Context: an optimization exercise on an open-source flow, tuned for a short achievable clock period and few clock cycles. The choices shown serve that exercise and are no tape-out recipe.
At most, simulation tests tie the RTL to the original design; equivalence was not proved.
Not every run is shown, and edits may drop behaviour that the tests do not exercise.
The RTL of run 6 was laid out without a check of its function.
No activity file was given, so power comes from the tool's default toggle rates.

===== design/flow/design.v =====
module rv_alu (
    input  wire [31:0] a,
    input  wire [31:0] b,
    input  wire [31:0] pc4,
    input  wire        op_add,
    input  wire        op_sub,
    input  wire        op_slt,
    input  wire        op_or,
    input  wire        op_and,
    input  wire        op_link,
    output wire [31:0] res
);
    wire [31:0] sum  = a + b;
    wire [31:0] diff = a - b;
    wire        lt   = (a[31] ^ b[31]) ? a[31] : diff[31];
    assign res = ({32{op_add}}  & sum)
               | ({32{op_sub}}  & diff)
               | ({31'd0, op_slt & lt})
               | ({32{op_or}}   & (a | b))
               | ({32{op_and}}  & (a & b))
               | ({32{op_link}} & pc4);
endmodule
module riscv_single_cycle (
    input  wire        clk,
    input  wire        rst,
    output wire [31:0] imem_addr,
    input  wire [31:0] imem_rdata,
    output wire [31:0] dmem_addr,
    output wire [31:0] dmem_wdata,
    output wire        dmem_we,
    input  wire [31:0] dmem_rdata
);
    reg [31:0] rf [1:31];
    reg [31:0] pc;
    reg        x_wr, x_ld, x_st, x_br, x_pred;
    reg [4:0]  x_rd;
    reg [31:0] x_a, x_b, x_imm, x_pc4, x_alt;
    reg        x_useimm;
    reg        x_add, x_sub, x_slt, x_or, x_and, x_link;
    reg        x_s1M, x_s1W, x_s2M, x_s2W;
    reg        m_wr, m_ld, m_we;
    reg [4:0]  m_rd;
    reg [31:0] m_res, m_sd;
    reg        w_v;
    reg [4:0]  w_rd;
    reg [31:0] w_val;
    wire [31:0] ins = imem_rdata;
    wire [6:0]  f_op  = ins[6:0];
    wire [2:0]  f_f3  = ins[14:12];
    wire [4:0]  f_rd  = ins[11:7];
    wire [4:0]  f_rs1 = ins[19:15];
    wire [4:0]  f_rs2 = ins[24:20];
    wire f_isR = (f_op == 7'b0110011);
    wire f_isI = (f_op == 7'b0010011);
    wire f_isL = (f_op == 7'b0000011);
    wire f_isS = (f_op == 7'b0100011);
    wire f_isB = (f_op == 7'b1100011);
    wire f_isJ = (f_op == 7'b1101111);
    wire [31:0] immI = {{20{ins[31]}}, ins[31:20]};
    wire [31:0] immS = {{20{ins[31]}}, ins[31:25], ins[11:7]};
    wire [31:0] immB = {{20{ins[31]}}, ins[7], ins[30:25], ins[11:8], 1'b0};
    wire [31:0] immJ = {{12{ins[31]}}, ins[19:12], ins[20], ins[30:21], 1'b0};
    wire [31:0] pc4  = pc + 32'd4;
    wire [31:0] tgtB = pc + immB;
    wire [31:0] tgtJ = pc + immJ;
    wire f_same  = (f_rs1 == f_rs2);
    wire f_b4    = (immB == 32'd4);
    wire f_predB = f_same | ins[31];
    wire f_jump  = f_isJ | (f_isB & f_predB);
    wire [31:0] f_tgt = f_isJ ? tgtJ : tgtB;
    wire f_use1 = f_isR | f_isI | f_isL | f_isS | f_isB;
    wire f_use2 = f_isR | f_isS | f_isB;
    wire f_wr   = (f_isR | f_isI | f_isL | f_isJ) & (f_rd != 5'd0);
    wire [31:0] f_a = (f_rs1 == 5'd0) ? 32'd0 : rf[f_rs1];
    wire [31:0] f_b = (f_rs2 == 5'd0) ? 32'd0 : rf[f_rs2];
    wire f_alu   = f_isR | f_isI;
    wire f_subop = f_alu & (f_f3 == 3'b000) & f_isR & ins[30];
    wire f_sltop = f_alu & (f_f3 == 3'b010);
    wire f_orop  = f_alu & (f_f3 == 3'b110);
    wire f_andop = f_alu & (f_f3 == 3'b111);
    wire f_addop = ~(f_subop | f_sltop | f_orop | f_andop | f_isJ);
    wire [31:0] a  = x_s1M ? m_res : x_s1W ? w_val : x_a;
    wire [31:0] b2 = x_s2M ? m_res : x_s2W ? w_val : x_b;
    wire [31:0] bs = x_useimm ? x_imm : b2;
    wire [31:0] x_res;
    rv_alu alu (.a(a), .b(bs), .pc4(x_pc4),
                .op_add(x_add), .op_sub(x_sub), .op_slt(x_slt),
                .op_or(x_or), .op_and(x_and), .op_link(x_link), .res(x_res));
    wire x_eq       = (a == b2);
    wire x_redirect = x_br & (x_eq ^ x_pred);
    wire stall = x_ld & x_wr & ((f_use1 & (f_rs1 == x_rd)) | (f_use2 & (f_rs2 == x_rd)));
    wire f_go  = ~x_redirect & ~stall;
    wire       wn_v  = m_wr | w_v;
    wire [4:0] wn_rd = m_wr ? m_rd : w_rd;
    wire [31:0] m_wdata = m_ld ? dmem_rdata : m_res;
    assign imem_addr  = pc;
    assign dmem_addr  = m_res;
    assign dmem_wdata = m_sd;
    assign dmem_we    = m_we;
    always @(posedge clk) begin
        if (rst)             pc <= 32'd0;
        else if (x_redirect) pc <= x_alt;
        else if (stall)      pc <= pc;
        else if (f_jump)     pc <= f_tgt;
        else                 pc <= pc4;
        x_wr     <= ~rst & f_go & f_wr;
        x_ld     <= ~rst & f_go & f_isL;
        x_st     <= ~rst & f_go & f_isS;
        x_br     <= ~rst & f_go & f_isB & ~f_same & ~f_b4;
        x_pred   <= ins[31];
        x_rd     <= f_rd;
        x_a      <= f_a;
        x_b      <= f_b;
        x_imm    <= f_isS ? immS : immI;
        x_useimm <= ~f_isR;
        x_pc4    <= pc4;
        x_alt    <= ins[31] ? pc4 : tgtB;
        x_add    <= f_addop;
        x_sub    <= f_subop;
        x_slt    <= f_sltop;
        x_or     <= f_orop;
        x_and    <= f_andop;
        x_link   <= f_isJ;
        x_s1M    <= x_wr & ~x_ld & (x_rd == f_rs1);
        x_s2M    <= x_wr & ~x_ld & (x_rd == f_rs2);
        x_s1W    <= wn_v & (wn_rd == f_rs1);
        x_s2W    <= wn_v & (wn_rd == f_rs2);
        m_wr  <= ~rst & x_wr;
        m_ld  <= x_ld;
        m_we  <= ~rst & x_st;
        m_rd  <= x_rd;
        m_res <= x_res;
        m_sd  <= b2;
        if (m_wr) begin
            rf[m_rd] <= m_wdata;
            w_val    <= m_wdata;
            w_rd     <= m_rd;
        end
        w_v <= ~rst & wn_v;
    end
endmodule

===== design/flow/run.sh =====
#!/bin/bash
# synth_recipe.tcl (not shown) runs the flow's synth.tcl, then flattens the netlist and writes it again
# the make line also repeats each setting of config.mk as NAME=value (left out here)
make -C /OpenROAD-flow-scripts/flow DESIGN_CONFIG=/design/flow/config.mk WORK_HOME=/design/flow/orfs CLKGATE_MAP_FILE= SYNTH_SCRIPT=/design/flow/synth_recipe.tcl finish

===== design/flow/config.mk =====
export PLATFORM = sky130hd
export DESIGN_NAME = riscv_single_cycle
export DESIGN_NICKNAME = riscv_single_cycle
export VERILOG_FILES = /design/flow/design.v
export SDC_FILE = /design/flow/constraint.sdc
export NUM_CORES = 4
export LEC_CHECK = 0
export ABC_CLOCK_PERIOD_IN_PS = 2500
export CAP_MARGIN = 20
export CORE_MARGIN = 2
export CORE_UTILIZATION = 40
export PLACE_DENSITY = 0.6
export SETUP_SLACK_MARGIN = 5
export SLEW_MARGIN = 20
export TNS_END_PERCENT = 100

===== design/flow/constraint.sdc =====
create_clock -name core_clock -period 10.0 [get_ports {clk}]
set_input_delay 2.0000 -clock core_clock [delete_from_list [all_inputs] [get_ports {clk}]]
set_output_delay 2.0000 -clock core_clock [all_outputs]
set_load 0.01 [all_outputs]

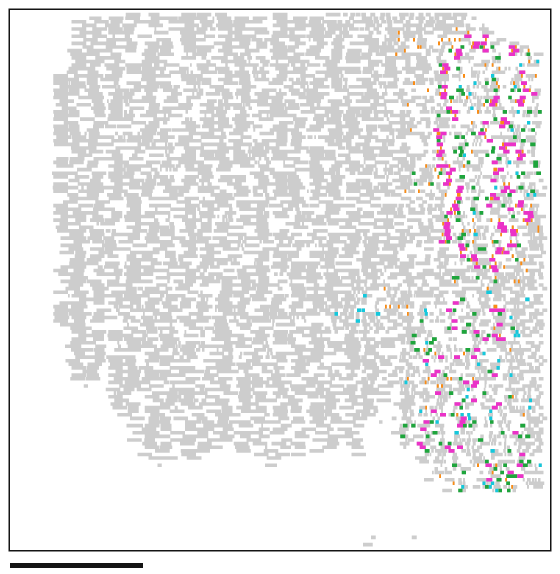
Run 1: gate-type map
Scale bar: 100 µm.
Cyan shows AND and OR gates, cells 60, where a vertical strip on the right. Magenta shows adder and majority cells, cells 148, where a vertical strip on the right. Green shows AND-OR and OR-AND gates, cells 151, where a vertical strip on the right. Orange shows inverters, cells 167, where a vertical strip on the right.
most common cell after layout, fill and taps aside: edfxtp_1
multi-input combinational area share: 37.1%
number of standard cells in the layout, taps in and fillers out: 6837

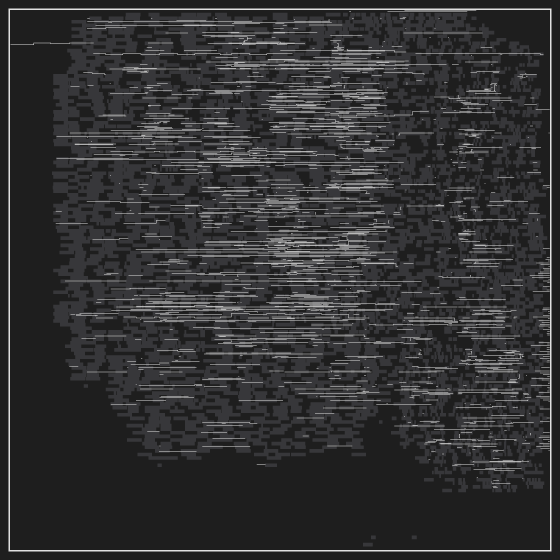
Run 1: metal 3
Cells faint in the background.
The longest straight run is 175 µm. 586 nets have wire on it.

==> impl_metrics.tcl, run 1 <==
set metrics [dict create \
    core_region_area_mm2 0.162 \
    dominantRegCellSynth "edfxtp_1" \
    pwr_density_cell_mw_per_mm2 187 \
    pin_count 163 \
    starting_density_of_the_core_pct 40.1 \
    global_route.usage.met2_pct 40.1 \
    dpl_wire_length_um 134000 \
    die_width_um 407 \
    outcome "timing/DRC/antenna clean" \
    layout_worst_path_cycle_share_pct 49.3 \
    grt_overflow 0 \
    finalPower_mw 13.9 \
    num_rows 148 \
    critical_path.max_fanout 32 \
    buffers_added_on_ports 162 \
    final_cell_mix "1024 x edfxtp_1, 510 x mux4_2, 262 x dfxtp_1, 220 x a21oi_1, 209 x nor2_1" \
    die-height_um 407 \
    stdcell_area_mm2 0.0742 \
    worstSetupEndpointType "flip-flop" \
    setup-tns-final_ps 0 \
    maximum_number_of_pins_on_one_net_before_global_route_repair 123 \
    max-cap-violations 0 \
    netlist_instances 4441 \
    fp.dieArea_mm2 0.166 \
    clock_tree_from_tritoncts "yes" \
    synthDominantCellAreaShare_pct 47.2 \
    routed-wl-met3_um 20400 \
    registers.top_by_ff_count "rf" \
    routed-via-count 42823 \
    cp-start-kind "flip-flop" \
    synth-edff-count 1024 \
    timing.hold.worst_endpoint "m_ld$_DFF_P_" \
    dr_wl_met2_um 99900 \
    top_layer "met5" \
    avgViaCountPerCell 6.26 \
    tightest_slew_margin_relative_to_the_limit_pct 19.6 \
    drt.antenna.violating_nets 0 \
    rsz0062_at_grt "yes" \
    synth_top_cells_by_area "edfxtp_1 47%, mux4_2 18%, dfxtp_1 8.3%" \
    vdd_drop_max_mv 0.134 \
    r2r_cells 11 \
    critPathKind "flip-flop to flip-flop" \
]
Testbench counts for the RTL of run 1, summed over its fixed seeds: cycles 53,980.
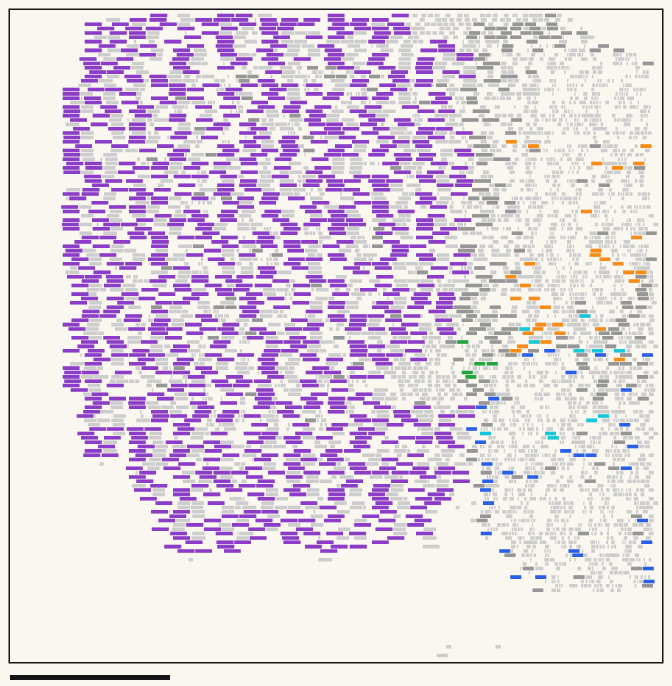
Run 1: sequential cells colored by netlist name
Scale bar: 100 µm. Other sequential cells in the stronger gray, the rest of the logic in the fainter gray.
Green shows `w_rd`, sequential cells 5. Cyan shows `x_imm`, sequential cells 11, where middle right. Blue shows `x_alt`, sequential cells 32. Orange shows `x_pc4`, sequential cells 31, where middle right. Purple shows `rf`, sequential cells 992.
seq pwr: 6.51 mW
area taken by flip-flops and latches: 0.0361 mm²
core occupancy in the finished layout: 45.7%

## run 1: layout make-up
class,instances,area share [%]
Timing Repair Buffer,260,3.33
Clock buffer,196,5.44
Clock inverter,64,0.891
Sequential cell,1293,48.7
Multi-Input combinational cell,2677,37.1
Inverter,167,0.845
Antenna cell,5,0.0169
Tap cell,2175,3.67
## run 1: worst max-delay path: stages, from the launching register on
cell and delay, ps:
dfxtp_2 320, buf_6 300, mux2_2 400, mux2i_1 560, xor2_1 180, nor4_1 590
nand4_1 420, o211ai_2 700, nand2_2 440, buf_4 350, or3_1 390, a21oi_1 140
## run 1: kinds of logic (layout without fill, tap and decap cells)
logic type / Yosys count / after routing / synth area share (%)
flip-flops: 1293 / 1293 / 55.5
other: 0 / 5 / 0
AO/OA/AOI/OAI: 804 / 804 / 8.25
AND/OR/NAND/NOR: 729 / 729 / 5.18
buffers and inverters: 471 / 687 / 2.89
multiplexers: 864 / 864 / 23.5
XOR/XNOR: 132 / 132 / 1.78
adder cells (fa/ha/maj): 148 / 148 / 2.90
## run 1: power breakdown
part           leakage (nW)  internal [mW]  switching (mW)
clock network          2.30           3.01            2.23
registers              11.4           6.29           0.215
logic                  11.4          0.758            1.35
--- run 2 (diff from run 1) ---
==> design/flow/flow/run.sh (new file) <==
#!/bin/bash
set -euo pipefail
MARGIN=6.8
sed -E "s/SETUP_SLACK_MARGIN=[0-9.]+/SETUP_SLACK_MARGIN=${MARGIN}/" standard.sh > standard_tight.sh
grep -q "SETUP_SLACK_MARGIN=${MARGIN}" standard_tight.sh
bash standard_tight.sh > make_flow.log 2>&1
==> design/flow/standard.sh (new file) <==
#!/bin/bash
# synth_recipe.tcl (not shown) runs the flow's synth.tcl, then flattens the netlist and writes it again
# the make line also repeats each setting of config.mk as NAME=value (left out here)
make -C /OpenROAD-flow-scripts/flow DESIGN_CONFIG=/design/flow/config.mk WORK_HOME=/design/flow/orfs CLKGATE_MAP_FILE= SYNTH_SCRIPT=/design/flow/synth_recipe.tcl "${@:-finish}"
removed: design/flow/run.sh
==> run 2 against run 1 <==
Final area up 12%. Critical path type unchanged. Largest power group unchanged. Critical endpoint is now m_res[31]$_DFF_P_. Utilization increased by 5.7 points. Worst hold slack improved by 18 ps.
==> impl_metrics.tcl, run 2 <==
set metrics [dict create \
    numCtsBuffers 143 \
    max-cap-violations 0 \
    core_region_area_mm2 0.162 \
    synth_top_family_by_area "multiplexers" \
    synth-async-reset-ratio_pct 0 \
    max_clock_freq_mhz 248 \
    top_layer "met5" \
    synth.area.mux_share_pct 23.5 \
    final_cell_mix "1024 x edfxtp_1, 510 x mux4_2, 289 x buf_4, 191 x nor2_1, 174 x dfxtp_1" \
    r2r_cells 19 \
    dominantRegCellSynth "edfxtp_1" \
    global_route_wire_length_before_repair_um 340000 \
    synth-adder-area-share_pct 2.90 \
    multi_input_area_share_pct 37.3 \
    buffers_added_on_ports 162 \
    slowest_stage "fa_2" \
    setup-tns-final_ps 0 \
    vdd_drop_max_mv 0.152 \
    post_synth_and_or_nand_nor_area_fraction_pct 5.18 \
    synthDominantCellAreaShare_pct 47.2 \
    timing.hold.worst_endpoint "m_ld$_DFF_P_" \
    critPathKind "flip-flop to flip-flop" \
    use_met3_pct 6.58 \
    crit_path_cell_trace "buf_8 > mux2i_4 > o21a_1 > o21a_2 > ha_4 > nor2_4 > a211oi_4 > o311ai_2 > buf_4 > a21oi_4 > a31oi_4 > a21o_4 > nor2_4 > o21ai_2 > a221oi_2 > fa_2 > o21ai_2 > nor3_2 > nand2_1" \
    largestClassByArea "sequential cells" \
    drt-met1-wl_um 91500 \
    critical_path.max_fanout 6 \
    cp-start-kind "flip-flop" \
    die_width_um 407 \
    worst_pin_slew_ps 1210 \
    clockNetworkAreaShare_pct 5.64 \
    timing.critical_path.slowest_cell_delay_ps 480 \
    layout.non_clock_inverters 167 \
    grt_pass1_vias 44930 \
    fin_cells 7224 \
    synth_top_cells_by_area "edfxtp_1 47%, mux4_2 18%, dfxtp_1 8.3%" \
    routed-wl-met3_um 29200 \
    clock_buffers 191 \
    global_route.usage.met2_pct 44.8 \
    worstSetupEndpointType "flip-flop" \
    die-height_um 407 \
    timing.final.max_slew_violations 0 \
    num_rows 148 \
    rr_startpoint "x_s2W$_DFF_P_" \
    maximum_number_of_pins_on_one_net_before_global_route_repair 59 \
    timing.final.crit_period_ps 4040 \
    path_clk_slew_ps 60 \
    multi_input_gates 2683 \
    netlist_instances 4441 \
    clock_tree_from_tritoncts "yes" \
    synth_area_mm2 0.0651 \
    pin_count 163 \
    synth_compound_gate_area_share_pct 8.25 \
    dr_wl_met2_um 114000 \
    tightest_slew_margin_relative_to_the_limit_pct 18.8 \
    outcome "timing/DRC/antenna clean" \
    clk_latency_ps 810 \
    starting_density_of_the_core_pct 40.1 \
    dpl_wire_length_um 135000 \
    rsz0062_at_grt "yes" \
    design.seq.count 1293 \
    grt_overflow 0 \
    synth-edff-count 1024 \
    layout_worst_path_cycle_share_pct 40.4 \
    n_antenna_cell 13 \
    registers.top_by_ff_count "rf" \
    pwr_density_cell_mw_per_mm2 177 \
    antenna_found_initial 25 \
    master_cell_of_the_clock_root_buffer "clkbuf_16" \
    most_common_cell_after_layout_fill_and_taps_aside "edfxtp_1" \
    layout.non_clock_buffers 630 \
    worst_hold_path.num_cells 0 \
    finalPower_mw 14.7 \
    fp.dieArea_mm2 0.166 \
    synthXorXnorAreaFrac_pct 1.78 \
    finalHoldViolations 0 \
    tap-cell-count 2175 \
    drt.antenna.violating_nets 0 \
    reg2reg_slack_ps 5960 \
    placed_insts 6565 \
    yosys.cell_count.top_type "edfxtp_1" \
    bufAreaShareNonClock_pct 9.29 \
    cts_num_sinks 1293 \
    setup_viol_count_final 0 \
    yosys_warnings 1 \
    avgViaCountPerCell 6.46 \
]
run 2: cell counts after synthesis:
No cell type changed its count.
run 2: report_power, final:
part / total (mW) / internal, mW / switching, mW
clock network: 5.32 / 3.02 / 2.30
registers: 6.53 / 6.32 / 0.209
logic: 2.87 / 1.17 / 1.70
run 2: what timing repair did:
item	in CTS	in global routing
buffers inserted	238	74
endpoints found under the setup margin	449	240
resized for setup	1181	283
cloned	48	23
pin swaps	165	181
hold buffers	0	0
run 2: cells by family (layout without fill, tap and decap cells):
logic type,after synthesis,count (layout)
compound gates,804,804
xor+xnor,132,132
fa+ha+maj,148,148
buf+inv,471,1060
flops,1293,1293
mux,864,864
other cells,0,13
simple gates,729,735
run 2: worst max-delay path: cells and delay by family (launching register included):
kind	cells	cell delay [ps]
AND/OR/NAND/NOR	4	290
buffers and inverters	2	330
multiplexers	1	200
AO/OA/AOI/OAI	10	1910
adder cells (fa/ha/maj)	2	810
flip-flops	1	400
run 2: through the flow:
step	hold slack (ps)	util (%)	cell area [µm²]	setup slack [ps]
finish	370	51.4	83400	5960
global route	385	51.4	83300	5860
CTS	365	49.8	80900	5950
detailed placement	354	43.4	70400	4330
global placement	363	43.4	70300	4320
floorplan	343	-	67600	5720
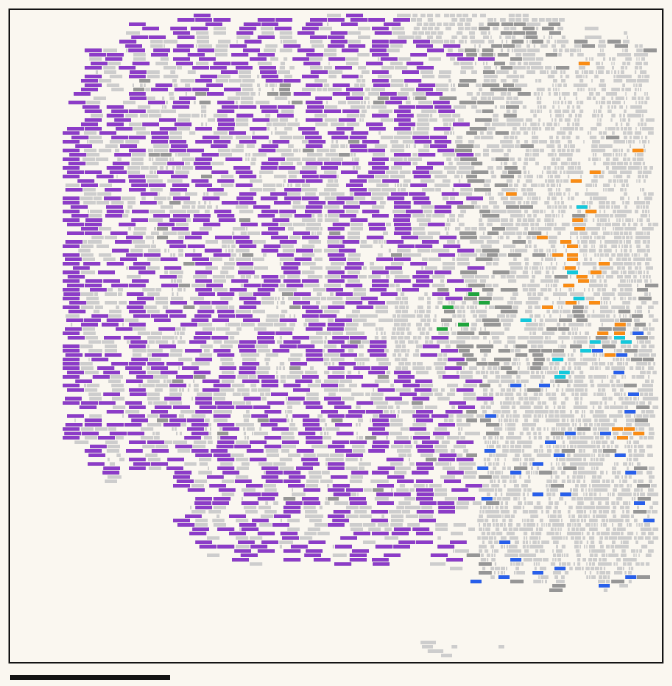
Run 2: sequential cells colored by netlist name
Scale bar: 100 µm. Other sequential cells in the stronger gray, the rest of the logic in the fainter gray.
Purple shows `rf`, sequential cells 992. Orange shows `x_pc4`, sequential cells 31. Blue shows `x_alt`, sequential cells 32. Green shows `w_rd`, sequential cells 5. Cyan shows `x_imm`, sequential cells 11, where middle right.
Another 222 sequential cells are not colored.
proportion of cell area occupied by registers: 43.7%
area taken by flip-flops and latches: 0.0364 mm²
seq pwr: 6.53 mW

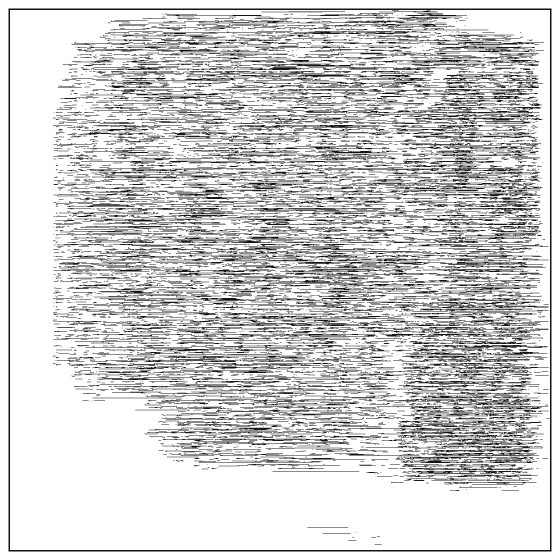
Run 2: M1 wires
The layer holds 37% of the routed length. The longest straight run is 122 µm. The wires run mostly horizontal.
Vias: 46637
routed wire length: 250000 µm
grt met1 use: 37.8%

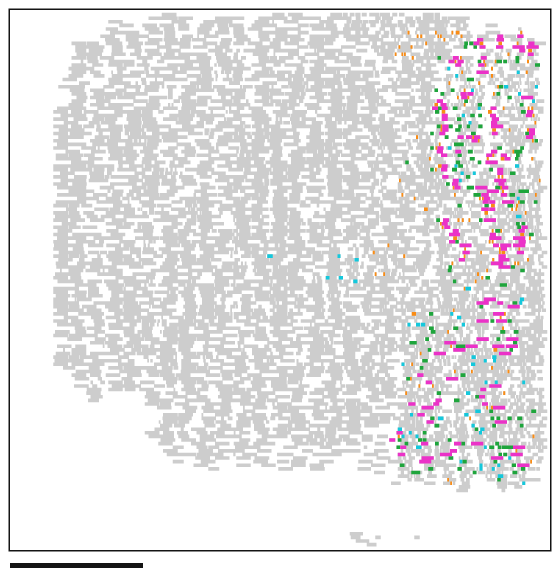
Run 2: gate-type map
Scale bar: 100 µm.
Orange shows inverters, cells 167, where a vertical strip on the right. Green shows AND-OR and OR-AND gates, cells 151, where a vertical strip on the right. Cyan shows AND and OR gates, cells 65, where a vertical strip on the right. Magenta shows adder and majority cells, cells 148, where a vertical strip on the right.

--- run 3 (diff from run 2) ---
--- a/design/flow/design.v
+++ b/design/flow/design.v
@@ -80,6 +80,7 @@
     wire f_andop = f_alu & (f_f3 == 3'b111);
     wire f_addop = ~(f_subop | f_sltop | f_orop | f_andop | f_isJ);
-    wire [31:0] a  = x_s1M ? m_res : x_s1W ? w_val : x_a;
-    wire [31:0] b2 = x_s2M ? m_res : x_s2W ? w_val : x_b;
+    wire [31:0] m_fwd = m_ld ? dmem_rdata : m_res;
+    wire [31:0] a  = x_s1M ? m_fwd : x_s1W ? w_val : x_a;
+    wire [31:0] b2 = x_s2M ? m_fwd : x_s2W ? w_val : x_b;
     wire [31:0] bs = x_useimm ? x_imm : b2;
     wire [31:0] x_res;
@@ -89,5 +90,5 @@
     wire x_eq       = (a == b2);
     wire x_redirect = x_br & (x_eq ^ x_pred);
-    wire stall = x_ld & x_wr & ((f_use1 & (f_rs1 == x_rd)) | (f_use2 & (f_rs2 == x_rd)));
+    wire stall = 1'b0;
     wire f_go  = ~x_redirect & ~stall;
     wire       wn_v  = m_wr | w_v;
@@ -122,6 +123,6 @@
         x_and    <= f_andop;
         x_link   <= f_isJ;
-        x_s1M    <= x_wr & ~x_ld & (x_rd == f_rs1);
-        x_s2M    <= x_wr & ~x_ld & (x_rd == f_rs2);
+        x_s1M    <= x_wr & (x_rd == f_rs1);
+        x_s2M    <= x_wr & (x_rd == f_rs2);
         x_s1W    <= wn_v & (wn_rd == f_rs1);
         x_s2W    <= wn_v & (wn_rd == f_rs2);
==> run 3 against run 2 <==
Sequential share of layout area decreased by 0.32 points. Utilization increased by 0.33 points. Worst hold slack got worse by 46 ps. Critical path type is now primary input to flip-flop. Largest power group unchanged.
==> impl_metrics.tcl, run 3 <==
set metrics [dict create \
    max_clock_freq_mhz 204 \
    critical_path_cell_count 19 \
    routed-wl-met3_um 22100 \
    synth-adder-area-share_pct 2.83 \
    critPathKind "primary input to flip-flop" \
    timing.hold.worst_endpoint "m_ld$_DFF_P_" \
    setup_viol_count_final 0 \
    r2r_cells 20 \
    reg2reg_slack_ps 5210 \
    cts_hold_buf 0 \
    crit_path_cell_trace "buf_6 > mux2i_4 > nand2_2 > o21ai_2 > o21a_1 > ha_4 > or3_4 > a211oi_2 > a211oi_2 > o21a_2 > o221a_4 > nor2_4 > nand3_2 > a211oi_2 > nor3_2 > fa_1 > o22ai_1 > a221oi_1 > o21ai_1" \
    layout.non_clock_buffers 693 \
    p_int_mw 10.5 \
    dr_wl_met2_um 116000 \
    antenna_found_initial 9 \
    core_region_area_mm2 0.162 \
    most_common_cell_after_layout_fill_and_taps_aside "edfxtp_1" \
    clockNetworkAreaShare_pct 5.45 \
    pin_count 163 \
    rr_startpoint "m_ld$_DFF_P_" \
    setup-tns-final_ps 0 \
    worst_pin_slew_ps 1100 \
    synthXorXnorAreaFrac_pct 2.45 \
    critical_path.max_fanout 4 \
    power.combinational.total_mw 3.03 \
    die_width_um 407 \
    num_rows 148 \
    timing.final.max_slew_violations 0 \
    synth-edff-count 1024 \
    global_route.usage.met2_pct 45.1 \
    tightest_slew_margin_relative_to_the_limit_pct 26.5 \
    die-height_um 407 \
    yosys_warnings 1 \
    outcome "timing/DRC/antenna clean" \
    grt_pass1_vias 44382 \
    bufAreaShareNonClock_pct 10.1 \
    clock_tree_from_tritoncts "yes" \
    drt-met1-wl_um 90600 \
    avgViaCountPerCell 6.29 \
    rsz0062_at_grt "yes" \
    path_clk_slew_ps 70 \
    layout_worst_path_cycle_share_pct 49.0 \
    max-cap-violations 0 \
    buffers_added_on_ports 162 \
    slowest_stage "fa_1" \
    grt_util_met1_pct 35.4 \
    timing.final.crit_period_ps 4900 \
    timing.critical_path.slowest_cell_delay_ps 480 \
    post_synth_and_or_nand_nor_area_fraction_pct 4.90 \
    multi_input_gates 2691 \
    synth-async-reset-ratio_pct 0 \
    yosys.cell_count.top_type "edfxtp_1" \
    maximum_number_of_pins_on_one_net_before_global_route_repair 64 \
    cp-start-kind "primary input" \
    master_cell_of_the_clock_root_buffer "clkbuf_16" \
    vdd_drop_max_mv 0.192 \
    pwr_density_cell_mw_per_mm2 175 \
    global_route_wire_length_before_repair_um 328000 \
    seq_power_share_pct 43.7 \
    fp.dieArea_mm2 0.166 \
    starting_density_of_the_core_pct 40.1 \
    routed-via-count 45961 \
    timing.critical_path.mode_cell "a211oi_2" \
    worstPathBufferInverterCount 1 \
    tap-cell-count 2175 \
    cts_num_sinks 1293 \
    dpl_wire_length_um 131000 \
    multi_input_area_share_pct 36.9 \
    synth.area.mux_share_pct 22.8 \
    synth_compound_gate_area_share_pct 8.49 \
    clk_pwr_mw 5.23 \
    top_layer "met5" \
    finalHoldViolations 0 \
    final_cell_mix "1024 x edfxtp_1, 506 x mux4_2, 328 x buf_4, 194 x a21oi_1, 176 x nor2_1" \
    layout.non_clock_inverters 201 \
    clk_latency_ps 820 \
    grt_overflow 0 \
    n_antenna_cell 3 \
    p_switching_mw 4.17 \
    largestClassByArea "sequential cells" \
    synth_top_family_by_area "multiplexers" \
    netlist_instances 4489 \
]
Testbench counts for the RTL of run 3, summed over its fixed seeds: cycles 53,178.
-- run 3: changes by cell type after synthesis, sizes merged, moves of 11 or more --
cell and change:
a21oi +29, inv +31, mux2 -42, mux2i +11, nand4 -12, nor2 -27
nor3 -22, o21ai +36, o22ai +16, xnor2 +23, xor2 +27
-- run 3: kinds of logic after synthesis --
logic type	after synthesis
multiplexers	829
AND/OR/NAND/NOR	685
XOR/XNOR	182
AO/OA/AOI/OAI	850
buffers and inverters	506
adder cells (fa/ha/maj)	144
flip-flops	1293
-- run 3: stage by stage --
| stage | utilization, % | cells | cell area [µm²] | setup slack (ps) | hold slack [ps] |
|---|---|---|---|---|---|
| after floorplan | - | 4489 | 67400 | 4540 | 310 |
| after global placement | 43.4 | 6606 | 70400 | 3530 | 313 |
| after detailed placement | 43.4 | 6606 | 70400 | 3520 | 312 |
| after CTS | 49.4 | 7121 | 80100 | 5230 | 324 |
| after global routing | 51.7 | 7309 | 83900 | 4970 | 341 |
| final | 51.7 | 7311 | 83900 | 5100 | 324 |
-- run 3: timing repair --
item | CTS | global route
buffers inserted | 217 | 138
resized for setup | 1106 | 343
cloned | 43 | 44
pin swaps | 106 | 116
setup endpoints to repair | 567 | 375
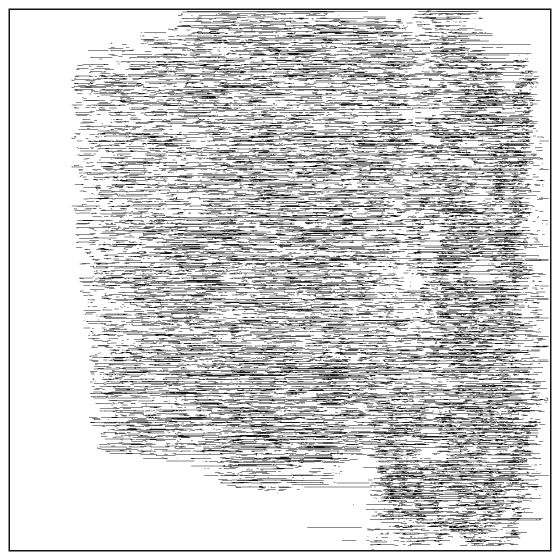
Run 3: M1 wires
4934 nets have wire on it. The longest straight run is 105 µm.

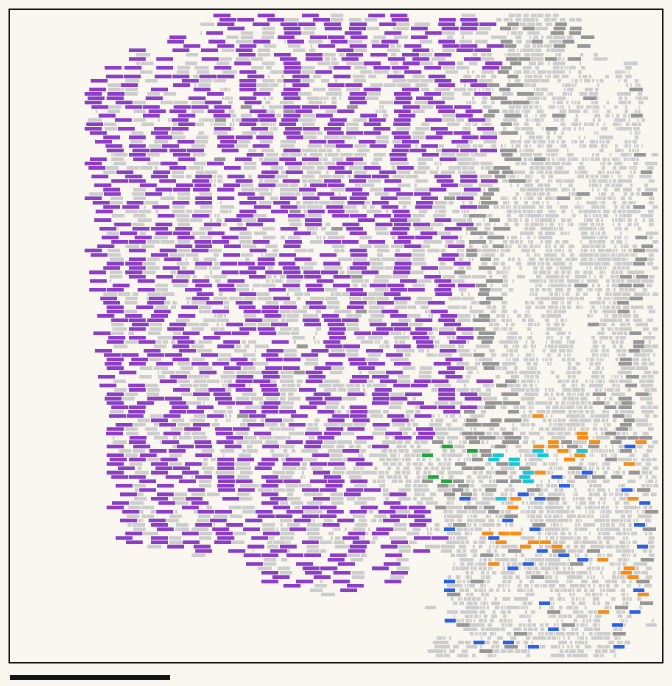
Run 3: sequential cells colored by netlist name
Scale bar: 100 µm. Other sequential cells in the stronger gray, the rest of the logic in the fainter gray.
Cyan shows `x_imm`, sequential cells 11. Purple shows `rf`, sequential cells 992. Blue shows `x_alt`, sequential cells 32, where lower right. Orange shows `x_pc4`, sequential cells 31, where lower right. Green shows `w_rd`, sequential cells 5.
Another 222 sequential cells are not colored.
area taken by flip-flops and latches: 0.0364 mm²
seq pwr: 6.40 mW
proportion of cell area occupied by registers: 43.4%

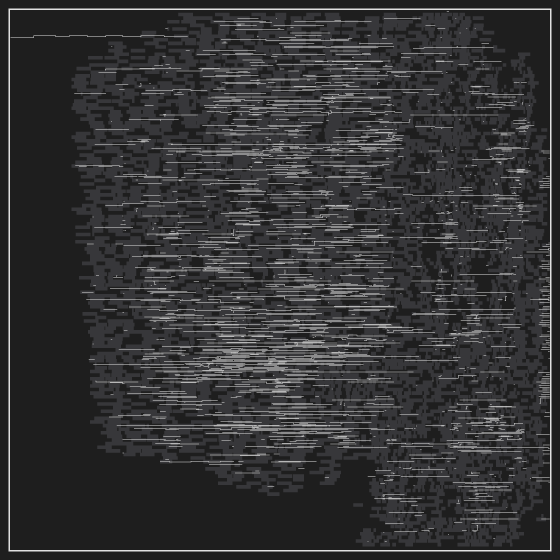
Run 3: metal 3
Cells faint in the background.
The layer holds 9.1% of the routed length. The wires run mostly horizontal. 721 nets have wire on it.
routed wire length: 243000 µm
met3 Usage GRT: 4.95%

==> run 4: a larger rewrite; changed files in full <==
==> design/flow/design.v <==
module rv_xor32 (input wire [31:0] a, input wire [31:0] b, output wire [31:0] y);
    assign y = a ^ b;
endmodule
module rv_xnor32 (input wire [31:0] a, input wire [31:0] b, output wire [31:0] y);
    assign y = ~(a ^ b);
endmodule
module rv_and32 (input wire [31:0] a, input wire [31:0] b, output wire [31:0] y);
    assign y = a & b;
endmodule
module rv_andn32 (input wire [31:0] a, input wire [31:0] b, output wire [31:0] y);
    assign y = a & ~b;
endmodule
module rv_carry (
    input  wire [31:0] g,
    input  wire [31:0] p,
    input  wire        cin,
    output wire [31:0] c
);
    wire [31:0] G [0:5];
    wire [31:0] P [0:5];
    assign G[0] = g;
    assign P[0] = p;
    genvar k, i;
    generate
        for (k = 0; k < 5; k = k + 1) begin : lvl
            for (i = 0; i < 32; i = i + 1) begin : bt
                if (i >= (1 << k)) begin : comb
                    assign G[k+1][i] = G[k][i] | (P[k][i] & G[k][i-(1<<k)]);
                    assign P[k+1][i] = P[k][i] & P[k][i-(1<<k)];
                end else begin : pass
                    assign G[k+1][i] = G[k][i];
                    assign P[k+1][i] = P[k][i];
                end
            end
        end
    endgenerate
    assign c = {G[5][30:0] | (P[5][30:0] & {31{cin}}), cin};
endmodule
module rv_add (input wire [31:0] a, input wire [31:0] b, output wire [31:0] s);
    wire [31:0] p, g, c;
    rv_xor32 px (.a(a), .b(b), .y(p));
    rv_and32 gx (.a(a), .b(b), .y(g));
    rv_carry cx (.g(g), .p(p), .cin(1'b0), .c(c));
    rv_xor32 sx (.a(p), .b(c), .y(s));
endmodule
module rv_sub (input wire [31:0] a, input wire [31:0] b, output wire [31:0] s);
    wire [31:0] p, g, c;
    rv_xnor32 px (.a(a), .b(b), .y(p));
    rv_andn32 gx (.a(a), .b(b), .y(g));
    rv_carry  cx (.g(g), .p(p), .cin(1'b1), .c(c));
    rv_xor32  sx (.a(p), .b(c), .y(s));
endmodule
module rv_alu (
    input  wire [31:0] a,
    input  wire [31:0] b,
    input  wire [31:0] pc4,
    input  wire        op_add,
    input  wire        op_sub,
    input  wire        op_slt,
    input  wire        op_or,
    input  wire        op_and,
    input  wire        op_link,
    output wire [31:0] res
);
    wire [31:0] sum, diff;
    rv_add add_u (.a(a), .b(b), .s(sum));
    rv_sub sub_u (.a(a), .b(b), .s(diff));
    rv_alu_out out_u (.a(a), .b(b), .sum(sum), .diff(diff), .pc4(pc4),
                      .op_add(op_add), .op_sub(op_sub), .op_slt(op_slt),
                      .op_or(op_or), .op_and(op_and), .op_link(op_link), .res(res));
endmodule
module rv_alu_out (
    input  wire [31:0] a,
    input  wire [31:0] b,
    input  wire [31:0] sum,
    input  wire [31:0] diff,
    input  wire [31:0] pc4,
    input  wire        op_add,
    input  wire        op_sub,
    input  wire        op_slt,
    input  wire        op_or,
    input  wire        op_and,
    input  wire        op_link,
    output wire [31:0] res
);
    wire lt = (a[31] ^ b[31]) ? a[31] : diff[31];
    assign res = ({32{op_add}}  & sum)
               | ({32{op_sub}}  & diff)
               | ({31'd0, op_slt & lt})
               | ({32{op_or}}   & (a | b))
               | ({32{op_and}}  & (a & b))
               | ({32{op_link}} & pc4);
endmodule
module rv_rf_read (
    input  wire [1023:0] regs,
    input  wire [4:0]    ra,
    input  wire          wen,
    input  wire [4:0]    wa,
    input  wire [31:0]   wd,
    output wire [31:0]   rd
);
    wire [31:0] r = regs[ra*32 +: 32];
    assign rd = (ra == 5'd0) ? 32'd0 : (wen & (wa == ra)) ? wd : r;
endmodule
module rv_eq32 (input wire [31:0] a, input wire [31:0] b, output wire eq);
    assign eq = (a == b);
endmodule
module riscv_single_cycle (
    input  wire        clk,
    input  wire        rst,
    output wire [31:0] imem_addr,
    input  wire [31:0] imem_rdata,
    output wire [31:0] dmem_addr,
    output wire [31:0] dmem_wdata,
    output wire        dmem_we,
    input  wire [31:0] dmem_rdata
);
    reg [31:0] rf [1:31];
    wire [1023:0] regs;
    assign regs[31:0] = 32'd0;
    genvar gi;
    generate
        for (gi = 1; gi < 32; gi = gi + 1) begin : rfw
            assign regs[gi*32 +: 32] = rf[gi];
        end
    endgenerate
    reg [31:0] pc;
    reg        x_wr, x_ld, x_st, x_br, x_pred;
    reg [4:0]  x_rd;
    reg [31:0] x_a, x_b, x_bv, x_pc4, x_alt;
    reg        x_add, x_sub, x_slt, x_or, x_and, x_link;
    reg        x_s1M, x_s2M, x_s2Mv;
    reg        m_wr, m_ld, m_we;
    reg [4:0]  m_rd;
    reg [31:0] m_res, m_sd;
    wire [31:0] ins = imem_rdata;
    wire [6:0]  f_op  = ins[6:0];
    wire [2:0]  f_f3  = ins[14:12];
    wire [4:0]  f_rd  = ins[11:7];
    wire [4:0]  f_rs1 = ins[19:15];
    wire [4:0]  f_rs2 = ins[24:20];
    wire f_isR = (f_op == 7'b0110011);
    wire f_isI = (f_op == 7'b0010011);
    wire f_isL = (f_op == 7'b0000011);
    wire f_isS = (f_op == 7'b0100011);
    wire f_isB = (f_op == 7'b1100011);
    wire f_isJ = (f_op == 7'b1101111);
    wire [31:0] immI = {{20{ins[31]}}, ins[31:20]};
    wire [31:0] immS = {{20{ins[31]}}, ins[31:25], ins[11:7]};
    wire [31:0] immB = {{20{ins[31]}}, ins[7], ins[30:25], ins[11:8], 1'b0};
    wire [31:0] immJ = {{12{ins[31]}}, ins[19:12], ins[20], ins[30:21], 1'b0};
    wire [31:0] pc4 = pc + 32'd4;
    wire [31:0] tgtB, tgtJ;
    rv_add addB (.a(pc), .b(immB), .s(tgtB));
    rv_add addJ (.a(pc), .b(immJ), .s(tgtJ));
    wire f_same  = (f_rs1 == f_rs2);
    wire f_b4    = (immB == 32'd4);
    wire f_predB = f_same | ins[31];
    wire f_jump  = f_isJ | (f_isB & f_predB);
    wire [31:0] f_tgt = f_isJ ? tgtJ : tgtB;
    wire f_use1 = f_isR | f_isI | f_isL | f_isS | f_isB;
    wire f_use2 = f_isR | f_isS | f_isB;
    wire f_wr   = (f_isR | f_isI | f_isL | f_isJ) & (f_rd != 5'd0);
    wire [31:0] m_wdata = m_ld ? dmem_rdata : m_res;
    wire [31:0] f_a, f_b;
    rv_rf_read rd1 (.regs(regs), .ra(f_rs1), .wen(m_wr), .wa(m_rd), .wd(m_wdata), .rd(f_a));
    rv_rf_read rd2 (.regs(regs), .ra(f_rs2), .wen(m_wr), .wa(m_rd), .wd(m_wdata), .rd(f_b));
    wire f_alu   = f_isR | f_isI;
    wire f_subop = f_alu & (f_f3 == 3'b000) & f_isR & ins[30];
    wire f_sltop = f_alu & (f_f3 == 3'b010);
    wire f_orop  = f_alu & (f_f3 == 3'b110);
    wire f_andop = f_alu & (f_f3 == 3'b111);
    wire f_addop = ~(f_subop | f_sltop | f_orop | f_andop | f_isJ);
    wire [31:0] a  = x_s1M  ? m_res : x_a;
    wire [31:0] b2 = x_s2M  ? m_res : x_b;
    wire [31:0] bs = x_s2Mv ? m_res : x_bv;
    wire [31:0] x_res;
    rv_alu alu (.a(a), .b(bs), .pc4(x_pc4),
                .op_add(x_add), .op_sub(x_sub), .op_slt(x_slt),
                .op_or(x_or), .op_and(x_and), .op_link(x_link), .res(x_res));
    wire eq_AB, eq_MB, eq_AM;
    rv_eq32 e0 (.a(x_a),   .b(x_b), .eq(eq_AB));
    rv_eq32 e1 (.a(m_res), .b(x_b), .eq(eq_MB));
    rv_eq32 e2 (.a(x_a), .b(m_res), .eq(eq_AM));
    wire x_eq = x_s1M ? (x_s2M | eq_MB) : (x_s2M ? eq_AM : eq_AB);
    wire x_redirect = x_br & (x_eq ^ x_pred);
    wire stall = x_ld & x_wr & ((f_use1 & (f_rs1 == x_rd)) | (f_use2 & (f_rs2 == x_rd)));
    wire f_go  = ~x_redirect & ~stall;
    assign imem_addr  = pc;
    assign dmem_addr  = m_res;
    assign dmem_wdata = m_sd;
    assign dmem_we    = m_we;
    always @(posedge clk) begin
        if (rst)             pc <= 32'd0;
        else if (x_redirect) pc <= x_alt;
        else if (stall)      pc <= pc;
        else if (f_jump)     pc <= f_tgt;
        else                 pc <= pc4;
        x_wr     <= ~rst & f_go & f_wr;
        x_ld     <= ~rst & f_go & f_isL;
        x_st     <= ~rst & f_go & f_isS;
        x_br     <= ~rst & f_go & f_isB & ~f_same & ~f_b4;
        x_pred   <= ins[31];
        x_rd     <= f_rd;
        x_a      <= f_a;
        x_b      <= f_b;
        x_bv     <= f_isR ? f_b : f_isS ? immS : immI;
        x_pc4    <= pc4;
        x_alt    <= ins[31] ? pc4 : tgtB;
        x_add    <= f_addop;
        x_sub    <= f_subop;
        x_slt    <= f_sltop;
        x_or     <= f_orop;
        x_and    <= f_andop;
        x_link   <= f_isJ;
        x_s1M    <= x_wr & (x_rd == f_rs1);
        x_s2M    <= x_wr & (x_rd == f_rs2);
        x_s2Mv   <= x_wr & (x_rd == f_rs2) & f_isR;
        m_wr  <= ~rst & x_wr;
        m_ld  <= x_ld;
        m_we  <= ~rst & x_st;
        m_rd  <= x_rd;
        m_res <= x_res;
        m_sd  <= b2;
        if (m_wr) rf[m_rd] <= m_wdata;
    end
endmodule
==> design/flow/config.mk <==
export PLATFORM = sky130hd
export DESIGN_NAME = riscv_single_cycle
export DESIGN_NICKNAME = riscv_single_cycle
export VERILOG_FILES = /design/flow/design.v
export SDC_FILE = /design/flow/constraint.sdc
export NUM_CORES = 4
export LEC_CHECK = 0
export ABC_CLOCK_PERIOD_IN_PS = 2500
export CAP_MARGIN = 20
export CORE_MARGIN = 2
export CORE_UTILIZATION = 40
export PLACE_DENSITY = 0.6
export SETUP_SLACK_MARGIN = 5
export SLEW_MARGIN = 20
export SYNTH_HIERARCHICAL = 1
export TNS_END_PERCENT = 100
==> run 4 against run 3 <==
Final area is 8.6% higher. Routed wire length is 21% higher. First-iteration DRC count is 22% higher. Via count is 19% higher. Clock skew is 18 ps higher. Critical endpoint is now x_bv[6]$_DFF_P_. Largest cell class is now multi-input combinational cells.
==> impl_metrics.tcl, run 4 <==
set metrics [dict create \
    largest_register_ff_count 992 \
    numCtsBuffers 139 \
    layout.area.seq_mm2 0.0357 \
    critical_path.max_fanout 7 \
    use_met3_pct 8.58 \
    grt_pass1_vias 52482 \
    finalPower_mw 15.5 \
    reg2reg_slack_ps 6370 \
    num_rows 151 \
    finalHoldViolations 0 \
    global_route.usage.met2_pct 50.2 \
    worst_pin_slew_ps 1070 \
    clk_latency_ps 830 \
    drc_violations 0 \
    hold_ws_ps 340 \
    pin_count 163 \
    critPathKind "primary input to flip-flop" \
    rsz0062_at_grt "yes" \
    drt.antenna.violating_nets 0 \
    r2r_cells 12 \
    max_clock_freq_mhz 272 \
    layout_worst_path_cycle_share_pct 36.7 \
    registers.top_by_ff_count "rf" \
    avgViaCountPerCell 6.69 \
    dr_wl_met2_um 132000 \
    outcome "timing/DRC/antenna clean" \
    vdd_drop_max_mv 0.176 \
    global_route_wire_length_before_repair_um 399000 \
    buffers_added_on_ports 162 \
    drt-met1-wl_um 103000 \
    cts_setup_buffers 407 \
    netlist_instances 5040 \
    starting_density_of_the_core_pct 40.2 \
    path_clk_slew_ps 60 \
    routed-wl-met3_um 34900 \
    postCtsResizedCells 1500 \
    core_region_area_mm2 0.169 \
    cts_num_sinks 1275 \
    rr_startpoint "x_s2Mv$_DFF_P_" \
    yosys_warnings 8 \
    maximum_number_of_pins_on_one_net_before_global_route_repair 48 \
    dpl_wire_length_um 161000 \
    fp.dieArea_mm2 0.173 \
    master_cell_of_the_clock_root_buffer "clkbuf_16" \
    timing.final.crit_period_ps 3670 \
    setup_viol_count_final 0 \
    timing.final.max_slew_violations 0 \
    cp-start-kind "primary input" \
    tightest_slew_margin_relative_to_the_limit_pct 29.0 \
    synth_area_mm2 0.0680 \
    cts_hold_buf 0 \
    clock_tree.buffer_depth 3 \
    final_cell_mix "992 x edfxtp_1, 442 x buf_4, 342 x mux4_2, 307 x mux2i_1, 237 x xor2_1" \
    die-height_um 416 \
    antenna_found_initial 22 \
    grt_overflow 0 \
    cp_data_required_time_ps 10700 \
    clock_tree_from_tritoncts "yes" \
    most_common_cell_after_layout_fill_and_taps_aside "edfxtp_1" \
    die_width_um 416 \
]
Testbench counts for the RTL of run 4, summed over its fixed seeds: cycles 53,980.
## run 4: layout make-up
| type | count | share of cell area, % |
|---|---|---|
| Tap cell | 2218 | 3.04 |
| Clock inverter | 64 | 0.848 |
| Antenna cell | 5 | 0.0137 |
| Inverter | 45 | 0.205 |
| Timing Repair Buffer | 893 | 12.5 |
| Sequential cell | 1275 | 39.2 |
| Multi-Input combinational cell | 3495 | 40.0 |
| Timing Repair inverter | 1 | 0.00824 |
| Clock buffer | 192 | 4.25 |
## run 4: per-stage QoR
step | setup WS (ps) | area [µm²]
2_1_floorplan | 5920 | 69600
3_3_place_gp | 4400 | 72700
3_5_place_dp | 4370 | 72700
4_1_cts | 6350 | 87600
5_1_grt | 6280 | 91100
6_report | 6330 | 91200
## run 4: critical path, cell delays in order
cell,delay (ps)
buf_16,110
buf_12,110
buf_6,90
buf_6,90
buf_12,160
buf_12,140
buf_16,130
mux4_2,560
o21ai_2,170
a211oi_2,90
a311o_1,400
mux2_2,290
## run 4: report_power, final
part | switching, mW | total (mW) | internal [mW]
Sequential | 0.214 | 6.54 | 6.33
Clock | 2.28 | 5.29 | 3.01
Combinational | 2.24 | 3.66 | 1.43
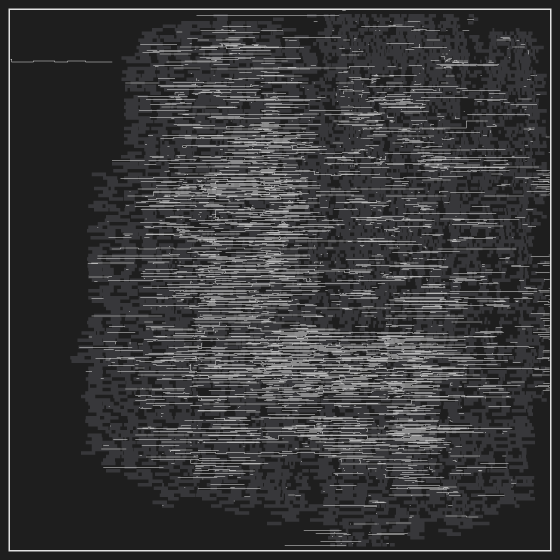
Run 4: metal 3
Cells faint in the background.
The layer carries 34.9 mm of wire. The wires run mostly horizontal. The layer holds 12% of the routed length. 1078 nets have wire on it.

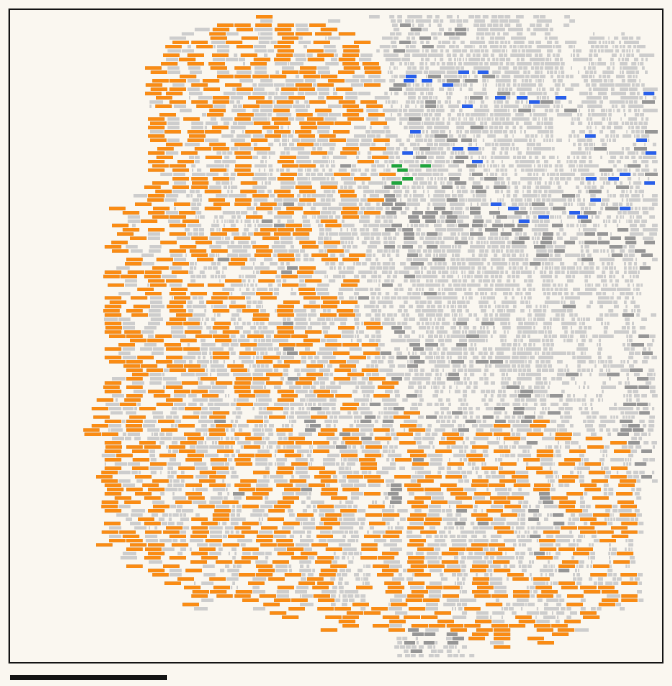
Run 4: sequential cells colored by netlist name
Scale bar: 100 µm. Other sequential cells in the stronger gray, the rest of the logic in the fainter gray.
Green shows `x_rd`, sequential cells 5, where top center. Orange shows `rf`, sequential cells 992. Blue shows `x_alt`, sequential cells 32, where upper right.
core occupancy in the finished layout: 53.9%
seq pwr: 6.54 mW

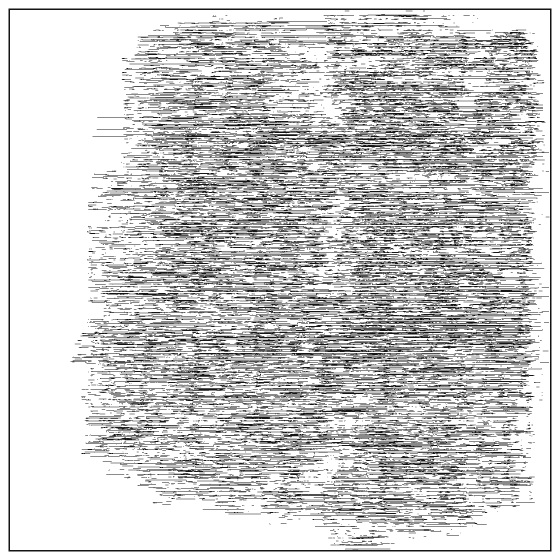
Run 4: M1 wires
5636 nets have wire on it. The wires run mostly horizontal. The layer holds 35% of the routed length. The layer carries 103 mm of wire. The longest straight run is 97.5 µm.
Vias: 54783
grt met1 use: 40.0%

--- run 5 (diff from run 4) ---
--- a/design/flow/design.v
+++ b/design/flow/design.v
@@ -105,4 +105,15 @@
 module rv_eq32 (input wire [31:0] a, input wire [31:0] b, output wire eq);
     assign eq = (a == b);
+endmodule
+module rv_pcsel (
+    input  wire        sel_b,
+    input  wire        sel_j,
+    input  wire        sel_o,
+    input  wire [31:0] tgt_b,
+    input  wire [31:0] tgt_j,
+    input  wire [31:0] other,
+    output wire [31:0] pc_next
+);
+    assign pc_next = ({32{sel_b}} & tgt_b) | ({32{sel_j}} & tgt_j) | ({32{sel_o}} & other);
 endmodule
 module riscv_single_cycle (
@@ -158,5 +169,4 @@
     wire f_predB = f_same | ins[31];
     wire f_jump  = f_isJ | (f_isB & f_predB);
-    wire [31:0] f_tgt = f_isJ ? tgtJ : tgtB;
     wire f_use1 = f_isR | f_isI | f_isL | f_isS | f_isB;
     wire f_use2 = f_isR | f_isS | f_isB;
@@ -187,4 +197,9 @@
     wire stall = x_ld & x_wr & ((f_use1 & (f_rs1 == x_rd)) | (f_use2 & (f_rs2 == x_rd)));
     wire f_go  = ~x_redirect & ~stall;
+    wire f_take = ~rst & ~x_redirect & ~stall & f_jump;
+    wire [31:0] pc_other = rst ? 32'd0 : x_redirect ? x_alt : stall ? pc : pc4;
+    wire [31:0] pc_next;
+    rv_pcsel pcs (.sel_b(f_take & ~f_isJ), .sel_j(f_take & f_isJ), .sel_o(~f_take),
+                  .tgt_b(tgtB), .tgt_j(tgtJ), .other(pc_other), .pc_next(pc_next));
     assign imem_addr  = pc;
     assign dmem_addr  = m_res;
@@ -192,9 +207,5 @@
     assign dmem_we    = m_we;
     always @(posedge clk) begin
-        if (rst)             pc <= 32'd0;
-        else if (x_redirect) pc <= x_alt;
-        else if (stall)      pc <= pc;
-        else if (f_jump)     pc <= f_tgt;
-        else                 pc <= pc4;
+        pc <= pc_next;
         x_wr     <= ~rst & f_go & f_wr;
         x_ld     <= ~rst & f_go & f_isL;
==> run 5 against run 4 <==
Still clean. Fmax shrank 5.3%. First-iteration DRC count grew 3.0%. Register-to-register slack gained 90 ps. Largest power group unchanged. Highest routed layer unchanged.
==> impl_metrics.tcl, run 5 <==
set metrics [dict create \
    master_cell_of_the_clock_root_buffer "clkbuf_16" \
    global_route_wire_length_before_repair_um 394000 \
    clock_tree_from_tritoncts "yes" \
    pwr_density_cell_mw_per_mm2 173 \
    top_layer "met5" \
    routed-via-count 53827 \
    slowest_stage "a2111o_1" \
    netlist_instances 5026 \
    rsz0062_at_grt "yes" \
    buffers_added_on_ports 162 \
    timing.critical_path.slowest_cell_delay_ps 520 \
    core_region_area_mm2 0.169 \
    die_width_um 417 \
    dr_wl_met2_um 130000 \
    wl_um 288000 \
    drt.antenna.violating_nets 0 \
    clock_tree.buffer_depth 3 \
    reg2reg_slack_ps 6460 \
    maximum_number_of_pins_on_one_net_before_global_route_repair 52 \
    registers.top_by_ff_count "rf" \
    stdcell_area_mm2 0.0894 \
    rr_startpoint "m_res[1]$_DFF_P_" \
    setup_ws_ps 6120 \
    timing.final.max_slew_violations 0 \
    timing.critical_path.mode_cell "buf_16" \
    pin_count 163 \
    crit_path_cell_trace "buf_16 > buf_12 > buf_16 > and2_1 > a221o_1 > a2111o_1 > o211ai_1 > nand2_2 > xor2_1 > a222oi_1 > inv_1" \
    synth_area_mm2 0.0682 \
    layout_worst_path_cycle_share_pct 38.8 \
    worstPathBufferInverterCount 4 \
    num_rows 151 \
    routed-wl-met3_um 31600 \
    finalHoldViolations 0 \
    fp.dieArea_mm2 0.174 \
    max_clock_freq_mhz 258 \
    grt_overflow 0 \
    setup-tns-final_ps 0 \
    critical_path_cell_count 11 \
    outcome "timing/DRC/antenna clean" \
    antenna_found_initial 12 \
    final_cell_mix "992 x edfxtp_1, 419 x buf_4, 344 x mux4_2, 312 x mux2i_1, 279 x xor2_1" \
    setup_viol_count_final 0 \
    cts_num_sinks 1275 \
    die-height_um 417 \
    crit_family "compound AO/OA/AOI/OAI gates" \
    tightest_slew_margin_relative_to_the_limit_pct 36.0 \
    worst_pin_slew_ps 960 \
    largest_register_ff_count 992 \
    critPathKind "primary input to flip-flop" \
    worstSetupEndpointType "flip-flop" \
    r2r_cells 18 \
    cp-start-kind "primary input" \
    placed_area_mm2 0.0727 \
    clk_latency_ps 820 \
    critical_path.max_fanout 22 \
    finalPower_mw 15.5 \
    placed_insts 7284 \
    worst_hold_path.num_cells 0 \
    yosys_warnings 8 \
    drc_violations 0 \
    drt-met1-wl_um 104000 \
    dpl_wire_length_um 163000 \
    timing.final.crit_period_ps 3880 \
]
Testbench counts for the RTL of run 5, summed over its fixed seeds: cycles 53,980.
-- run 5: cell type report --
class / count / area share (%)
clock inverters: 78 / 0.995
multi-input cells: 3470 / 40.1
diodes: 1 / 0.00280
flip-flops and latches: 1275 / 40.0
well taps: 2218 / 3.10
clock buffers: 175 / 4.18
inverters: 68 / 0.304
repair buffers: 820 / 11.3
-- run 5: routing by layer --
| layer | GRT usage (%) | vias up |
|---|---|---|
| met3 | 7.40 | 946 |
| li1 | - | 21602 |
| met4 | 19.8 | 10 |
| met1 | 40.5 | 27441 |
| met2 | 49.6 | 3828 |
| met5 | 0.333 | - |
-- run 5: power by group --
group / internal, mW / switching (mW) / total (mW)
Sequential: 6.33 / 0.218 / 6.55
Combinational: 1.41 / 2.23 / 3.64
Clock: 2.99 / 2.28 / 5.27
-- run 5: what timing repair did --
| item | 4_1_cts | 5_1_grt |
|---|---|---|
| cloned | 76 | 14 |
| pin swaps | 233 | 192 |
| hold buffers | 0 | 0 |
| endpoints found under the setup margin | 284 | 277 |
| endpoints found under the hold margin | 0 | 0 |
| gates resized for setup | 1420 | 317 |
| setup buffers | 350 | 127 |
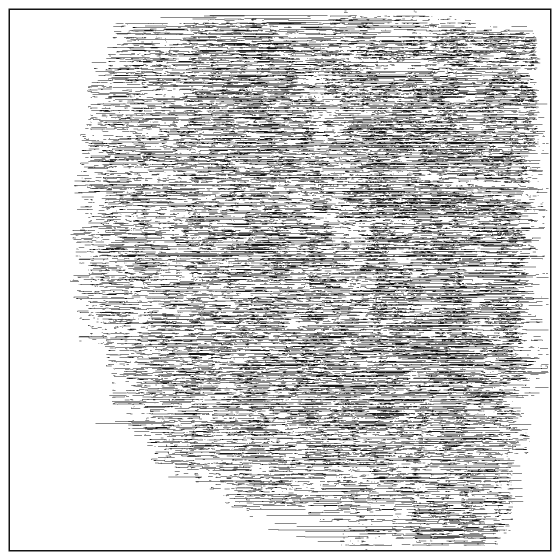
Run 5: M1 wires
The layer carries 104 mm of wire. The layer holds 36% of the routed length. 5573 nets have wire on it. The wires run mostly horizontal. The longest straight run is 101 µm.

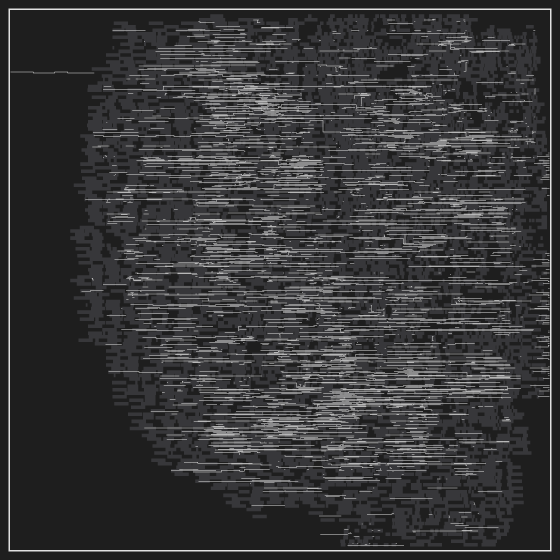
Run 5: metal 3
Cells faint in the background.
The wires run mostly horizontal. The longest straight run is 207 µm. 1057 nets have wire on it. The layer holds 11% of the routed length.

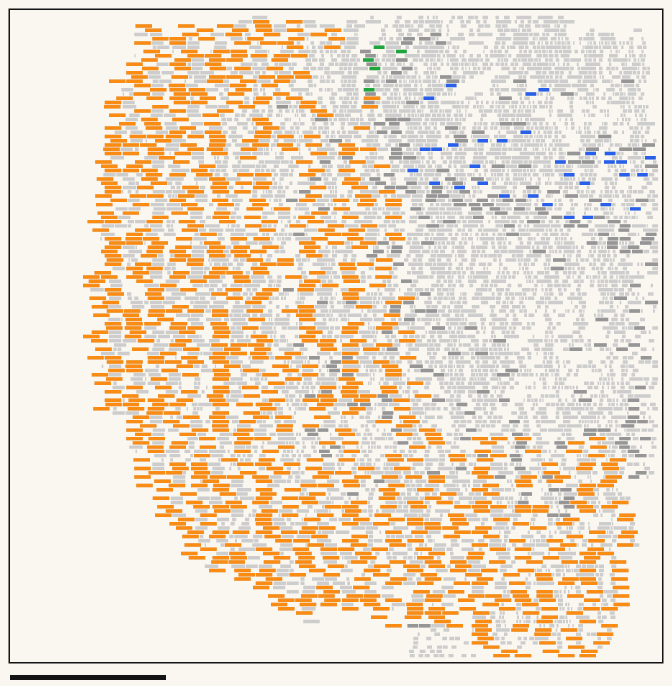
Run 5: sequential cells colored by netlist name
Scale bar: 100 µm. Other sequential cells in the stronger gray, the rest of the logic in the fainter gray.
Orange shows `rf`, sequential cells 992. Green shows `x_rd`, sequential cells 5, where top center. Blue shows `x_alt`, sequential cells 32, where upper right.
Another 246 sequential cells are not colored.
area taken by flip-flops and latches: 0.0358 mm²
core occupancy in the finished layout: 52.8%
seq pwr: 6.55 mW
proportion of cell area occupied by registers: 40.0%

==> run 6: a larger rewrite; changed files in full <==
==> design/flow/design.v <==
module rv_xorw #(parameter W = 32) (input wire [W-1:0] a, input wire [W-1:0] b, output wire [W-1:0] y);
    assign y = a ^ b;
endmodule
module rv_xnorw #(parameter W = 32) (input wire [W-1:0] a, input wire [W-1:0] b, output wire [W-1:0] y);
    assign y = ~(a ^ b);
endmodule
module rv_andw #(parameter W = 32) (input wire [W-1:0] a, input wire [W-1:0] b, output wire [W-1:0] y);
    assign y = a & b;
endmodule
module rv_andnw #(parameter W = 32) (input wire [W-1:0] a, input wire [W-1:0] b, output wire [W-1:0] y);
    assign y = a & ~b;
endmodule
module rv_carry #(parameter W = 32) (
    input  wire [W-1:0] g,
    input  wire [W-1:0] p,
    input  wire         cin,
    output wire [W-1:0] c,
    output wire         cout
);
    localparam L = $clog2(W);
    wire [W-1:0] G [0:L];
    wire [W-1:0] P [0:L];
    assign G[0] = g;
    assign P[0] = p;
    genvar k, i;
    generate
        for (k = 0; k < L; k = k + 1) begin : lvl
            for (i = 0; i < W; i = i + 1) begin : bt
                if (i >= (1 << k)) begin : comb
                    assign G[k+1][i] = G[k][i] | (P[k][i] & G[k][i-(1<<k)]);
                    assign P[k+1][i] = P[k][i] & P[k][i-(1<<k)];
                end else begin : pass
                    assign G[k+1][i] = G[k][i];
                    assign P[k+1][i] = P[k][i];
                end
            end
        end
    endgenerate
    wire [W-1:0] co = G[L] | (P[L] & {W{cin}});
    assign c    = {co[W-2:0], cin};
    assign cout = co[W-1];
endmodule
module rv_add #(parameter W = 32) (input wire [W-1:0] a, input wire [W-1:0] b,
                                   output wire [W-1:0] s, output wire cout);
    wire [W-1:0] p, g, c;
    rv_xorw  #(W) px (.a(a), .b(b), .y(p));
    rv_andw  #(W) gx (.a(a), .b(b), .y(g));
    rv_carry #(W) cx (.g(g), .p(p), .cin(1'b0), .c(c), .cout(cout));
    rv_xorw  #(W) sx (.a(p), .b(c), .y(s));
endmodule
module rv_sub (input wire [31:0] a, input wire [31:0] b, output wire [31:0] s);
    wire [31:0] p, g, c;
    wire        co;
    rv_xnorw #(32) px (.a(a), .b(b), .y(p));
    rv_andnw #(32) gx (.a(a), .b(b), .y(g));
    rv_carry #(32) cx (.g(g), .p(p), .cin(1'b1), .c(c), .cout(co));
    rv_xorw  #(32) sx (.a(p), .b(c), .y(s));
endmodule
module rv_incdec #(parameter LO = 13) (input wire [31:0] pc,
                                       output wire [31:LO] inc, output wire [31:LO] dec);
    assign inc = pc[31:LO] + 1'b1;
    assign dec = pc[31:LO] - 1'b1;
endmodule
module rv_alu (
    input  wire [31:0] a,
    input  wire [31:0] b,
    input  wire [31:0] pc4,
    input  wire        op_slt,
    input  wire        op_or,
    input  wire        op_and,
    input  wire        op_link,
    output wire [31:0] sum,
    output wire [31:0] diff,
    output wire [31:0] other
);
    wire [31:0] oth;
    wire        co;
    rv_add #(32) add_u (.a(a), .b(b), .s(sum), .cout(co));
    rv_sub       sub_u (.a(a), .b(b), .s(diff));
    rv_alu_misc  mis_u (.a(a), .b(b), .pc4(pc4), .op_or(op_or), .op_and(op_and),
                        .op_link(op_link), .other(oth));
    rv_alu_slt   slt_u (.a31(a[31]), .b31(b[31]), .d31(diff[31]), .op_slt(op_slt),
                        .oth(oth), .other(other));
endmodule
module rv_alu_misc (
    input  wire [31:0] a,
    input  wire [31:0] b,
    input  wire [31:0] pc4,
    input  wire        op_or,
    input  wire        op_and,
    input  wire        op_link,
    output wire [31:0] other
);
    assign other = ({32{op_or}} & (a | b)) | ({32{op_and}} & (a & b)) | ({32{op_link}} & pc4);
endmodule
module rv_alu_slt (
    input  wire        a31,
    input  wire        b31,
    input  wire        d31,
    input  wire        op_slt,
    input  wire [31:0] oth,
    output wire [31:0] other
);
    wire lt = (a31 ^ b31) ? a31 : d31;
    assign other = {oth[31:1], oth[0] | (op_slt & lt)};
endmodule
module rv_fwd4 (
    input  wire        s0, s1, s2, s3,
    input  wire [31:0] d0, d1, d2, d3,
    output wire [31:0] y
);
    assign y = ({32{s0}} & d0) | ({32{s1}} & d1) | ({32{s2}} & d2) | ({32{s3}} & d3);
endmodule
module rv_add20 (input wire [19:0] a, input wire [19:0] b, input wire c, output wire [19:0] s);
    assign s = a + b + c;
endmodule
module rv_rf_mux (
    input  wire [1023:0] regs,
    input  wire [4:0]    ra,
    output wire [31:0]   rd
);
    assign rd = regs[ra*32 +: 32];
endmodule
module rv_ao (input wire s, input wire [31:0] a, input wire [31:0] o, output wire [31:0] y);
    assign y = ({32{s}} & a) | o;
endmodule
module rv_eq32 (input wire [31:0] a, input wire [31:0] b, output wire eq);
    assign eq = (a == b);
endmodule
module rv_pcsel (
    input  wire        sel_b,
    input  wire        sel_j,
    input  wire        sel_h,
    input  wire        sel_o,
    input  wire [31:0] tgt_b,
    input  wire [31:0] tgt_j,
    input  wire [31:0] hold,
    input  wire [31:0] other,
    output wire [31:0] pc_next
);
    assign pc_next = ({32{sel_b}} & tgt_b) | ({32{sel_j}} & tgt_j)
                   | ({32{sel_h}} & hold)  | ({32{sel_o}} & other);
endmodule
module riscv_single_cycle (
    input  wire        clk,
    input  wire        rst,
    output wire [31:0] imem_addr,
    input  wire [31:0] imem_rdata,
    output wire [31:0] dmem_addr,
    output wire [31:0] dmem_wdata,
    output wire        dmem_we,
    input  wire [31:0] dmem_rdata
);
    reg [31:0] rf [1:31];
    wire [1023:0] regs;
    assign regs[31:0] = 32'd0;
    genvar gi;
    generate
        for (gi = 1; gi < 32; gi = gi + 1) begin : rfw
            assign regs[gi*32 +: 32] = rf[gi];
        end
    endgenerate
    reg [31:0] pc;
    reg        fx_t;                 
    wire       fx = fx_t & ~((fx_imm == 20'hFFFFF) & fx_c | (fx_imm == 20'h00000) & ~fx_c);
    reg [19:0] fx_pc, fx_imm;
    reg        fx_c;
    reg        x_wr, x_ld, x_st, x_br, x_pred;
    reg [4:0]  x_rd;
    reg [31:0] x_a, x_b, x_bv, x_pc4;
    reg [11:0] x_lo;                 
    reg        x_c;
    reg [31:12] x_pchi, x_inc;
    reg        x_add, x_sub, x_slt, x_or, x_and, x_link;
    reg        x_1s, x_1d, x_1o, x_1n;
    reg        x_2s, x_2d, x_2o, x_2n;
    reg        x_vs, x_vd, x_vo, x_vn;
    reg        m_wr, m_ld, m_we, m_add, m_sub;
    reg [4:0]  m_rd;
    reg [31:0] m_sum, m_diff, m_oth, m_sd;
    wire [31:0] ins = imem_rdata;
    wire [6:0]  f_op  = ins[6:0];
    wire [2:0]  f_f3  = ins[14:12];
    wire [4:0]  f_rd  = ins[11:7];
    wire [4:0]  f_rs1 = ins[19:15];
    wire [4:0]  f_rs2 = ins[24:20];
    wire f_isR = (f_op == 7'b0110011);
    wire f_isI = (f_op == 7'b0010011);
    wire f_isL = (f_op == 7'b0000011);
    wire f_isS = (f_op == 7'b0100011);
    wire f_isB = (f_op == 7'b1100011);
    wire f_isJ = (f_op == 7'b1101111);
    wire [31:0] immI = {{20{ins[31]}}, ins[31:20]};
    wire [31:0] immS = {{20{ins[31]}}, ins[31:25], ins[11:7]};
    wire [31:0] immB = {{20{ins[31]}}, ins[7], ins[30:25], ins[11:8], 1'b0};
    wire [31:0] immJ = {{12{ins[31]}}, ins[19:12], ins[20], ins[30:21], 1'b0};
    wire [31:0] pc4 = pc + 32'd4;
    wire [11:0] loB, loJ;
    wire        cB, cJ;
    rv_add #(12) addB (.a(pc[11:0]), .b(immB[11:0]), .s(loB), .cout(cB));
    rv_add #(12) addJ (.a(pc[11:0]), .b(immJ[11:0]), .s(loJ), .cout(cJ));
    wire [31:12] incB, decB;
    rv_incdec #(12) idB (.pc(pc), .inc(incB), .dec(decB));
    wire f_same  = (f_rs1 == f_rs2);
    wire f_b4    = (immB == 32'd4);
    wire f_predB = f_same | ins[31];
    wire f_jump  = f_isJ | (f_isB & f_predB);
    wire f_use1 = f_isR | f_isI | f_isL | f_isS | f_isB;
    wire f_use2 = f_isR | f_isS | f_isB;
    wire f_wr   = (f_isR | f_isI | f_isL | f_isJ) & (f_rd != 5'd0);
    wire [31:0] m_val;
    rv_fwd4 mv (.s0(m_add), .s1(m_sub), .s2(1'b1), .s3(1'b0),
                .d0(m_sum), .d1(m_diff), .d2(m_oth), .d3(32'd0), .y(m_val));
    wire [31:0] m_wdata = m_ld ? dmem_rdata : m_val;
    wire [31:0] r1, r2, f_a, f_b, f_bv;
    rv_rf_mux rm1 (.regs(regs), .ra(f_rs1), .rd(r1));
    rv_rf_mux rm2 (.regs(regs), .ra(f_rs2), .rd(r2));
    wire byp1 = m_wr & (m_rd == f_rs1);
    wire byp2 = m_wr & (m_rd == f_rs2);
    rv_ao ao1 (.s(~byp1), .a(r1), .o({32{byp1}} & m_wdata), .y(f_a));
    rv_ao ao2 (.s(~byp2), .a(r2), .o({32{byp2}} & m_wdata), .y(f_b));
    rv_ao ao3 (.s(f_isR & ~byp2), .a(r2),
               .o(({32{f_isR & byp2}} & m_wdata) | ({32{~f_isR}} & (f_isS ? immS : immI))),
               .y(f_bv));
    wire f_alu   = f_isR | f_isI;
    wire f_subop = f_alu & (f_f3 == 3'b000) & f_isR & ins[30];
    wire f_sltop = f_alu & (f_f3 == 3'b010);
    wire f_orop  = f_alu & (f_f3 == 3'b110);
    wire f_andop = f_alu & (f_f3 == 3'b111);
    wire f_addop = ~(f_subop | f_sltop | f_orop | f_andop | f_isJ);
    wire fw1 = x_wr & ~x_ld & (x_rd == f_rs1);
    wire fw2 = x_wr & ~x_ld & (x_rd == f_rs2);
    wire fwv = fw2 & f_isR;
    wire [31:0] a, b2, bs;
    rv_fwd4 fa (.s0(x_1s), .s1(x_1d), .s2(x_1o), .s3(x_1n),
                .d0(m_sum), .d1(m_diff), .d2(m_oth), .d3(x_a), .y(a));
    rv_fwd4 fb (.s0(x_2s), .s1(x_2d), .s2(x_2o), .s3(x_2n),
                .d0(m_sum), .d1(m_diff), .d2(m_oth), .d3(x_b), .y(b2));
    rv_fwd4 fv (.s0(x_vs), .s1(x_vd), .s2(x_vo), .s3(x_vn),
                .d0(m_sum), .d1(m_diff), .d2(m_oth), .d3(x_bv), .y(bs));
    wire [31:0] x_sum, x_diff, x_oth;
    rv_alu alu (.a(a), .b(bs), .pc4(x_pc4),
                .op_slt(x_slt), .op_or(x_or), .op_and(x_and), .op_link(x_link),
                .sum(x_sum), .diff(x_diff), .other(x_oth));
    wire x_eq;
    rv_eq32 eq (.a(a), .b(b2), .eq(x_eq));
    wire x_redirect = x_br & (x_eq ^ x_pred);
    wire [31:0] x_alt = x_pred ? x_pc4 :
                        {x_c ? x_inc : x_pchi, x_lo};    
    wire stall = x_ld & x_wr & ((f_use1 & (f_rs1 == x_rd)) | (f_use2 & (f_rs2 == x_rd)));
    wire f_go  = ~x_redirect & ~fx & ~stall;
    wire f_take = ~rst & f_go & f_jump;
    wire f_hold = ~rst & ~x_redirect & ~fx & stall;
    wire [19:0] fx_hi;
    rv_add20 fxa (.a(fx_pc), .b(fx_imm), .c(fx_c), .s(fx_hi));
    wire [31:0] pc_other = rst ? 32'd0 : x_redirect ? x_alt : fx ? {fx_hi, pc[11:0]} : pc4;
    wire [31:0] pc_next;
    rv_pcsel pcs (.sel_b(f_take & ~f_isJ), .sel_j(f_take & f_isJ), .sel_h(f_hold),
                  .sel_o(~f_take & ~f_hold),
                  .tgt_b({pc[31:12], loB}), .tgt_j({pc[31:12], loJ}), .hold(pc),
                  .other(pc_other), .pc_next(pc_next));
    assign imem_addr  = pc;
    assign dmem_addr  = m_sum;       
    assign dmem_wdata = m_sd;
    assign dmem_we    = m_we;
    always @(posedge clk) begin
        pc     <= pc_next;
        fx_t   <= f_take;
        fx_pc  <= pc[31:12];
        fx_imm <= f_isJ ? immJ[31:12] : immB[31:12];
        fx_c   <= f_isJ ? cJ : cB;
        x_wr     <= ~rst & f_go & f_wr;
        x_ld     <= ~rst & f_go & f_isL;
        x_st     <= ~rst & f_go & f_isS;
        x_br     <= ~rst & f_go & f_isB & ~f_same & ~f_b4;
        x_pred   <= ins[31];
        x_rd     <= f_rd;
        x_a      <= f_a;
        x_b      <= f_b;
        x_bv     <= f_bv;
        x_pc4    <= pc4;
        x_lo     <= loB;
        x_c      <= cB;
        x_pchi   <= pc[31:12];
        x_inc    <= incB;
        x_add    <= f_addop;
        x_sub    <= f_subop;
        x_slt    <= f_sltop;
        x_or     <= f_orop;
        x_and    <= f_andop;
        x_link   <= f_isJ;
        x_1s <= fw1 & x_add;  x_1d <= fw1 & x_sub;  x_1o <= fw1 & ~x_add & ~x_sub;  x_1n <= ~fw1;
        x_2s <= fw2 & x_add;  x_2d <= fw2 & x_sub;  x_2o <= fw2 & ~x_add & ~x_sub;  x_2n <= ~fw2;
        x_vs <= fwv & x_add;  x_vd <= fwv & x_sub;  x_vo <= fwv & ~x_add & ~x_sub;  x_vn <= ~fwv;
        m_wr   <= ~rst & x_wr;
        m_ld   <= x_ld;
        m_we   <= ~rst & x_st;
        m_rd   <= x_rd;
        m_add  <= x_add;
        m_sub  <= x_sub;
        m_sum  <= x_sum;
        m_diff <= x_diff;
        m_oth  <= x_oth;
        m_sd   <= b2;
        if (m_wr) rf[m_rd] <= m_wdata;
    end
endmodule
==> design/flow/config.mk <==
export PLATFORM = sky130hd
export DESIGN_NAME = riscv_single_cycle
export DESIGN_NICKNAME = riscv_single_cycle
export VERILOG_FILES = /design/flow/design.v
export SDC_FILE = /design/flow/constraint.sdc
export NUM_CORES = 4
export LEC_CHECK = 0
export ABC_CLOCK_PERIOD_IN_PS = 2500
export CAP_MARGIN = 20
export CORE_MARGIN = 2
export CORE_UTILIZATION = 40
export CTS_CLUSTER_DIAMETER = 60
export CTS_CLUSTER_SIZE = 30
export PLACE_DENSITY = 0.6
export SETUP_SLACK_MARGIN = 5
export SLEW_MARGIN = 20
export SYNTH_HIERARCHICAL = 1
export TNS_END_PERCENT = 100
==> run 6 against run 5 <==
Routed wire length fell by 1.3%. Fmax increased by 9.6%. Still clean. Global-route usage down 2.4 points. First-iteration DRC count grew 0.21%. Largest power group unchanged. Flip-flop and latch count rose by 106. Largest cell class is now sequential cells. Highest routed layer unchanged.
==> impl_metrics.tcl, run 6 <==
set metrics [dict create \
    drt.antenna.violating_nets 0 \
    cp-start-kind "flip-flop" \
    master_cell_of_the_clock_root_buffer "clkbuf_16" \
    cts_hold_buf 0 \
    routed-wl-met3_um 29700 \
    critical_path.max_fanout 32 \
    power.combinational.total_mw 2.97 \
    clk_latency_ps 800 \
    synth_area_mm2 0.0710 \
    outcome "timing/DRC/antenna clean" \
    setup_ws_ps 6460 \
    worstPathBufferInverterCount 3 \
    avgViaCountPerCell 6.29 \
    sequentialPower_mw 6.91 \
    switching_part_of_the_total_power_pct 31.2 \
    grt_pass1_vias 53191 \
    max-cap-violations 0 \
    starting_density_of_the_core_pct 40.3 \
    yosys_warnings 9 \
    registers.top_by_ff_count "rf" \
    crit_path_cell_trace "buf_8 > a22oi_1 > nand2_2 > xor2_4 > nor4_2 > nand4_1 > nor2_4 > xor2_4 > nand2_8 > o211a_4 > o211ai_4 > buf_12 > nor2_4 > buf_12 > a22oi_1 > nand2_1" \
    finalHoldViolations 0 \
    clock_tree_from_tritoncts "yes" \
    postCtsResizedCells 1116 \
    seq_power_share_pct 45.8 \
    reg2reg_slack_ps 6460 \
    numCtsBuffers 118 \
    rr_startpoint "x_2o$_DFF_P_" \
    top_consumer "registers" \
    worst_pin_slew_ps 1110 \
    placed_area_mm2 0.0748 \
    stdcell_area_mm2 0.0872 \
    dpl_wire_length_um 147000 \
    netlist_instances 6004 \
    most_common_cell_after_layout_fill_and_taps_aside "mux2i_1" \
    layout_worst_path_cycle_share_pct 35.4 \
    maximum_number_of_pins_on_one_net_before_global_route_repair 69 \
    pwr-share-comb_pct 19.7 \
    setup_viol_count_final 0 \
    worstSetupEndpointType "flip-flop" \
    dpl_worst_slack_ps 4160 \
    clock_tree.buffer_depth 3 \
    top_layer "met5" \
    timing.final.max_slew_violations 0 \
    global_route_wire_length_before_repair_um 386000 \
    path_clk_slew_ps 80 \
    setup-tns-final_ps 0 \
    clockPowerShare_pct 34.5 \
    p_switching_mw 4.71 \
    cts_setup_buffers 197 \
    grt_overflow 0 \
    drt-met1-wl_um 112000 \
    cts_num_sinks 1381 \
    dr_wl_met2_um 124000 \
    timing.final.crit_period_ps 3540 \
    num_rows 154 \
    r2r_cells 16 \
    rsz0062_at_grt "yes" \
    finalPower_mw 15.1 \
    fp.dieArea_mm2 0.181 \
    cp_data_required_time_ps 10660 \
    buffers_added_on_ports 162 \
    clk_pwr_mw 5.21 \
]
run 6: per-layer routing:
metal  global-route usage (%)  up-vias
met5                        0        -
met4                     15.5        8
met3                     5.86      842
met2                     45.0     3535
met1                     39.6    28194
li1                         -    23653
run 6: worst min-delay path by stage:
stage,from,depth (start not counted),end
5_1_grt,x_rd[4]$_DFF_P_,0,m_rd[4]$_DFF_P_
3_5_place_dp,x_ld$_DFF_P_,0,m_ld$_DFF_P_
6_report,x_ld$_DFF_P_,0,m_ld$_DFF_P_
2_1_floorplan,x_ld$_DFF_P_,0,m_ld$_DFF_P_
3_3_place_gp,x_ld$_DFF_P_,0,m_ld$_DFF_P_
4_1_cts,x_ld$_DFF_P_,0,m_ld$_DFF_P_
run 6: area by class of cell:
type,instances,area [µm²]
Fill cell,15350,89100
Timing Repair inverter,9,67.6
Clock inverter,95,1340
Sequential cell,1381,37900
Antenna cell,6,15.0
Inverter,104,439
Clock buffer,130,3070
Timing Repair Buffer,653,7910
Tap cell,2340,2930
Multi-Input combinational cell,4219,33500
run 6: stage by stage:
step	hold slack, ps	utilization, %
after CTS	395	48.0
after global routing	407	49.4
final	401	49.5
after floorplan	365	-
after detailed placement	382	42.4
after global placement	381	42.4
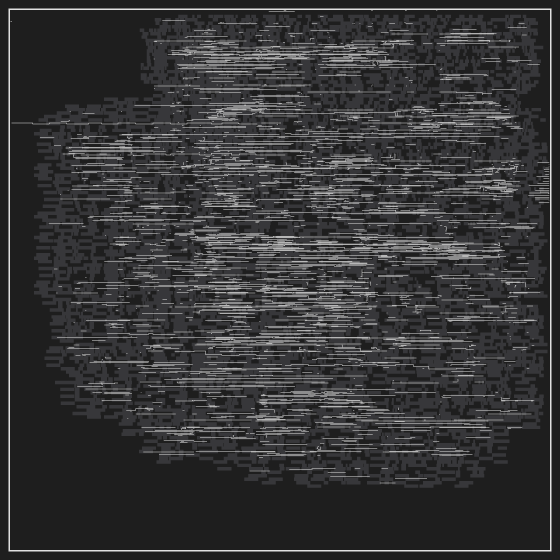
Run 6: metal 3
Cells faint in the background.
The layer carries 29.7 mm of wire. 806 nets have wire on it. The wires run mostly horizontal.

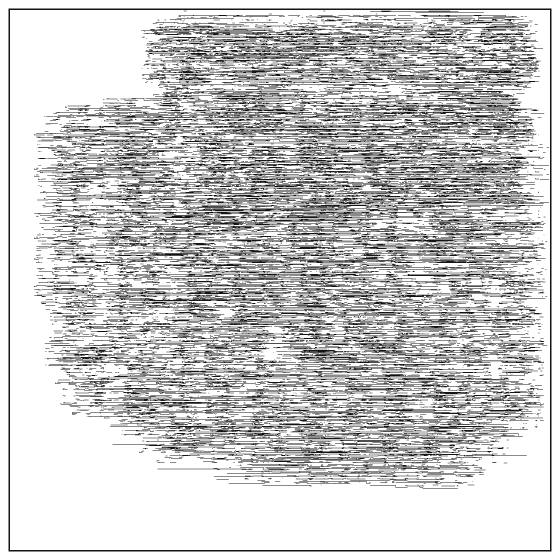
Run 6: M1 wires
The layer carries 112 mm of wire. 6239 nets have wire on it. The layer holds 40% of the routed length.
routed wire length: 284000 µm
Vias: 56232
grt met1 use: 39.6%

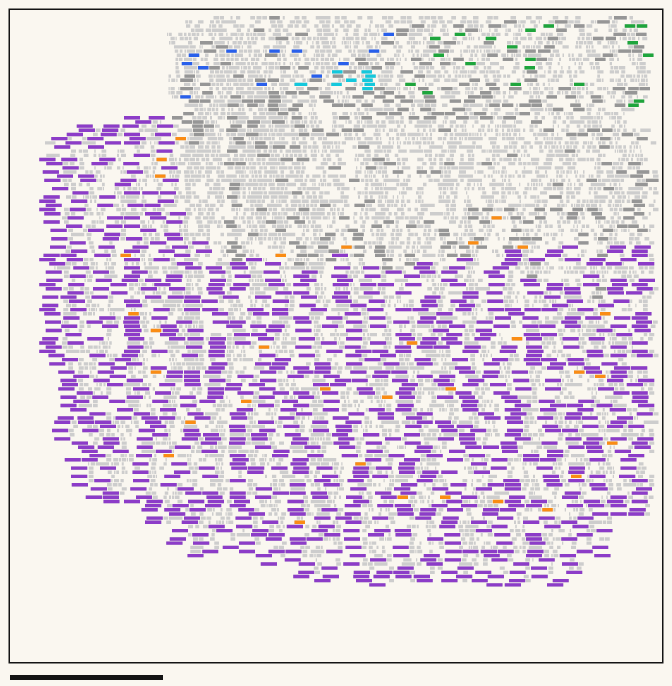
Run 6: sequential cells colored by netlist name
Scale bar: 100 µm. Other sequential cells in the stronger gray, the rest of the logic in the fainter gray.
Blue shows `x_lo`, sequential cells 12. Purple shows `rf`, sequential cells 992. Cyan shows `fx_imm`, sequential cells 9, where top center. Green shows `x_inc`, sequential cells 20, where upper right. Orange shows `x_a`, sequential cells 32.
Another 316 sequential cells are not colored.

--- run 7 (diff from run 6) ---
--- a/design/flow/design.v
+++ b/design/flow/design.v
@@ -18,5 +18,5 @@
     output wire         cout
 );
-    localparam L = $clog2(W);
+    localparam L = (W > 16) ? 5 : (W > 8) ? 4 : (W > 4) ? 3 : (W > 2) ? 2 : 1;
     wire [W-1:0] G [0:L];
     wire [W-1:0] P [0:L];
--- a/design/flow/config.mk
+++ b/design/flow/config.mk
@@ -10,6 +10,4 @@
 export CORE_MARGIN = 2
 export CORE_UTILIZATION = 40
-export CTS_CLUSTER_DIAMETER = 60
-export CTS_CLUSTER_SIZE = 30
 export PLACE_DENSITY = 0.6
 export SETUP_SLACK_MARGIN = 5
==> run 7 against run 6 <==
Largest cell class unchanged. Die area is the same. Critical path depth did not move. Still clean on timing, DRC and antenna. Register-to-register slack barely moved.
==> impl_metrics.tcl, run 7 <==
set metrics [dict create \
    dpl_worst_slack_ps 4160 \
    fin_cells 8954 \
    timing.final.crit_period_ps 3530 \
    die_width_um 425 \
    switching_part_of_the_total_power_pct 29.0 \
    clockPowerShare_pct 36.6 \
    pin_count 163 \
    dpl_wire_length_um 147000 \
    largestClassByArea "sequential cells" \
    grt_overflow 0 \
    timing.final.max_slew_violations 0 \
    reg2reg_slack_ps 6470 \
    cts_num_sinks 1381 \
    path_clk_slew_ps 60 \
    die-height_um 425 \
    clockNetworkAreaShare_pct 5.70 \
    clock_tree_from_tritoncts "yes" \
    n_fill_cell 15318 \
    setup-tns-final_ps 0 \
    finalHoldViolations 0 \
    multi_input_gates 4220 \
    final_cell_mix "1081 x mux2i_1, 992 x edfxtp_1, 441 x a22oi_1, 349 x nand2_1, 290 x a21oi_1" \
    placed_insts 8310 \
    clock_buffers 215 \
    setup_ws_ps 6470 \
    n_antenna_cell 2 \
    design.seq.count 1381 \
    p_switching_mw 4.52 \
    outcome "timing/DRC/antenna clean" \
    netlist_instances 6004 \
    num_rows 154 \
    critPathKind "flip-flop to flip-flop" \
    grt_pass1_vias 53618 \
    pwr_density_cell_mw_per_mm2 178 \
    maximum_number_of_pins_on_one_net_before_global_route_repair 69 \
    setup_viol_count_final 0 \
    numCtsBuffers 152 \
    drt.antenna.violating_nets 0 \
    starting_density_of_the_core_pct 40.3 \
    max_clock_freq_mhz 283 \
    rr_startpoint "x_1s$_DFF_P_" \
    layout.area.seq_mm2 0.0379 \
    tightest_slew_margin_relative_to_the_limit_pct 25.2 \
    wl_um 283000 \
    buffers_added_on_ports 162 \
    global_route_wire_length_before_repair_um 388000 \
    drc_violations 0 \
    rsz0062_at_grt "yes" \
    bufAreaShareNonClock_pct 8.75 \
    cp-start-kind "flip-flop" \
    p_int_mw 11.1 \
    master_cell_of_the_clock_root_buffer "clkbuf_16" \
    clock_tree.buffer_depth 3 \
    vdd_drop_max_mv 0.154 \
    synth_area_mm2 0.0710 \
    most_common_cell_after_layout_fill_and_taps_aside "mux2i_1" \
    largest_register_ff_count 992 \
    clk_latency_ps 820 \
    yosys_warnings 9 \
    cp_data_required_time_ps 10690 \
]
Testbench counts for the RTL of run 7, summed over its fixed seeds: cycles 53,980.
[run 7: repair_timing]
item | CTS | global route
pin swaps | 94 | 94
setup endpoints to repair | 434 | 486
gates cloned | 60 | 12
gates resized for setup | 1158 | 241
setup buffers | 210 | 79
[run 7: power groups by stage]
stage / Combinational, mW / Clock, mW / Sequential [mW]
finish: 2.98 / 5.70 / 6.92
global route: 3.11 / 5.97 / 6.93
CTS: 2.72 / 5.73 / 6.91
detailed placement: 2.22 / 0 / 7.05
global placement: 2.20 / 0 / 7.05
floorplan: 1.34 / 0 / 6.96
[run 7: layer usage]
metal	wire (µm)	GRT usage, %
met5	13	0
met4	17500	16.1
met3	29800	5.85
met2	125000	45.1
met1	111000	40.0
[run 7: worst max-delay path: stages (launching register included)]
cell and delay, ps:
dfxtp_4 440, buf_12 200, a22oi_2 220, nand2_2 140, xor2_4 240, nor4_2 300, nand4_1 180, nor2_4 210
xor2_4 340, nand2_8 110, o211a_4 190, o211ai_4 120, buf_12 180, nor2_4 40, buf_12 170, a22oi_1 190
nand2_1 70
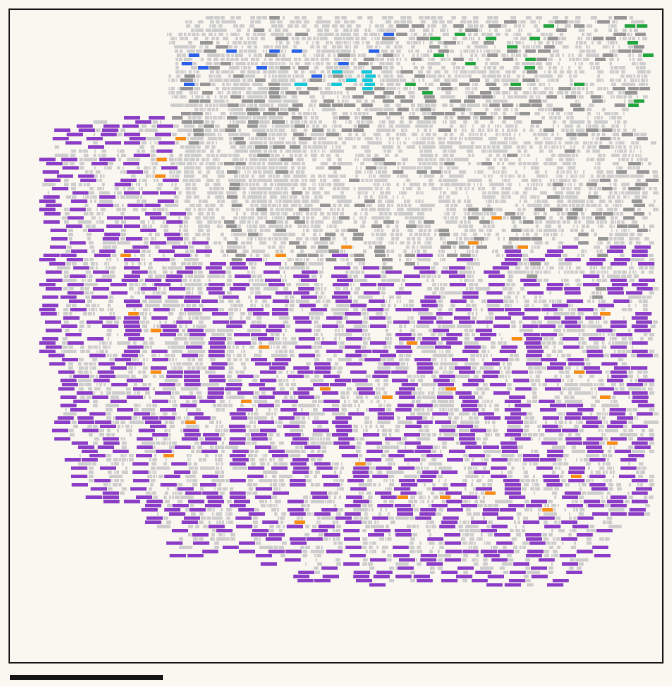
Run 7: sequential cells colored by netlist name
Scale bar: 100 µm. Other sequential cells in the stronger gray, the rest of the logic in the fainter gray.
Purple shows `rf`, sequential cells 992. Cyan shows `fx_imm`, sequential cells 9, where top center. Blue shows `x_lo`, sequential cells 12. Green shows `x_inc`, sequential cells 20, where upper right. Orange shows `x_a`, sequential cells 32.
proportion of cell area occupied by registers: 43.2%
core occupancy in the finished layout: 49.7%

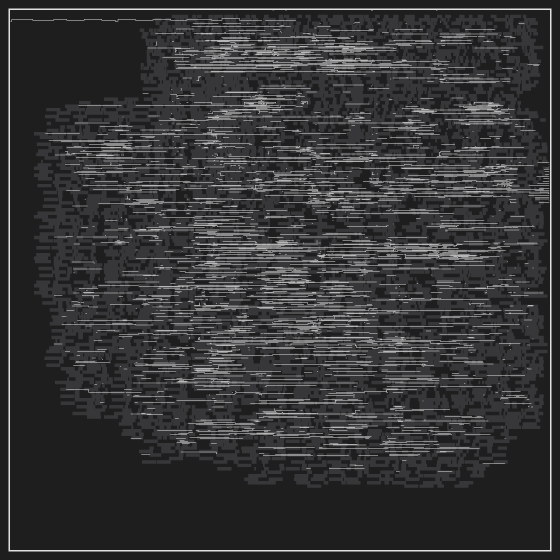
Run 7: metal 3
Cells faint in the background.
The layer carries 29.8 mm of wire. 798 nets have wire on it. The wires run mostly horizontal. The layer holds 11% of the routed length.

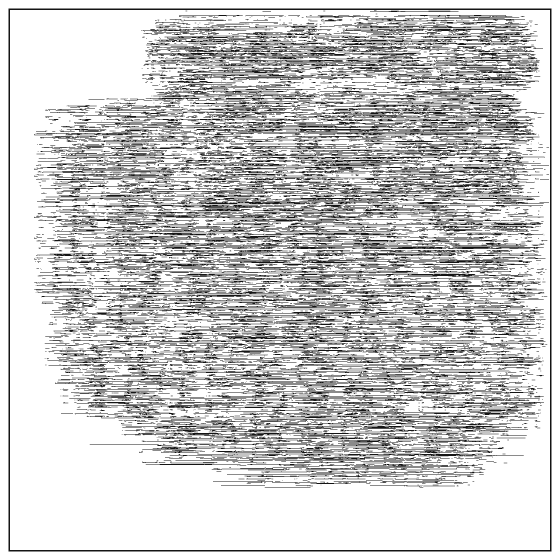
Run 7: M1 wires
The wires run mostly horizontal. The longest straight run is 117 µm. The layer holds 39% of the routed length. 6221 nets have wire on it.

--- run 8 (diff from run 7) ---
--- a/design/flow/design.v
+++ b/design/flow/design.v
@@ -178,5 +178,5 @@
     reg        m_wr, m_ld, m_we, m_add, m_sub;
     reg [4:0]  m_rd;
-    reg [31:0] m_sum, m_diff, m_oth, m_sd;
+    reg [31:0] m_sum, m_diff, m_oth, m_sd, m_addr;
     wire [31:0] ins = imem_rdata;
     wire [6:0]  f_op  = ins[6:0];
@@ -243,6 +243,16 @@
                 .op_slt(x_slt), .op_or(x_or), .op_and(x_and), .op_link(x_link),
                 .sum(x_sum), .diff(x_diff), .other(x_oth));
-    wire x_eq;
-    rv_eq32 eq (.a(a), .b(b2), .eq(x_eq));
+    wire e_ab, e_sb, e_db, e_ob, e_as, e_ad, e_ao;
+    rv_eq32 eq0 (.a(x_a),    .b(x_b),    .eq(e_ab));
+    rv_eq32 eq1 (.a(m_sum),  .b(x_b),    .eq(e_sb));
+    rv_eq32 eq2 (.a(m_diff), .b(x_b),    .eq(e_db));
+    rv_eq32 eq3 (.a(m_oth),  .b(x_b),    .eq(e_ob));
+    rv_eq32 eq4 (.a(x_a),    .b(m_sum),  .eq(e_as));
+    rv_eq32 eq5 (.a(x_a),    .b(m_diff), .eq(e_ad));
+    rv_eq32 eq6 (.a(x_a),    .b(m_oth),  .eq(e_ao));
+    wire x_eq = (~x_1n & ~x_2n)
+              | (x_1n & x_2n & e_ab)
+              | (x_1s & x_2n & e_sb) | (x_1d & x_2n & e_db) | (x_1o & x_2n & e_ob)
+              | (x_1n & x_2s & e_as) | (x_1n & x_2d & e_ad) | (x_1n & x_2o & e_ao);
     wire x_redirect = x_br & (x_eq ^ x_pred);
     wire [31:0] x_alt = x_pred ? x_pc4 :
@@ -261,5 +271,5 @@
                   .other(pc_other), .pc_next(pc_next));
     assign imem_addr  = pc;
-    assign dmem_addr  = m_sum;       
+    assign dmem_addr  = m_addr;      
     assign dmem_wdata = m_sd;
     assign dmem_we    = m_we;
@@ -302,5 +312,6 @@
         m_diff <= x_diff;
         m_oth  <= x_oth;
-        m_sd   <= b2;
+        if (x_ld | x_st) m_addr <= x_sum;    
+        if (x_st) m_sd <= b2;
         if (m_wr) rf[m_rd] <= m_wdata;
     end
==> design/flow/flow/run.sh (replaced) <==
#!/bin/bash
set -euo pipefail
MARGIN=7.3
sed -E "s/SETUP_SLACK_MARGIN=[0-9.]+/SETUP_SLACK_MARGIN=${MARGIN}/" standard.sh > standard_tight.sh
grep -q "SETUP_SLACK_MARGIN=${MARGIN}" standard_tight.sh
bash standard_tight.sh > make_flow.log 2>&1
==> run 8 against run 7 <==
Still clean on timing, DRC and antenna. Area after synthesis increased by 5.3%. Fmax up 1.0%. First-iteration DRC count rose by 27%. Final area is 12% higher. Sequential power rose by 7.9%. Worst hold slack worse by 0.64 ps. Sequential share of layout area down 3.3 points. Power is 9.5% higher. Synthesized cell count grew 6.1%. Critical path type unchanged. Highest routed layer unchanged.
==> impl_metrics.tcl, run 8 <==
set metrics [dict create \
    outcome "timing/DRC/antenna clean" \
    crit_family "compound AO/OA/AOI/OAI gates" \
    vdd_drop_max_mv 0.187 \
    top_usage_layer "met2" \
    tightest_slew_margin_relative_to_the_limit_pct 16.4 \
    global_route_wire_length_before_repair_um 472000 \
    cts_num_sinks 1413 \
    final_cell_mix "1056 x edfxtp_1, 1042 x mux2i_1, 428 x a22oi_1, 388 x nand2_1, 331 x buf_4" \
    reg2reg_slack_ps 6500 \
    worstSetupEndpointType "flip-flop" \
    timing.final.max_slew_violations 0 \
    top_layer "met5" \
    timing.final.crit_period_ps 3500 \
    layout_worst_path_cycle_share_pct 35.0 \
    avgViaCountPerCell 6.53 \
    switching_part_of_the_total_power_pct 31.0 \
    netlist_instances 6373 \
    buffers_added_on_ports 162 \
    yosys_warnings 9 \
    rr_startpoint "m_oth[14]$_DFF_P_" \
    clock_tree_from_tritoncts "yes" \
    master_cell_of_the_clock_root_buffer "clkbuf_16" \
    multiInputGateArea_mm2 0.0380 \
    multi_input_gates 4544 \
    cts_hold_buf 0 \
    registers.top_by_ff_count "rf" \
    finalHoldViolations 0 \
    critical_path_cell_count 14 \
    bufAreaShareNonClock_pct 12.4 \
    pwr_density_cell_mw_per_mm2 173 \
    critPathKind "flip-flop to flip-flop" \
    worst_pin_slew_ps 1250 \
    worst_hold_path.num_cells 0 \
    global_route.usage.met2_pct 50.1 \
    maximum_number_of_pins_on_one_net_before_global_route_repair 65 \
    core_region_area_mm2 0.185 \
    setup_viol_count_final 0 \
    timing.critical_path.slowest_cell_delay_ps 590 \
    pwr-share-comb_pct 20.0 \
    clockPowerShare_pct 36.2 \
    p_int_mw 11.8 \
    path_clk_slew_ps 60 \
    hold_path_startpoint "x_rd[4]$_DFF_P_" \
    crit_path_cell_trace "xor2_1 > nor4_2 > nand4_1 > nor2_1 > a222oi_1 > mux2i_2 > buf_4 > o21ai_4 > and2_4 > bufbuf_16 > a211oi_2 > a311oi_1 > a22oi_2 > nand2_1" \
    n_antenna_cell 8 \
    most_common_cell_after_layout_fill_and_taps_aside "edfxtp_1" \
    max-cap-violations 0 \
    grt_pass1_vias 60709 \
    drc_violations 0 \
    dr.first_iter.drc_count 9630 \
    setup-tns-final_ps 0 \
    clockNetworkAreaShare_pct 5.60 \
    rsz0062_at_grt "yes" \
    n_fill_cell 15377 \
    multi_input_area_share_pct 38.5 \
    clock_buffers 207 \
    largestClassByArea "sequential cells" \
    layout.non_clock_buffers 894 \
    grt_overflow 0 \
    cp_data_required_time_ps 10750 \
    grt_util_met1_pct 44.5 \
    drt-met1-wl_um 127000 \
    timing.hold.worst_endpoint "m_rd[4]$_DFF_P_" \
    use_met3_pct 11.7 \
    max_clock_freq_mhz 286 \
    critical_path.max_fanout 13 \
    antenna_found_initial 15 \
    die_width_um 436 \
    clk_latency_ps 840 \
    synth_area_mm2 0.0747 \
    routed-wl-met3_um 47300 \
]
Testbench counts for the RTL of run 8, summed over its fixed seeds: cycles 53,980.
## run 8: changes by cell type in the layout (fill, tap and decap cells not counted), moves of 31 or more
cell      before   now
buf_12        61   125
buf_16        46   123
buf_2          6    68
buf_4        283   331
dfxtp_1      284   192
dfxtp_2       39    95
edfxtp_1     992  1056
mux2i_1     1081  1042
nand2_1      349   388
nor3_2         8    39
nor4_1         8    53
xor2_1       183   329
## run 8: metrics by stage
step                      power (mW)  setup WS, ps  cell area (µm²)  cells  hold WS [ps]
after floorplan                 8.78          6060            76000   6485           360
after global placement          9.79          3960            78900   8786           385
after detailed placement        9.81          3940            79000   8790           383
after CTS                       16.7          6540            96200   9636           392
after global routing            17.4          6450            98500   9733           399
final                           17.1          6500            98500   9740           397
## run 8: power by group through the flow
stage	clock [mW]	combinational (mW)	sequential (mW)
final	6.19	3.42	7.47
after global routing	6.43	3.54	7.44
after floorplan	0	1.59	7.20
after detailed placement	0	2.31	7.50
after global placement	0	2.28	7.51
after CTS	6.18	3.08	7.41
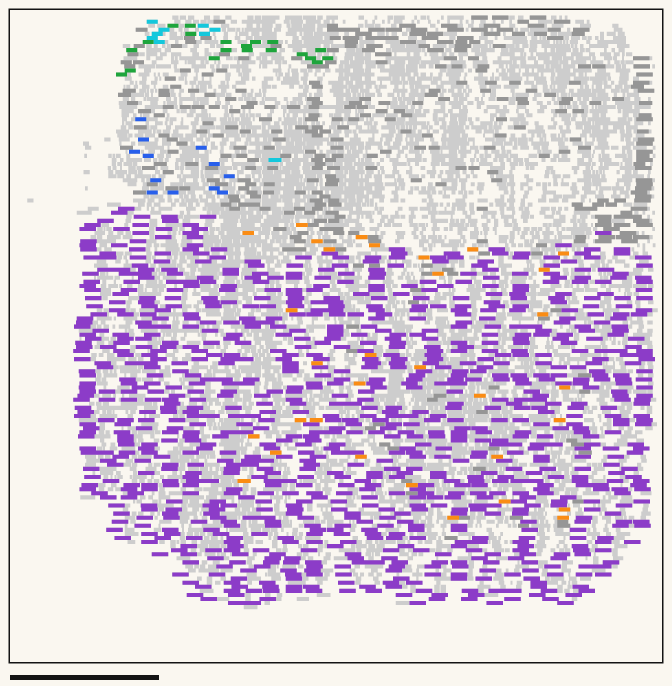
Run 8: sequential cells colored by netlist name
Scale bar: 100 µm. Other sequential cells in the stronger gray, the rest of the logic in the fainter gray.
Green shows `x_inc`, sequential cells 20. Cyan shows `fx_imm`, sequential cells 9, where upper left. Purple shows `rf`, sequential cells 992. Orange shows `x_a`, sequential cells 32. Blue shows `x_lo`, sequential cells 12, where upper left.
core occupancy in the finished layout: 53.1%
seq pwr: 7.47 mW
area taken by flip-flops and latches: 0.0392 mm²

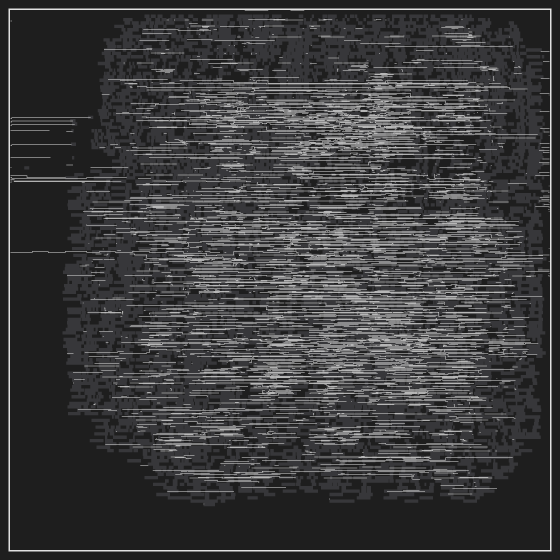
Run 8: metal 3
Cells faint in the background.
The layer carries 47.3 mm of wire. The longest straight run is 201 µm. 1147 nets have wire on it. The wires run mostly horizontal.

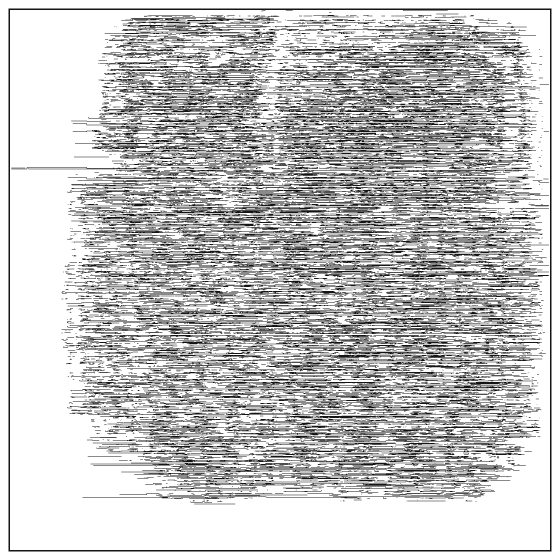
Run 8: M1 wires
The layer holds 37% of the routed length. 6839 nets have wire on it. The layer carries 127 mm of wire. The longest straight run is 110 µm.

--- run 9 (diff from run 8) ---
==> design/flow/flow/run.sh (replaced) <==
#!/bin/bash
set -euo pipefail
MARGIN=6.8
sed -E "s/SETUP_SLACK_MARGIN=[0-9.]+/SETUP_SLACK_MARGIN=${MARGIN}/" standard.sh > standard_tight.sh
grep -q "SETUP_SLACK_MARGIN=${MARGIN}" standard_tight.sh
bash standard_tight.sh > make_flow.log 2>&1
==> run 9 against run 8 <==
Worst setup slack gained 54 ps. Flip-flop and latch count is the same. Highest routed layer is now met4. First-iteration DRC count shrank 12%. Global-route usage shrank 3.9 points. Critical path type is now flip-flop to primary output. Largest cell class unchanged. Synthesized cell count is the same. Still clean.
==> impl_metrics.tcl, run 9 <==
set metrics [dict create \
    routabilityCongestion 0.993 \
    finish.net_count 6847 \
    slowest_stage "edfxtp_1" \
    fp.dieArea_mm2 0.190 \
    final_cell_mix "1068 x mux2i_1, 1056 x edfxtp_1, 415 x a22oi_1, 391 x nand2_1, 362 x xor2_1" \
    switching_part_of_the_total_power_pct 30.5 \
    rsz0062_at_grt "yes" \
    critPathKind "flip-flop to primary output" \
    max_clock_freq_mhz 290 \
    worstPathBufferInverterCount 1 \
    synth.avg_cell_area_um2 11.7 \
    critical_path_cell_count 1 \
    clock_tree_from_tritoncts "yes" \
    crit_path_cell_trace "buf_6" \
    drc_violations 0 \
    p_int_mw 11.3 \
    master_cell_of_the_clock_root_buffer "clkbuf_16" \
    power_leakage_nw 35.0 \
    drt.antenna.violating_nets 0 \
    starting_density_of_the_core_pct 40.3 \
    clk_latency_ps 830 \
    clock_tree.buffer_depth 3 \
    dpl_wire_length_um 167000 \
    max-cap-violations 0 \
    firstDrtPassIters 9 \
    antenna_found_initial 10 \
    pwr-share-comb_pct 17.5 \
    hold_ws_ps 388 \
    setup_ws_ps 6560 \
    hold_path_startpoint "x_rd[2]$_DFF_P_" \
    fin_cells 9380 \
    avgViaCountPerCell 6.37 \
    largest_register_ff_count 992 \
    worstSetupEndpointType "primary output" \
    yosys_warnings 9 \
    h-tree-depth 4 \
    setup_viol_count_final 0 \
    routed-via-count 59727 \
    wl_um 313000 \
    cp_data_required_time_ps 8000 \
    buffers_added_on_ports 162 \
    timing.final.crit_period_ps 3440 \
    dpl_worst_slack_ps 4200 \
    cts_setup_buffers 126 \
    most_common_cell_after_layout_fill_and_taps_aside "mux2i_1" \
    num_rows 158 \
    netlist_instances 6373 \
    grt_overflow 0 \
    postCtsResizedCells 1062 \
    finalHoldViolations 0 \
    registers.top_by_ff_count "rf" \
    pwr_density_cell_mw_per_mm2 179 \
    die-height_um 436 \
    layout_worst_path_cycle_share_pct 34.4 \
    critical_path.max_fanout 1 \
    stdcell_area_mm2 0.0908 \
    worst_hold_path.num_cells 0 \
    vdd_drop_max_mv 0.201 \
    clockPowerShare_pct 36.4 \
    pin_count 163 \
    synth_area_mm2 0.0747 \
    rr_startpoint "m_sum[1]$_DFF_P_" \
    seq_power_share_pct 46.1 \
    setup.worst_path.start "m_addr[0]$_DFFE_PP_" \
    finalPower_mw 16.3 \
    grt_pass1_vias 56463 \
    p_switching_mw 4.97 \
    r2r_cells 15 \
    cp-start-kind "flip-flop" \
    timing.final.max_slew_violations 0 \
    maximum_number_of_pins_on_one_net_before_global_route_repair 68 \
    numCtsBuffers 155 \
    outcome "timing/DRC/antenna clean" \
    worst_pin_slew_ps 1230 \
    n_fill_cell 16308 \
    die_width_um 436 \
    cts_num_sinks 1413 \
    core_region_area_mm2 0.185 \
    crit_family "flip-flops" \
    tightest_slew_margin_relative_to_the_limit_pct 17.4 \
    ratio_of_cells_with_drive_above_1_in_the_final_layout_pct 22.3 \
    cts_hold_buf 0 \
    global_route_wire_length_before_repair_um 425000 \
    dr.first_iter.drc_count 8521 \
    placed_area_mm2 0.0784 \
    placed_insts 8782 \
    path_clk_slew_ps 60 \
    timing.critical_path.slowest_cell_delay_ps 450 \
    setup-tns-final_ps 0 \
]
[run 9: final cells by class]
cell class / instances / area [µm²] / share of cell area, %
timing repair inverter: 16 / 120 / 0.132
multi-input combinational: 4539 / 36200 / 39.9
antenna: 11 / 27.5 / 0.0303
sequential: 1413 / 39300 / 43.3
timing repair buffer: 529 / 6290 / 6.93
clock inverter: 66 / 811 / 0.893
tap: 2480 / 3100 / 3.42
inverter: 104 / 454 / 0.500
clock buffer: 222 / 4450 / 4.90
[run 9: final timing paths]
path	end	slack [ps]
setup / recovery	dmem_addr[0]	6560
hold / removal	m_rd[2]$_DFF_P_	390
setup reg to reg	pc[16]$_DFF_P_	6590
hold reg to reg	m_rd[2]$_DFF_P_	390
[run 9: power groups by stage]
stage / sequential, mW / combinational (mW) / clock, mW
after detailed placement: 7.52 / 2.25 / 0
after global routing: 7.47 / 3.00 / 6.19
final: 7.50 / 2.86 / 5.92
after floorplan: 7.20 / 1.54 / 0
after CTS: 7.41 / 2.57 / 5.96
after global placement: 7.53 / 2.23 / 0
[run 9: metal layers]
metal  vias up  track usage (%)  share of wire [%]
li1      24790                -                  -
met2      4044             46.7                 43
met1     29910             41.4                 39
met3       983             7.23                 11
met4         0             17.2                6.4
met5         -                0                  0
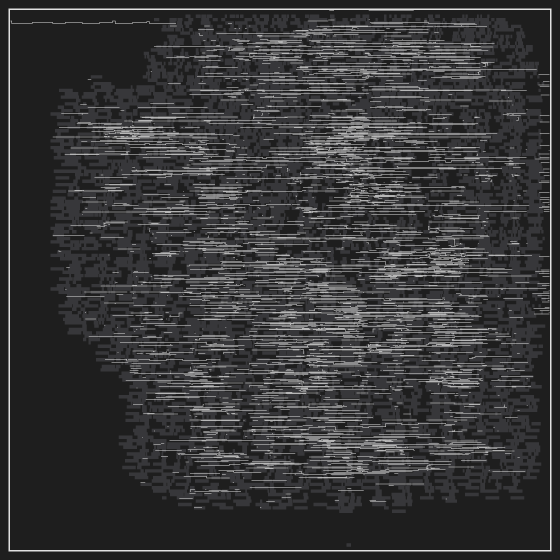
Run 9: metal 3
Cells faint in the background.
The layer holds 11% of the routed length. The wires run mostly horizontal. The longest straight run is 164 µm. The layer carries 35.9 mm of wire.

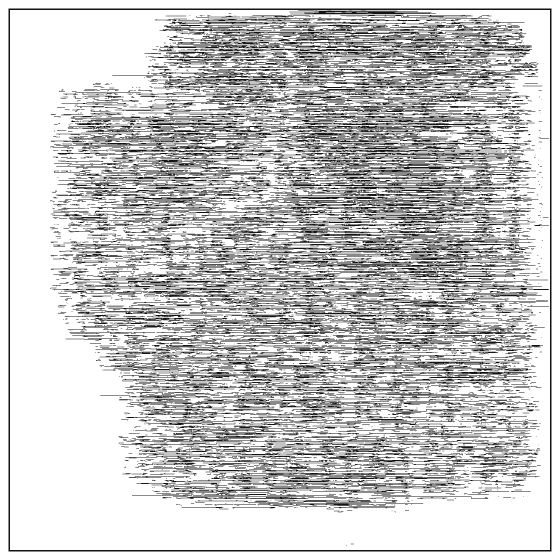
Run 9: M1 wires
The layer carries 122 mm of wire. The layer holds 39% of the routed length. 6462 nets have wire on it. The wires run mostly horizontal. The longest straight run is 115 µm.

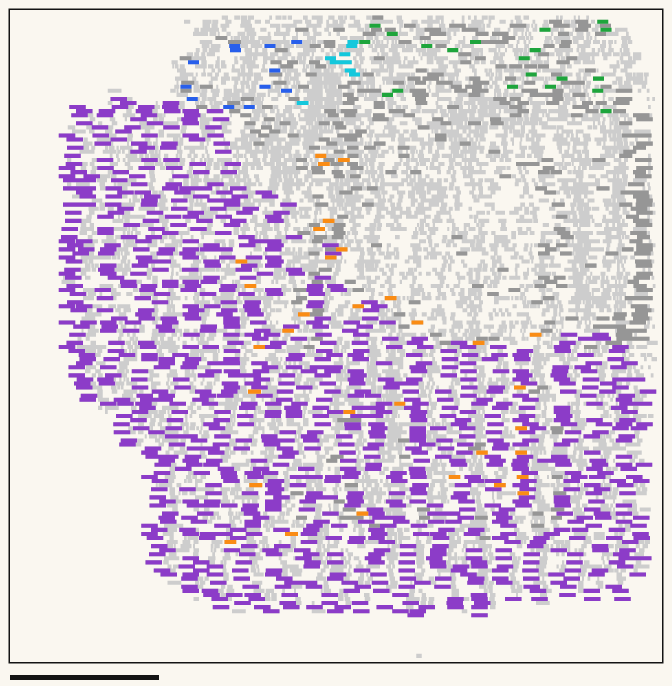
Run 9: sequential cells colored by netlist name
Scale bar: 100 µm. Other sequential cells in the stronger gray, the rest of the logic in the fainter gray.
Green shows `x_inc`, sequential cells 20, where upper right. Blue shows `x_lo`, sequential cells 12. Cyan shows `fx_imm`, sequential cells 9, where top center. Purple shows `rf`, sequential cells 992. Orange shows `x_a`, sequential cells 32, where center.
core occupancy in the finished layout: 48.9%
area taken by flip-flops and latches: 0.0393 mm²
proportion of cell area occupied by registers: 43.3%
seq pwr: 7.50 mW

--- run 10 (diff from run 9) ---
--- a/design/flow/design.v
+++ b/design/flow/design.v
@@ -49,7 +49,8 @@
     rv_xorw  #(W) sx (.a(p), .b(c), .y(s));
 endmodule
-module rv_sub (input wire [31:0] a, input wire [31:0] b, output wire [31:0] s);
+module rv_sub (input wire [31:0] a, input wire [31:0] b, output wire [31:0] s, output wire c31);
     wire [31:0] p, g, c;
     wire        co;
+    assign c31 = c[31];
     rv_xnorw #(32) px (.a(a), .b(b), .y(p));
     rv_andnw #(32) gx (.a(a), .b(b), .y(g));
@@ -77,8 +78,9 @@
     wire        co;
     rv_add #(32) add_u (.a(a), .b(b), .s(sum), .cout(co));
-    rv_sub       sub_u (.a(a), .b(b), .s(diff));
+    wire         c31;
+    rv_sub       sub_u (.a(a), .b(b), .s(diff), .c31(c31));
     rv_alu_misc  mis_u (.a(a), .b(b), .pc4(pc4), .op_or(op_or), .op_and(op_and),
                         .op_link(op_link), .other(oth));
-    rv_alu_slt   slt_u (.a31(a[31]), .b31(b[31]), .d31(diff[31]), .op_slt(op_slt),
+    rv_alu_slt   slt_u (.a31(a[31]), .b31(b[31]), .c31(c31), .op_slt(op_slt),
                         .oth(oth), .other(other));
 endmodule
@@ -97,10 +99,10 @@
     input  wire        a31,
     input  wire        b31,
-    input  wire        d31,
+    input  wire        c31,
     input  wire        op_slt,
     input  wire [31:0] oth,
     output wire [31:0] other
 );
-    wire lt = (a31 ^ b31) ? a31 : d31;
+    wire lt = (a31 ^ b31) ? a31 : ~c31;
     assign other = {oth[31:1], oth[0] | (op_slt & lt)};
 endmodule
==> run 10 against run 9 <==
Final cell count about the same. Combinational power increased by 3%. Count of clock-buffer cells in the layout decreased by 20. Clock power increased by 1%. First-iteration DRC count decreased by 0.47%. Critical path type unchanged. Largest power group unchanged.
==> impl_metrics.tcl, run 10 <==
set metrics [dict create \
    timing.final.crit_period_ps 3510 \
    global_route.usage.met2_pct 47.2 \
    global_route_wire_length_before_repair_um 428000 \
    starting_density_of_the_core_pct 40.3 \
    multiInputGateArea_mm2 0.0364 \
    tightest_slew_margin_relative_to_the_limit_pct 28.6 \
    worstSetupEndpointType "primary output" \
    dpl_wire_length_um 174000 \
    arrival_ps 1510 \
    grt_util_met1_pct 42.4 \
    final_cell_mix "1066 x mux2i_1, 1056 x edfxtp_1, 438 x a22oi_1, 394 x nand2_1, 356 x xor2_1" \
    cp_data_required_time_ps 8000 \
    hold_path_startpoint "x_rd[2]$_DFF_P_" \
    cts_num_sinks 1413 \
    fp.dieArea_mm2 0.190 \
    grt_overflow 0 \
    avgViaCountPerCell 6.33 \
    setup-tns-final_ps 0 \
    vdd_drop_max_mv 0.205 \
    p_switching_mw 5.07 \
    h-tree-depth 4 \
    die_width_um 436 \
    stdcell_area_mm2 0.0910 \
    routabilityCongestion 0.985 \
    pin_count 163 \
    num_rows 158 \
    critical_path.max_fanout 1 \
    worst_pin_slew_ps 1060 \
    crit_family "flip-flops" \
    clock_tree_from_tritoncts "yes" \
    finish.net_count 6847 \
    max_clock_freq_mhz 285 \
    timing.rr.end "pc[1]$_DFF_P_" \
    drt.antenna.violating_nets 0 \
    hold_ws_ps 396 \
    switching_part_of_the_total_power_pct 30.9 \
    setup_ws_ps 6490 \
    use_met3_pct 7.32 \
    clockPowerShare_pct 36.4 \
    pwr-share-comb_pct 18.0 \
    worst_setup_path_endpoint "dmem_wdata[30]" \
    maximum_number_of_pins_on_one_net_before_global_route_repair 65 \
    outcome "timing/DRC/antenna clean" \
    layout_worst_path_cycle_share_pct 35.1 \
    rsz0062_at_grt "yes" \
    largest_register_ff_count 992 \
    pwr_density_cell_mw_per_mm2 180 \
    timing.hold.worst_endpoint "m_rd[2]$_DFF_P_" \
    ratio_of_cells_with_drive_above_1_in_the_final_layout_pct 22.1 \
    firstDrtPassIters 8 \
    cp-start-kind "flip-flop" \
    yosys_warnings 9 \
    p_int_mw 11.3 \
    timing.critical_path.slowest_cell_delay_ps 490 \
    cts_hold_buf 0 \
    most_common_cell_after_layout_fill_and_taps_aside "mux2i_1" \
    r2r_cells 15 \
    n_fill_cell 16252 \
    max-cap-violations 0 \
    top_usage_layer "met2" \
    antenna_found_initial 12 \
    final_core_utilization_pct 49.1 \
    registers.top_by_ff_count "rf" \
    path_clk_slew_ps 60 \
    crit_path_cell_trace "buf_2" \
    dr.first_iter.drc_count 8481 \
    critPathKind "flip-flop to primary output" \
    grt_pass1_vias 56181 \
    power.combinational.total_mw 2.95 \
    netlist_instances 6372 \
    finalClockSkew_ps 41.2 \
    finalPower_mw 16.4 \
    critical_path_cell_count 1 \
    worstPathBufferInverterCount 1 \
    placed_area_mm2 0.0785 \
    numCtsBuffers 155 \
    top_consumer "registers" \
    seq_power_share_pct 45.6 \
    placed_insts 8791 \
    rr_startpoint "x_a[14]$_DFF_P_" \
    clock_tree.buffer_depth 3 \
    master_cell_of_the_clock_root_buffer "clkbuf_16" \
    synth_area_mm2 0.0747 \
    timing.final.max_slew_violations 0 \
    drc_violations 0 \
    buffers_added_on_ports 162 \
]
Testbench counts for the RTL of run 10, summed over its fixed seeds: cycles 53,980.
## run 10: cell types whose count changed in the layout (fill, tap and decap cells not counted), sizes merged, moves of 2 or more
cell           previous run  this run
buf                     454       431
bufbuf                    9        25
bufinv                   11        13
clkbuf                  240       227
clkdlybuf4s15             3         1
clkinv                   44        67
clkinvlp                 35        41
diode                    11         7
dlygate4sd2               6         4
dlymetal6s2s              0         2
inv                      96        89
## run 10: area by class of cell
| class | instances | area share, % |
|---|---|---|
| inverters | 103 | 0.503 |
| multi-input cells | 4540 | 40.0 |
| repair inverters | 18 | 0.137 |
| diodes | 7 | 0.0192 |
| repair buffers | 527 | 7.02 |
| flip-flops and latches | 1413 | 43.1 |
| clock buffers | 202 | 4.75 |
| clock inverters | 89 | 1.09 |
| well taps | 2480 | 3.41 |
## run 10: layer usage
| layer | routed length, µm | part of all wire (%) |
|---|---|---|
| met1 | 125000 | 39 |
| met3 | 35800 | 11 |
| met4 | 18500 | 5.8 |
| met2 | 138000 | 43 |
| met5 | 74 | 0.023 |
## run 10: repair_timing
action                                  CTS  global route
setup endpoints to repair               769           497
endpoints found under the hold margin     0             0
cloned                                   60            25
setup buffers                           107            98
pin swaps                                68           100
resized for setup                      1160           336
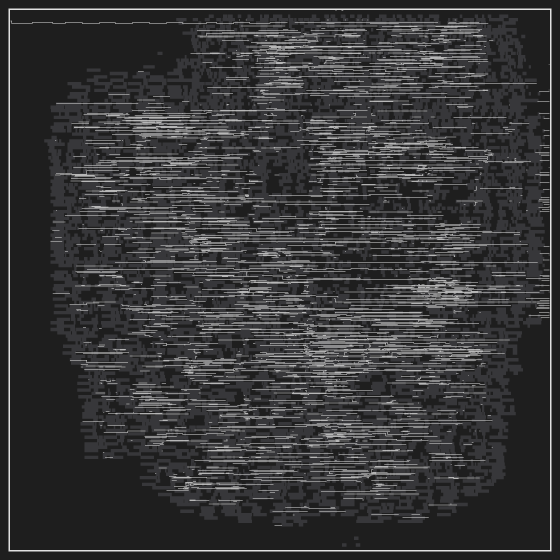
Run 10: metal 3
Cells faint in the background.
The layer holds 11% of the routed length. The longest straight run is 159 µm.
Vias: 59401
routed wire length: 317000 µm

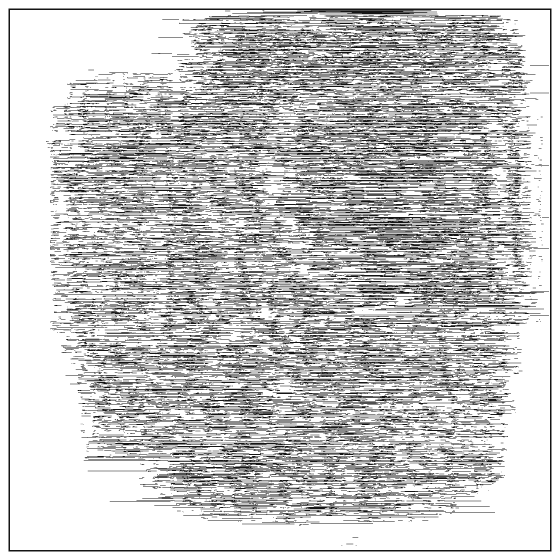
Run 10: M1 wires
The layer carries 125 mm of wire. The layer holds 39% of the routed length.

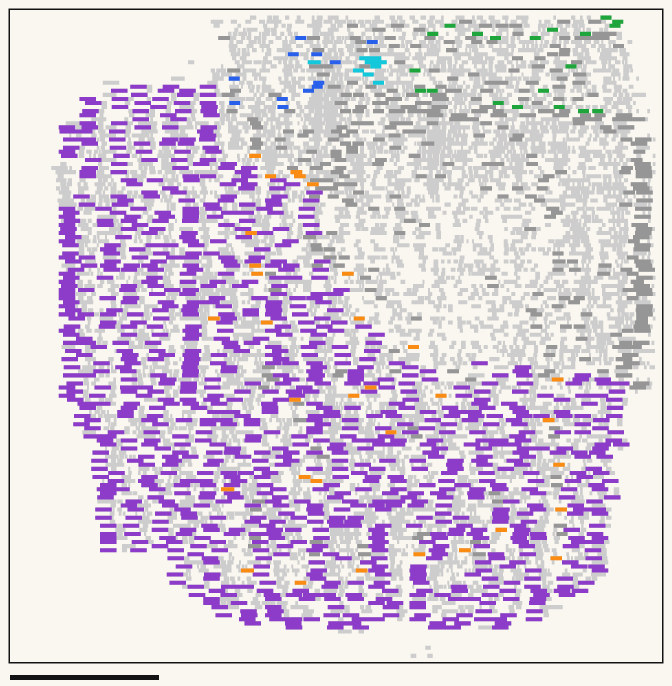
Run 10: sequential cells colored by netlist name
Scale bar: 100 µm. Other sequential cells in the stronger gray, the rest of the logic in the fainter gray.
Blue shows `x_lo`, sequential cells 12, where top center. Cyan shows `fx_imm`, sequential cells 9, where top center. Orange shows `x_a`, sequential cells 32. Green shows `x_inc`, sequential cells 20, where upper right. Purple shows `rf`, sequential cells 992.
Another 348 sequential cells are not colored.
seq pwr: 7.48 mW
area taken by flip-flops and latches: 0.0392 mm²

[re-timing with driven ports]
No port has a modelled driver above. Below, the same layouts with a new extraction and two added sets of constraints. Step 1 (the two cells are an assumption about what drives the block):
set clk [get_ports {clk}]
set_driving_cell -lib_cell sky130_fd_sc_hd__clkbuf_16 $clk
set_driving_cell -lib_cell sky130_fd_sc_hd__buf_2 [delete_from_list [all_inputs] $clk]
Step 2 times the ports against the registers' clock, not the clock port: input delays grow and output delays shrink by t, the midpoint of the rising clock arrivals with the driver on. a / b / c = no drivers / after step 1 / after step 2; a / b = the first two.
run | shift t [ns] | setup slack, ns | clock arrival spread, ns | worst register clock-pin slew, ns | pins driven straight from the clock port
run 1 | 0.863 | 5.071 / 5.071 / 4.426 | 0.056 / 0.055 | 0.07 / 0.07 | 1
run 2 | 0.877 | 5.964 / 5.964 / 5.221 | 0.049 / 0.049 | 0.07 / 0.07 | 1
run 3 | 0.887 | 5.097 / 5.152 / 4.265 | 0.036 / 0.036 | 0.07 / 0.07 | 1
run 4 | 0.891 | 6.329 / 5.998 / 5.107 | 0.060 / 0.060 | 0.07 / 0.07 | 1
run 5 | 0.898 | 6.123 / 6.124 / 5.226 | 0.040 / 0.040 | 0.07 / 0.07 | 1
run 6 | 0.861 | 6.463 / 6.463 / 5.676 | 0.067 / 0.066 | 0.10 / 0.10 | 1
run 7 | 0.889 | 6.467 / 6.467 / 5.603 | 0.040 / 0.041 | 0.07 / 0.07 | 1
run 8 | 0.903 | 6.503 / 6.503 / 5.622 | 0.044 / 0.044 | 0.07 / 0.07 | 1
run 9 | 0.899 | 6.557 / 6.464 / 5.597 | 0.054 / 0.053 | 0.07 / 0.07 | 1
run 10 | 0.921 | 6.486 / 6.391 / 5.485 | 0.049 / 0.049 | 0.07 / 0.07 | 1
After both steps every run listed still meets setup and hold. The setup slack of run 4, which loses most, moves by -0.331 ns with the drivers and by -1.222 ns with both steps.
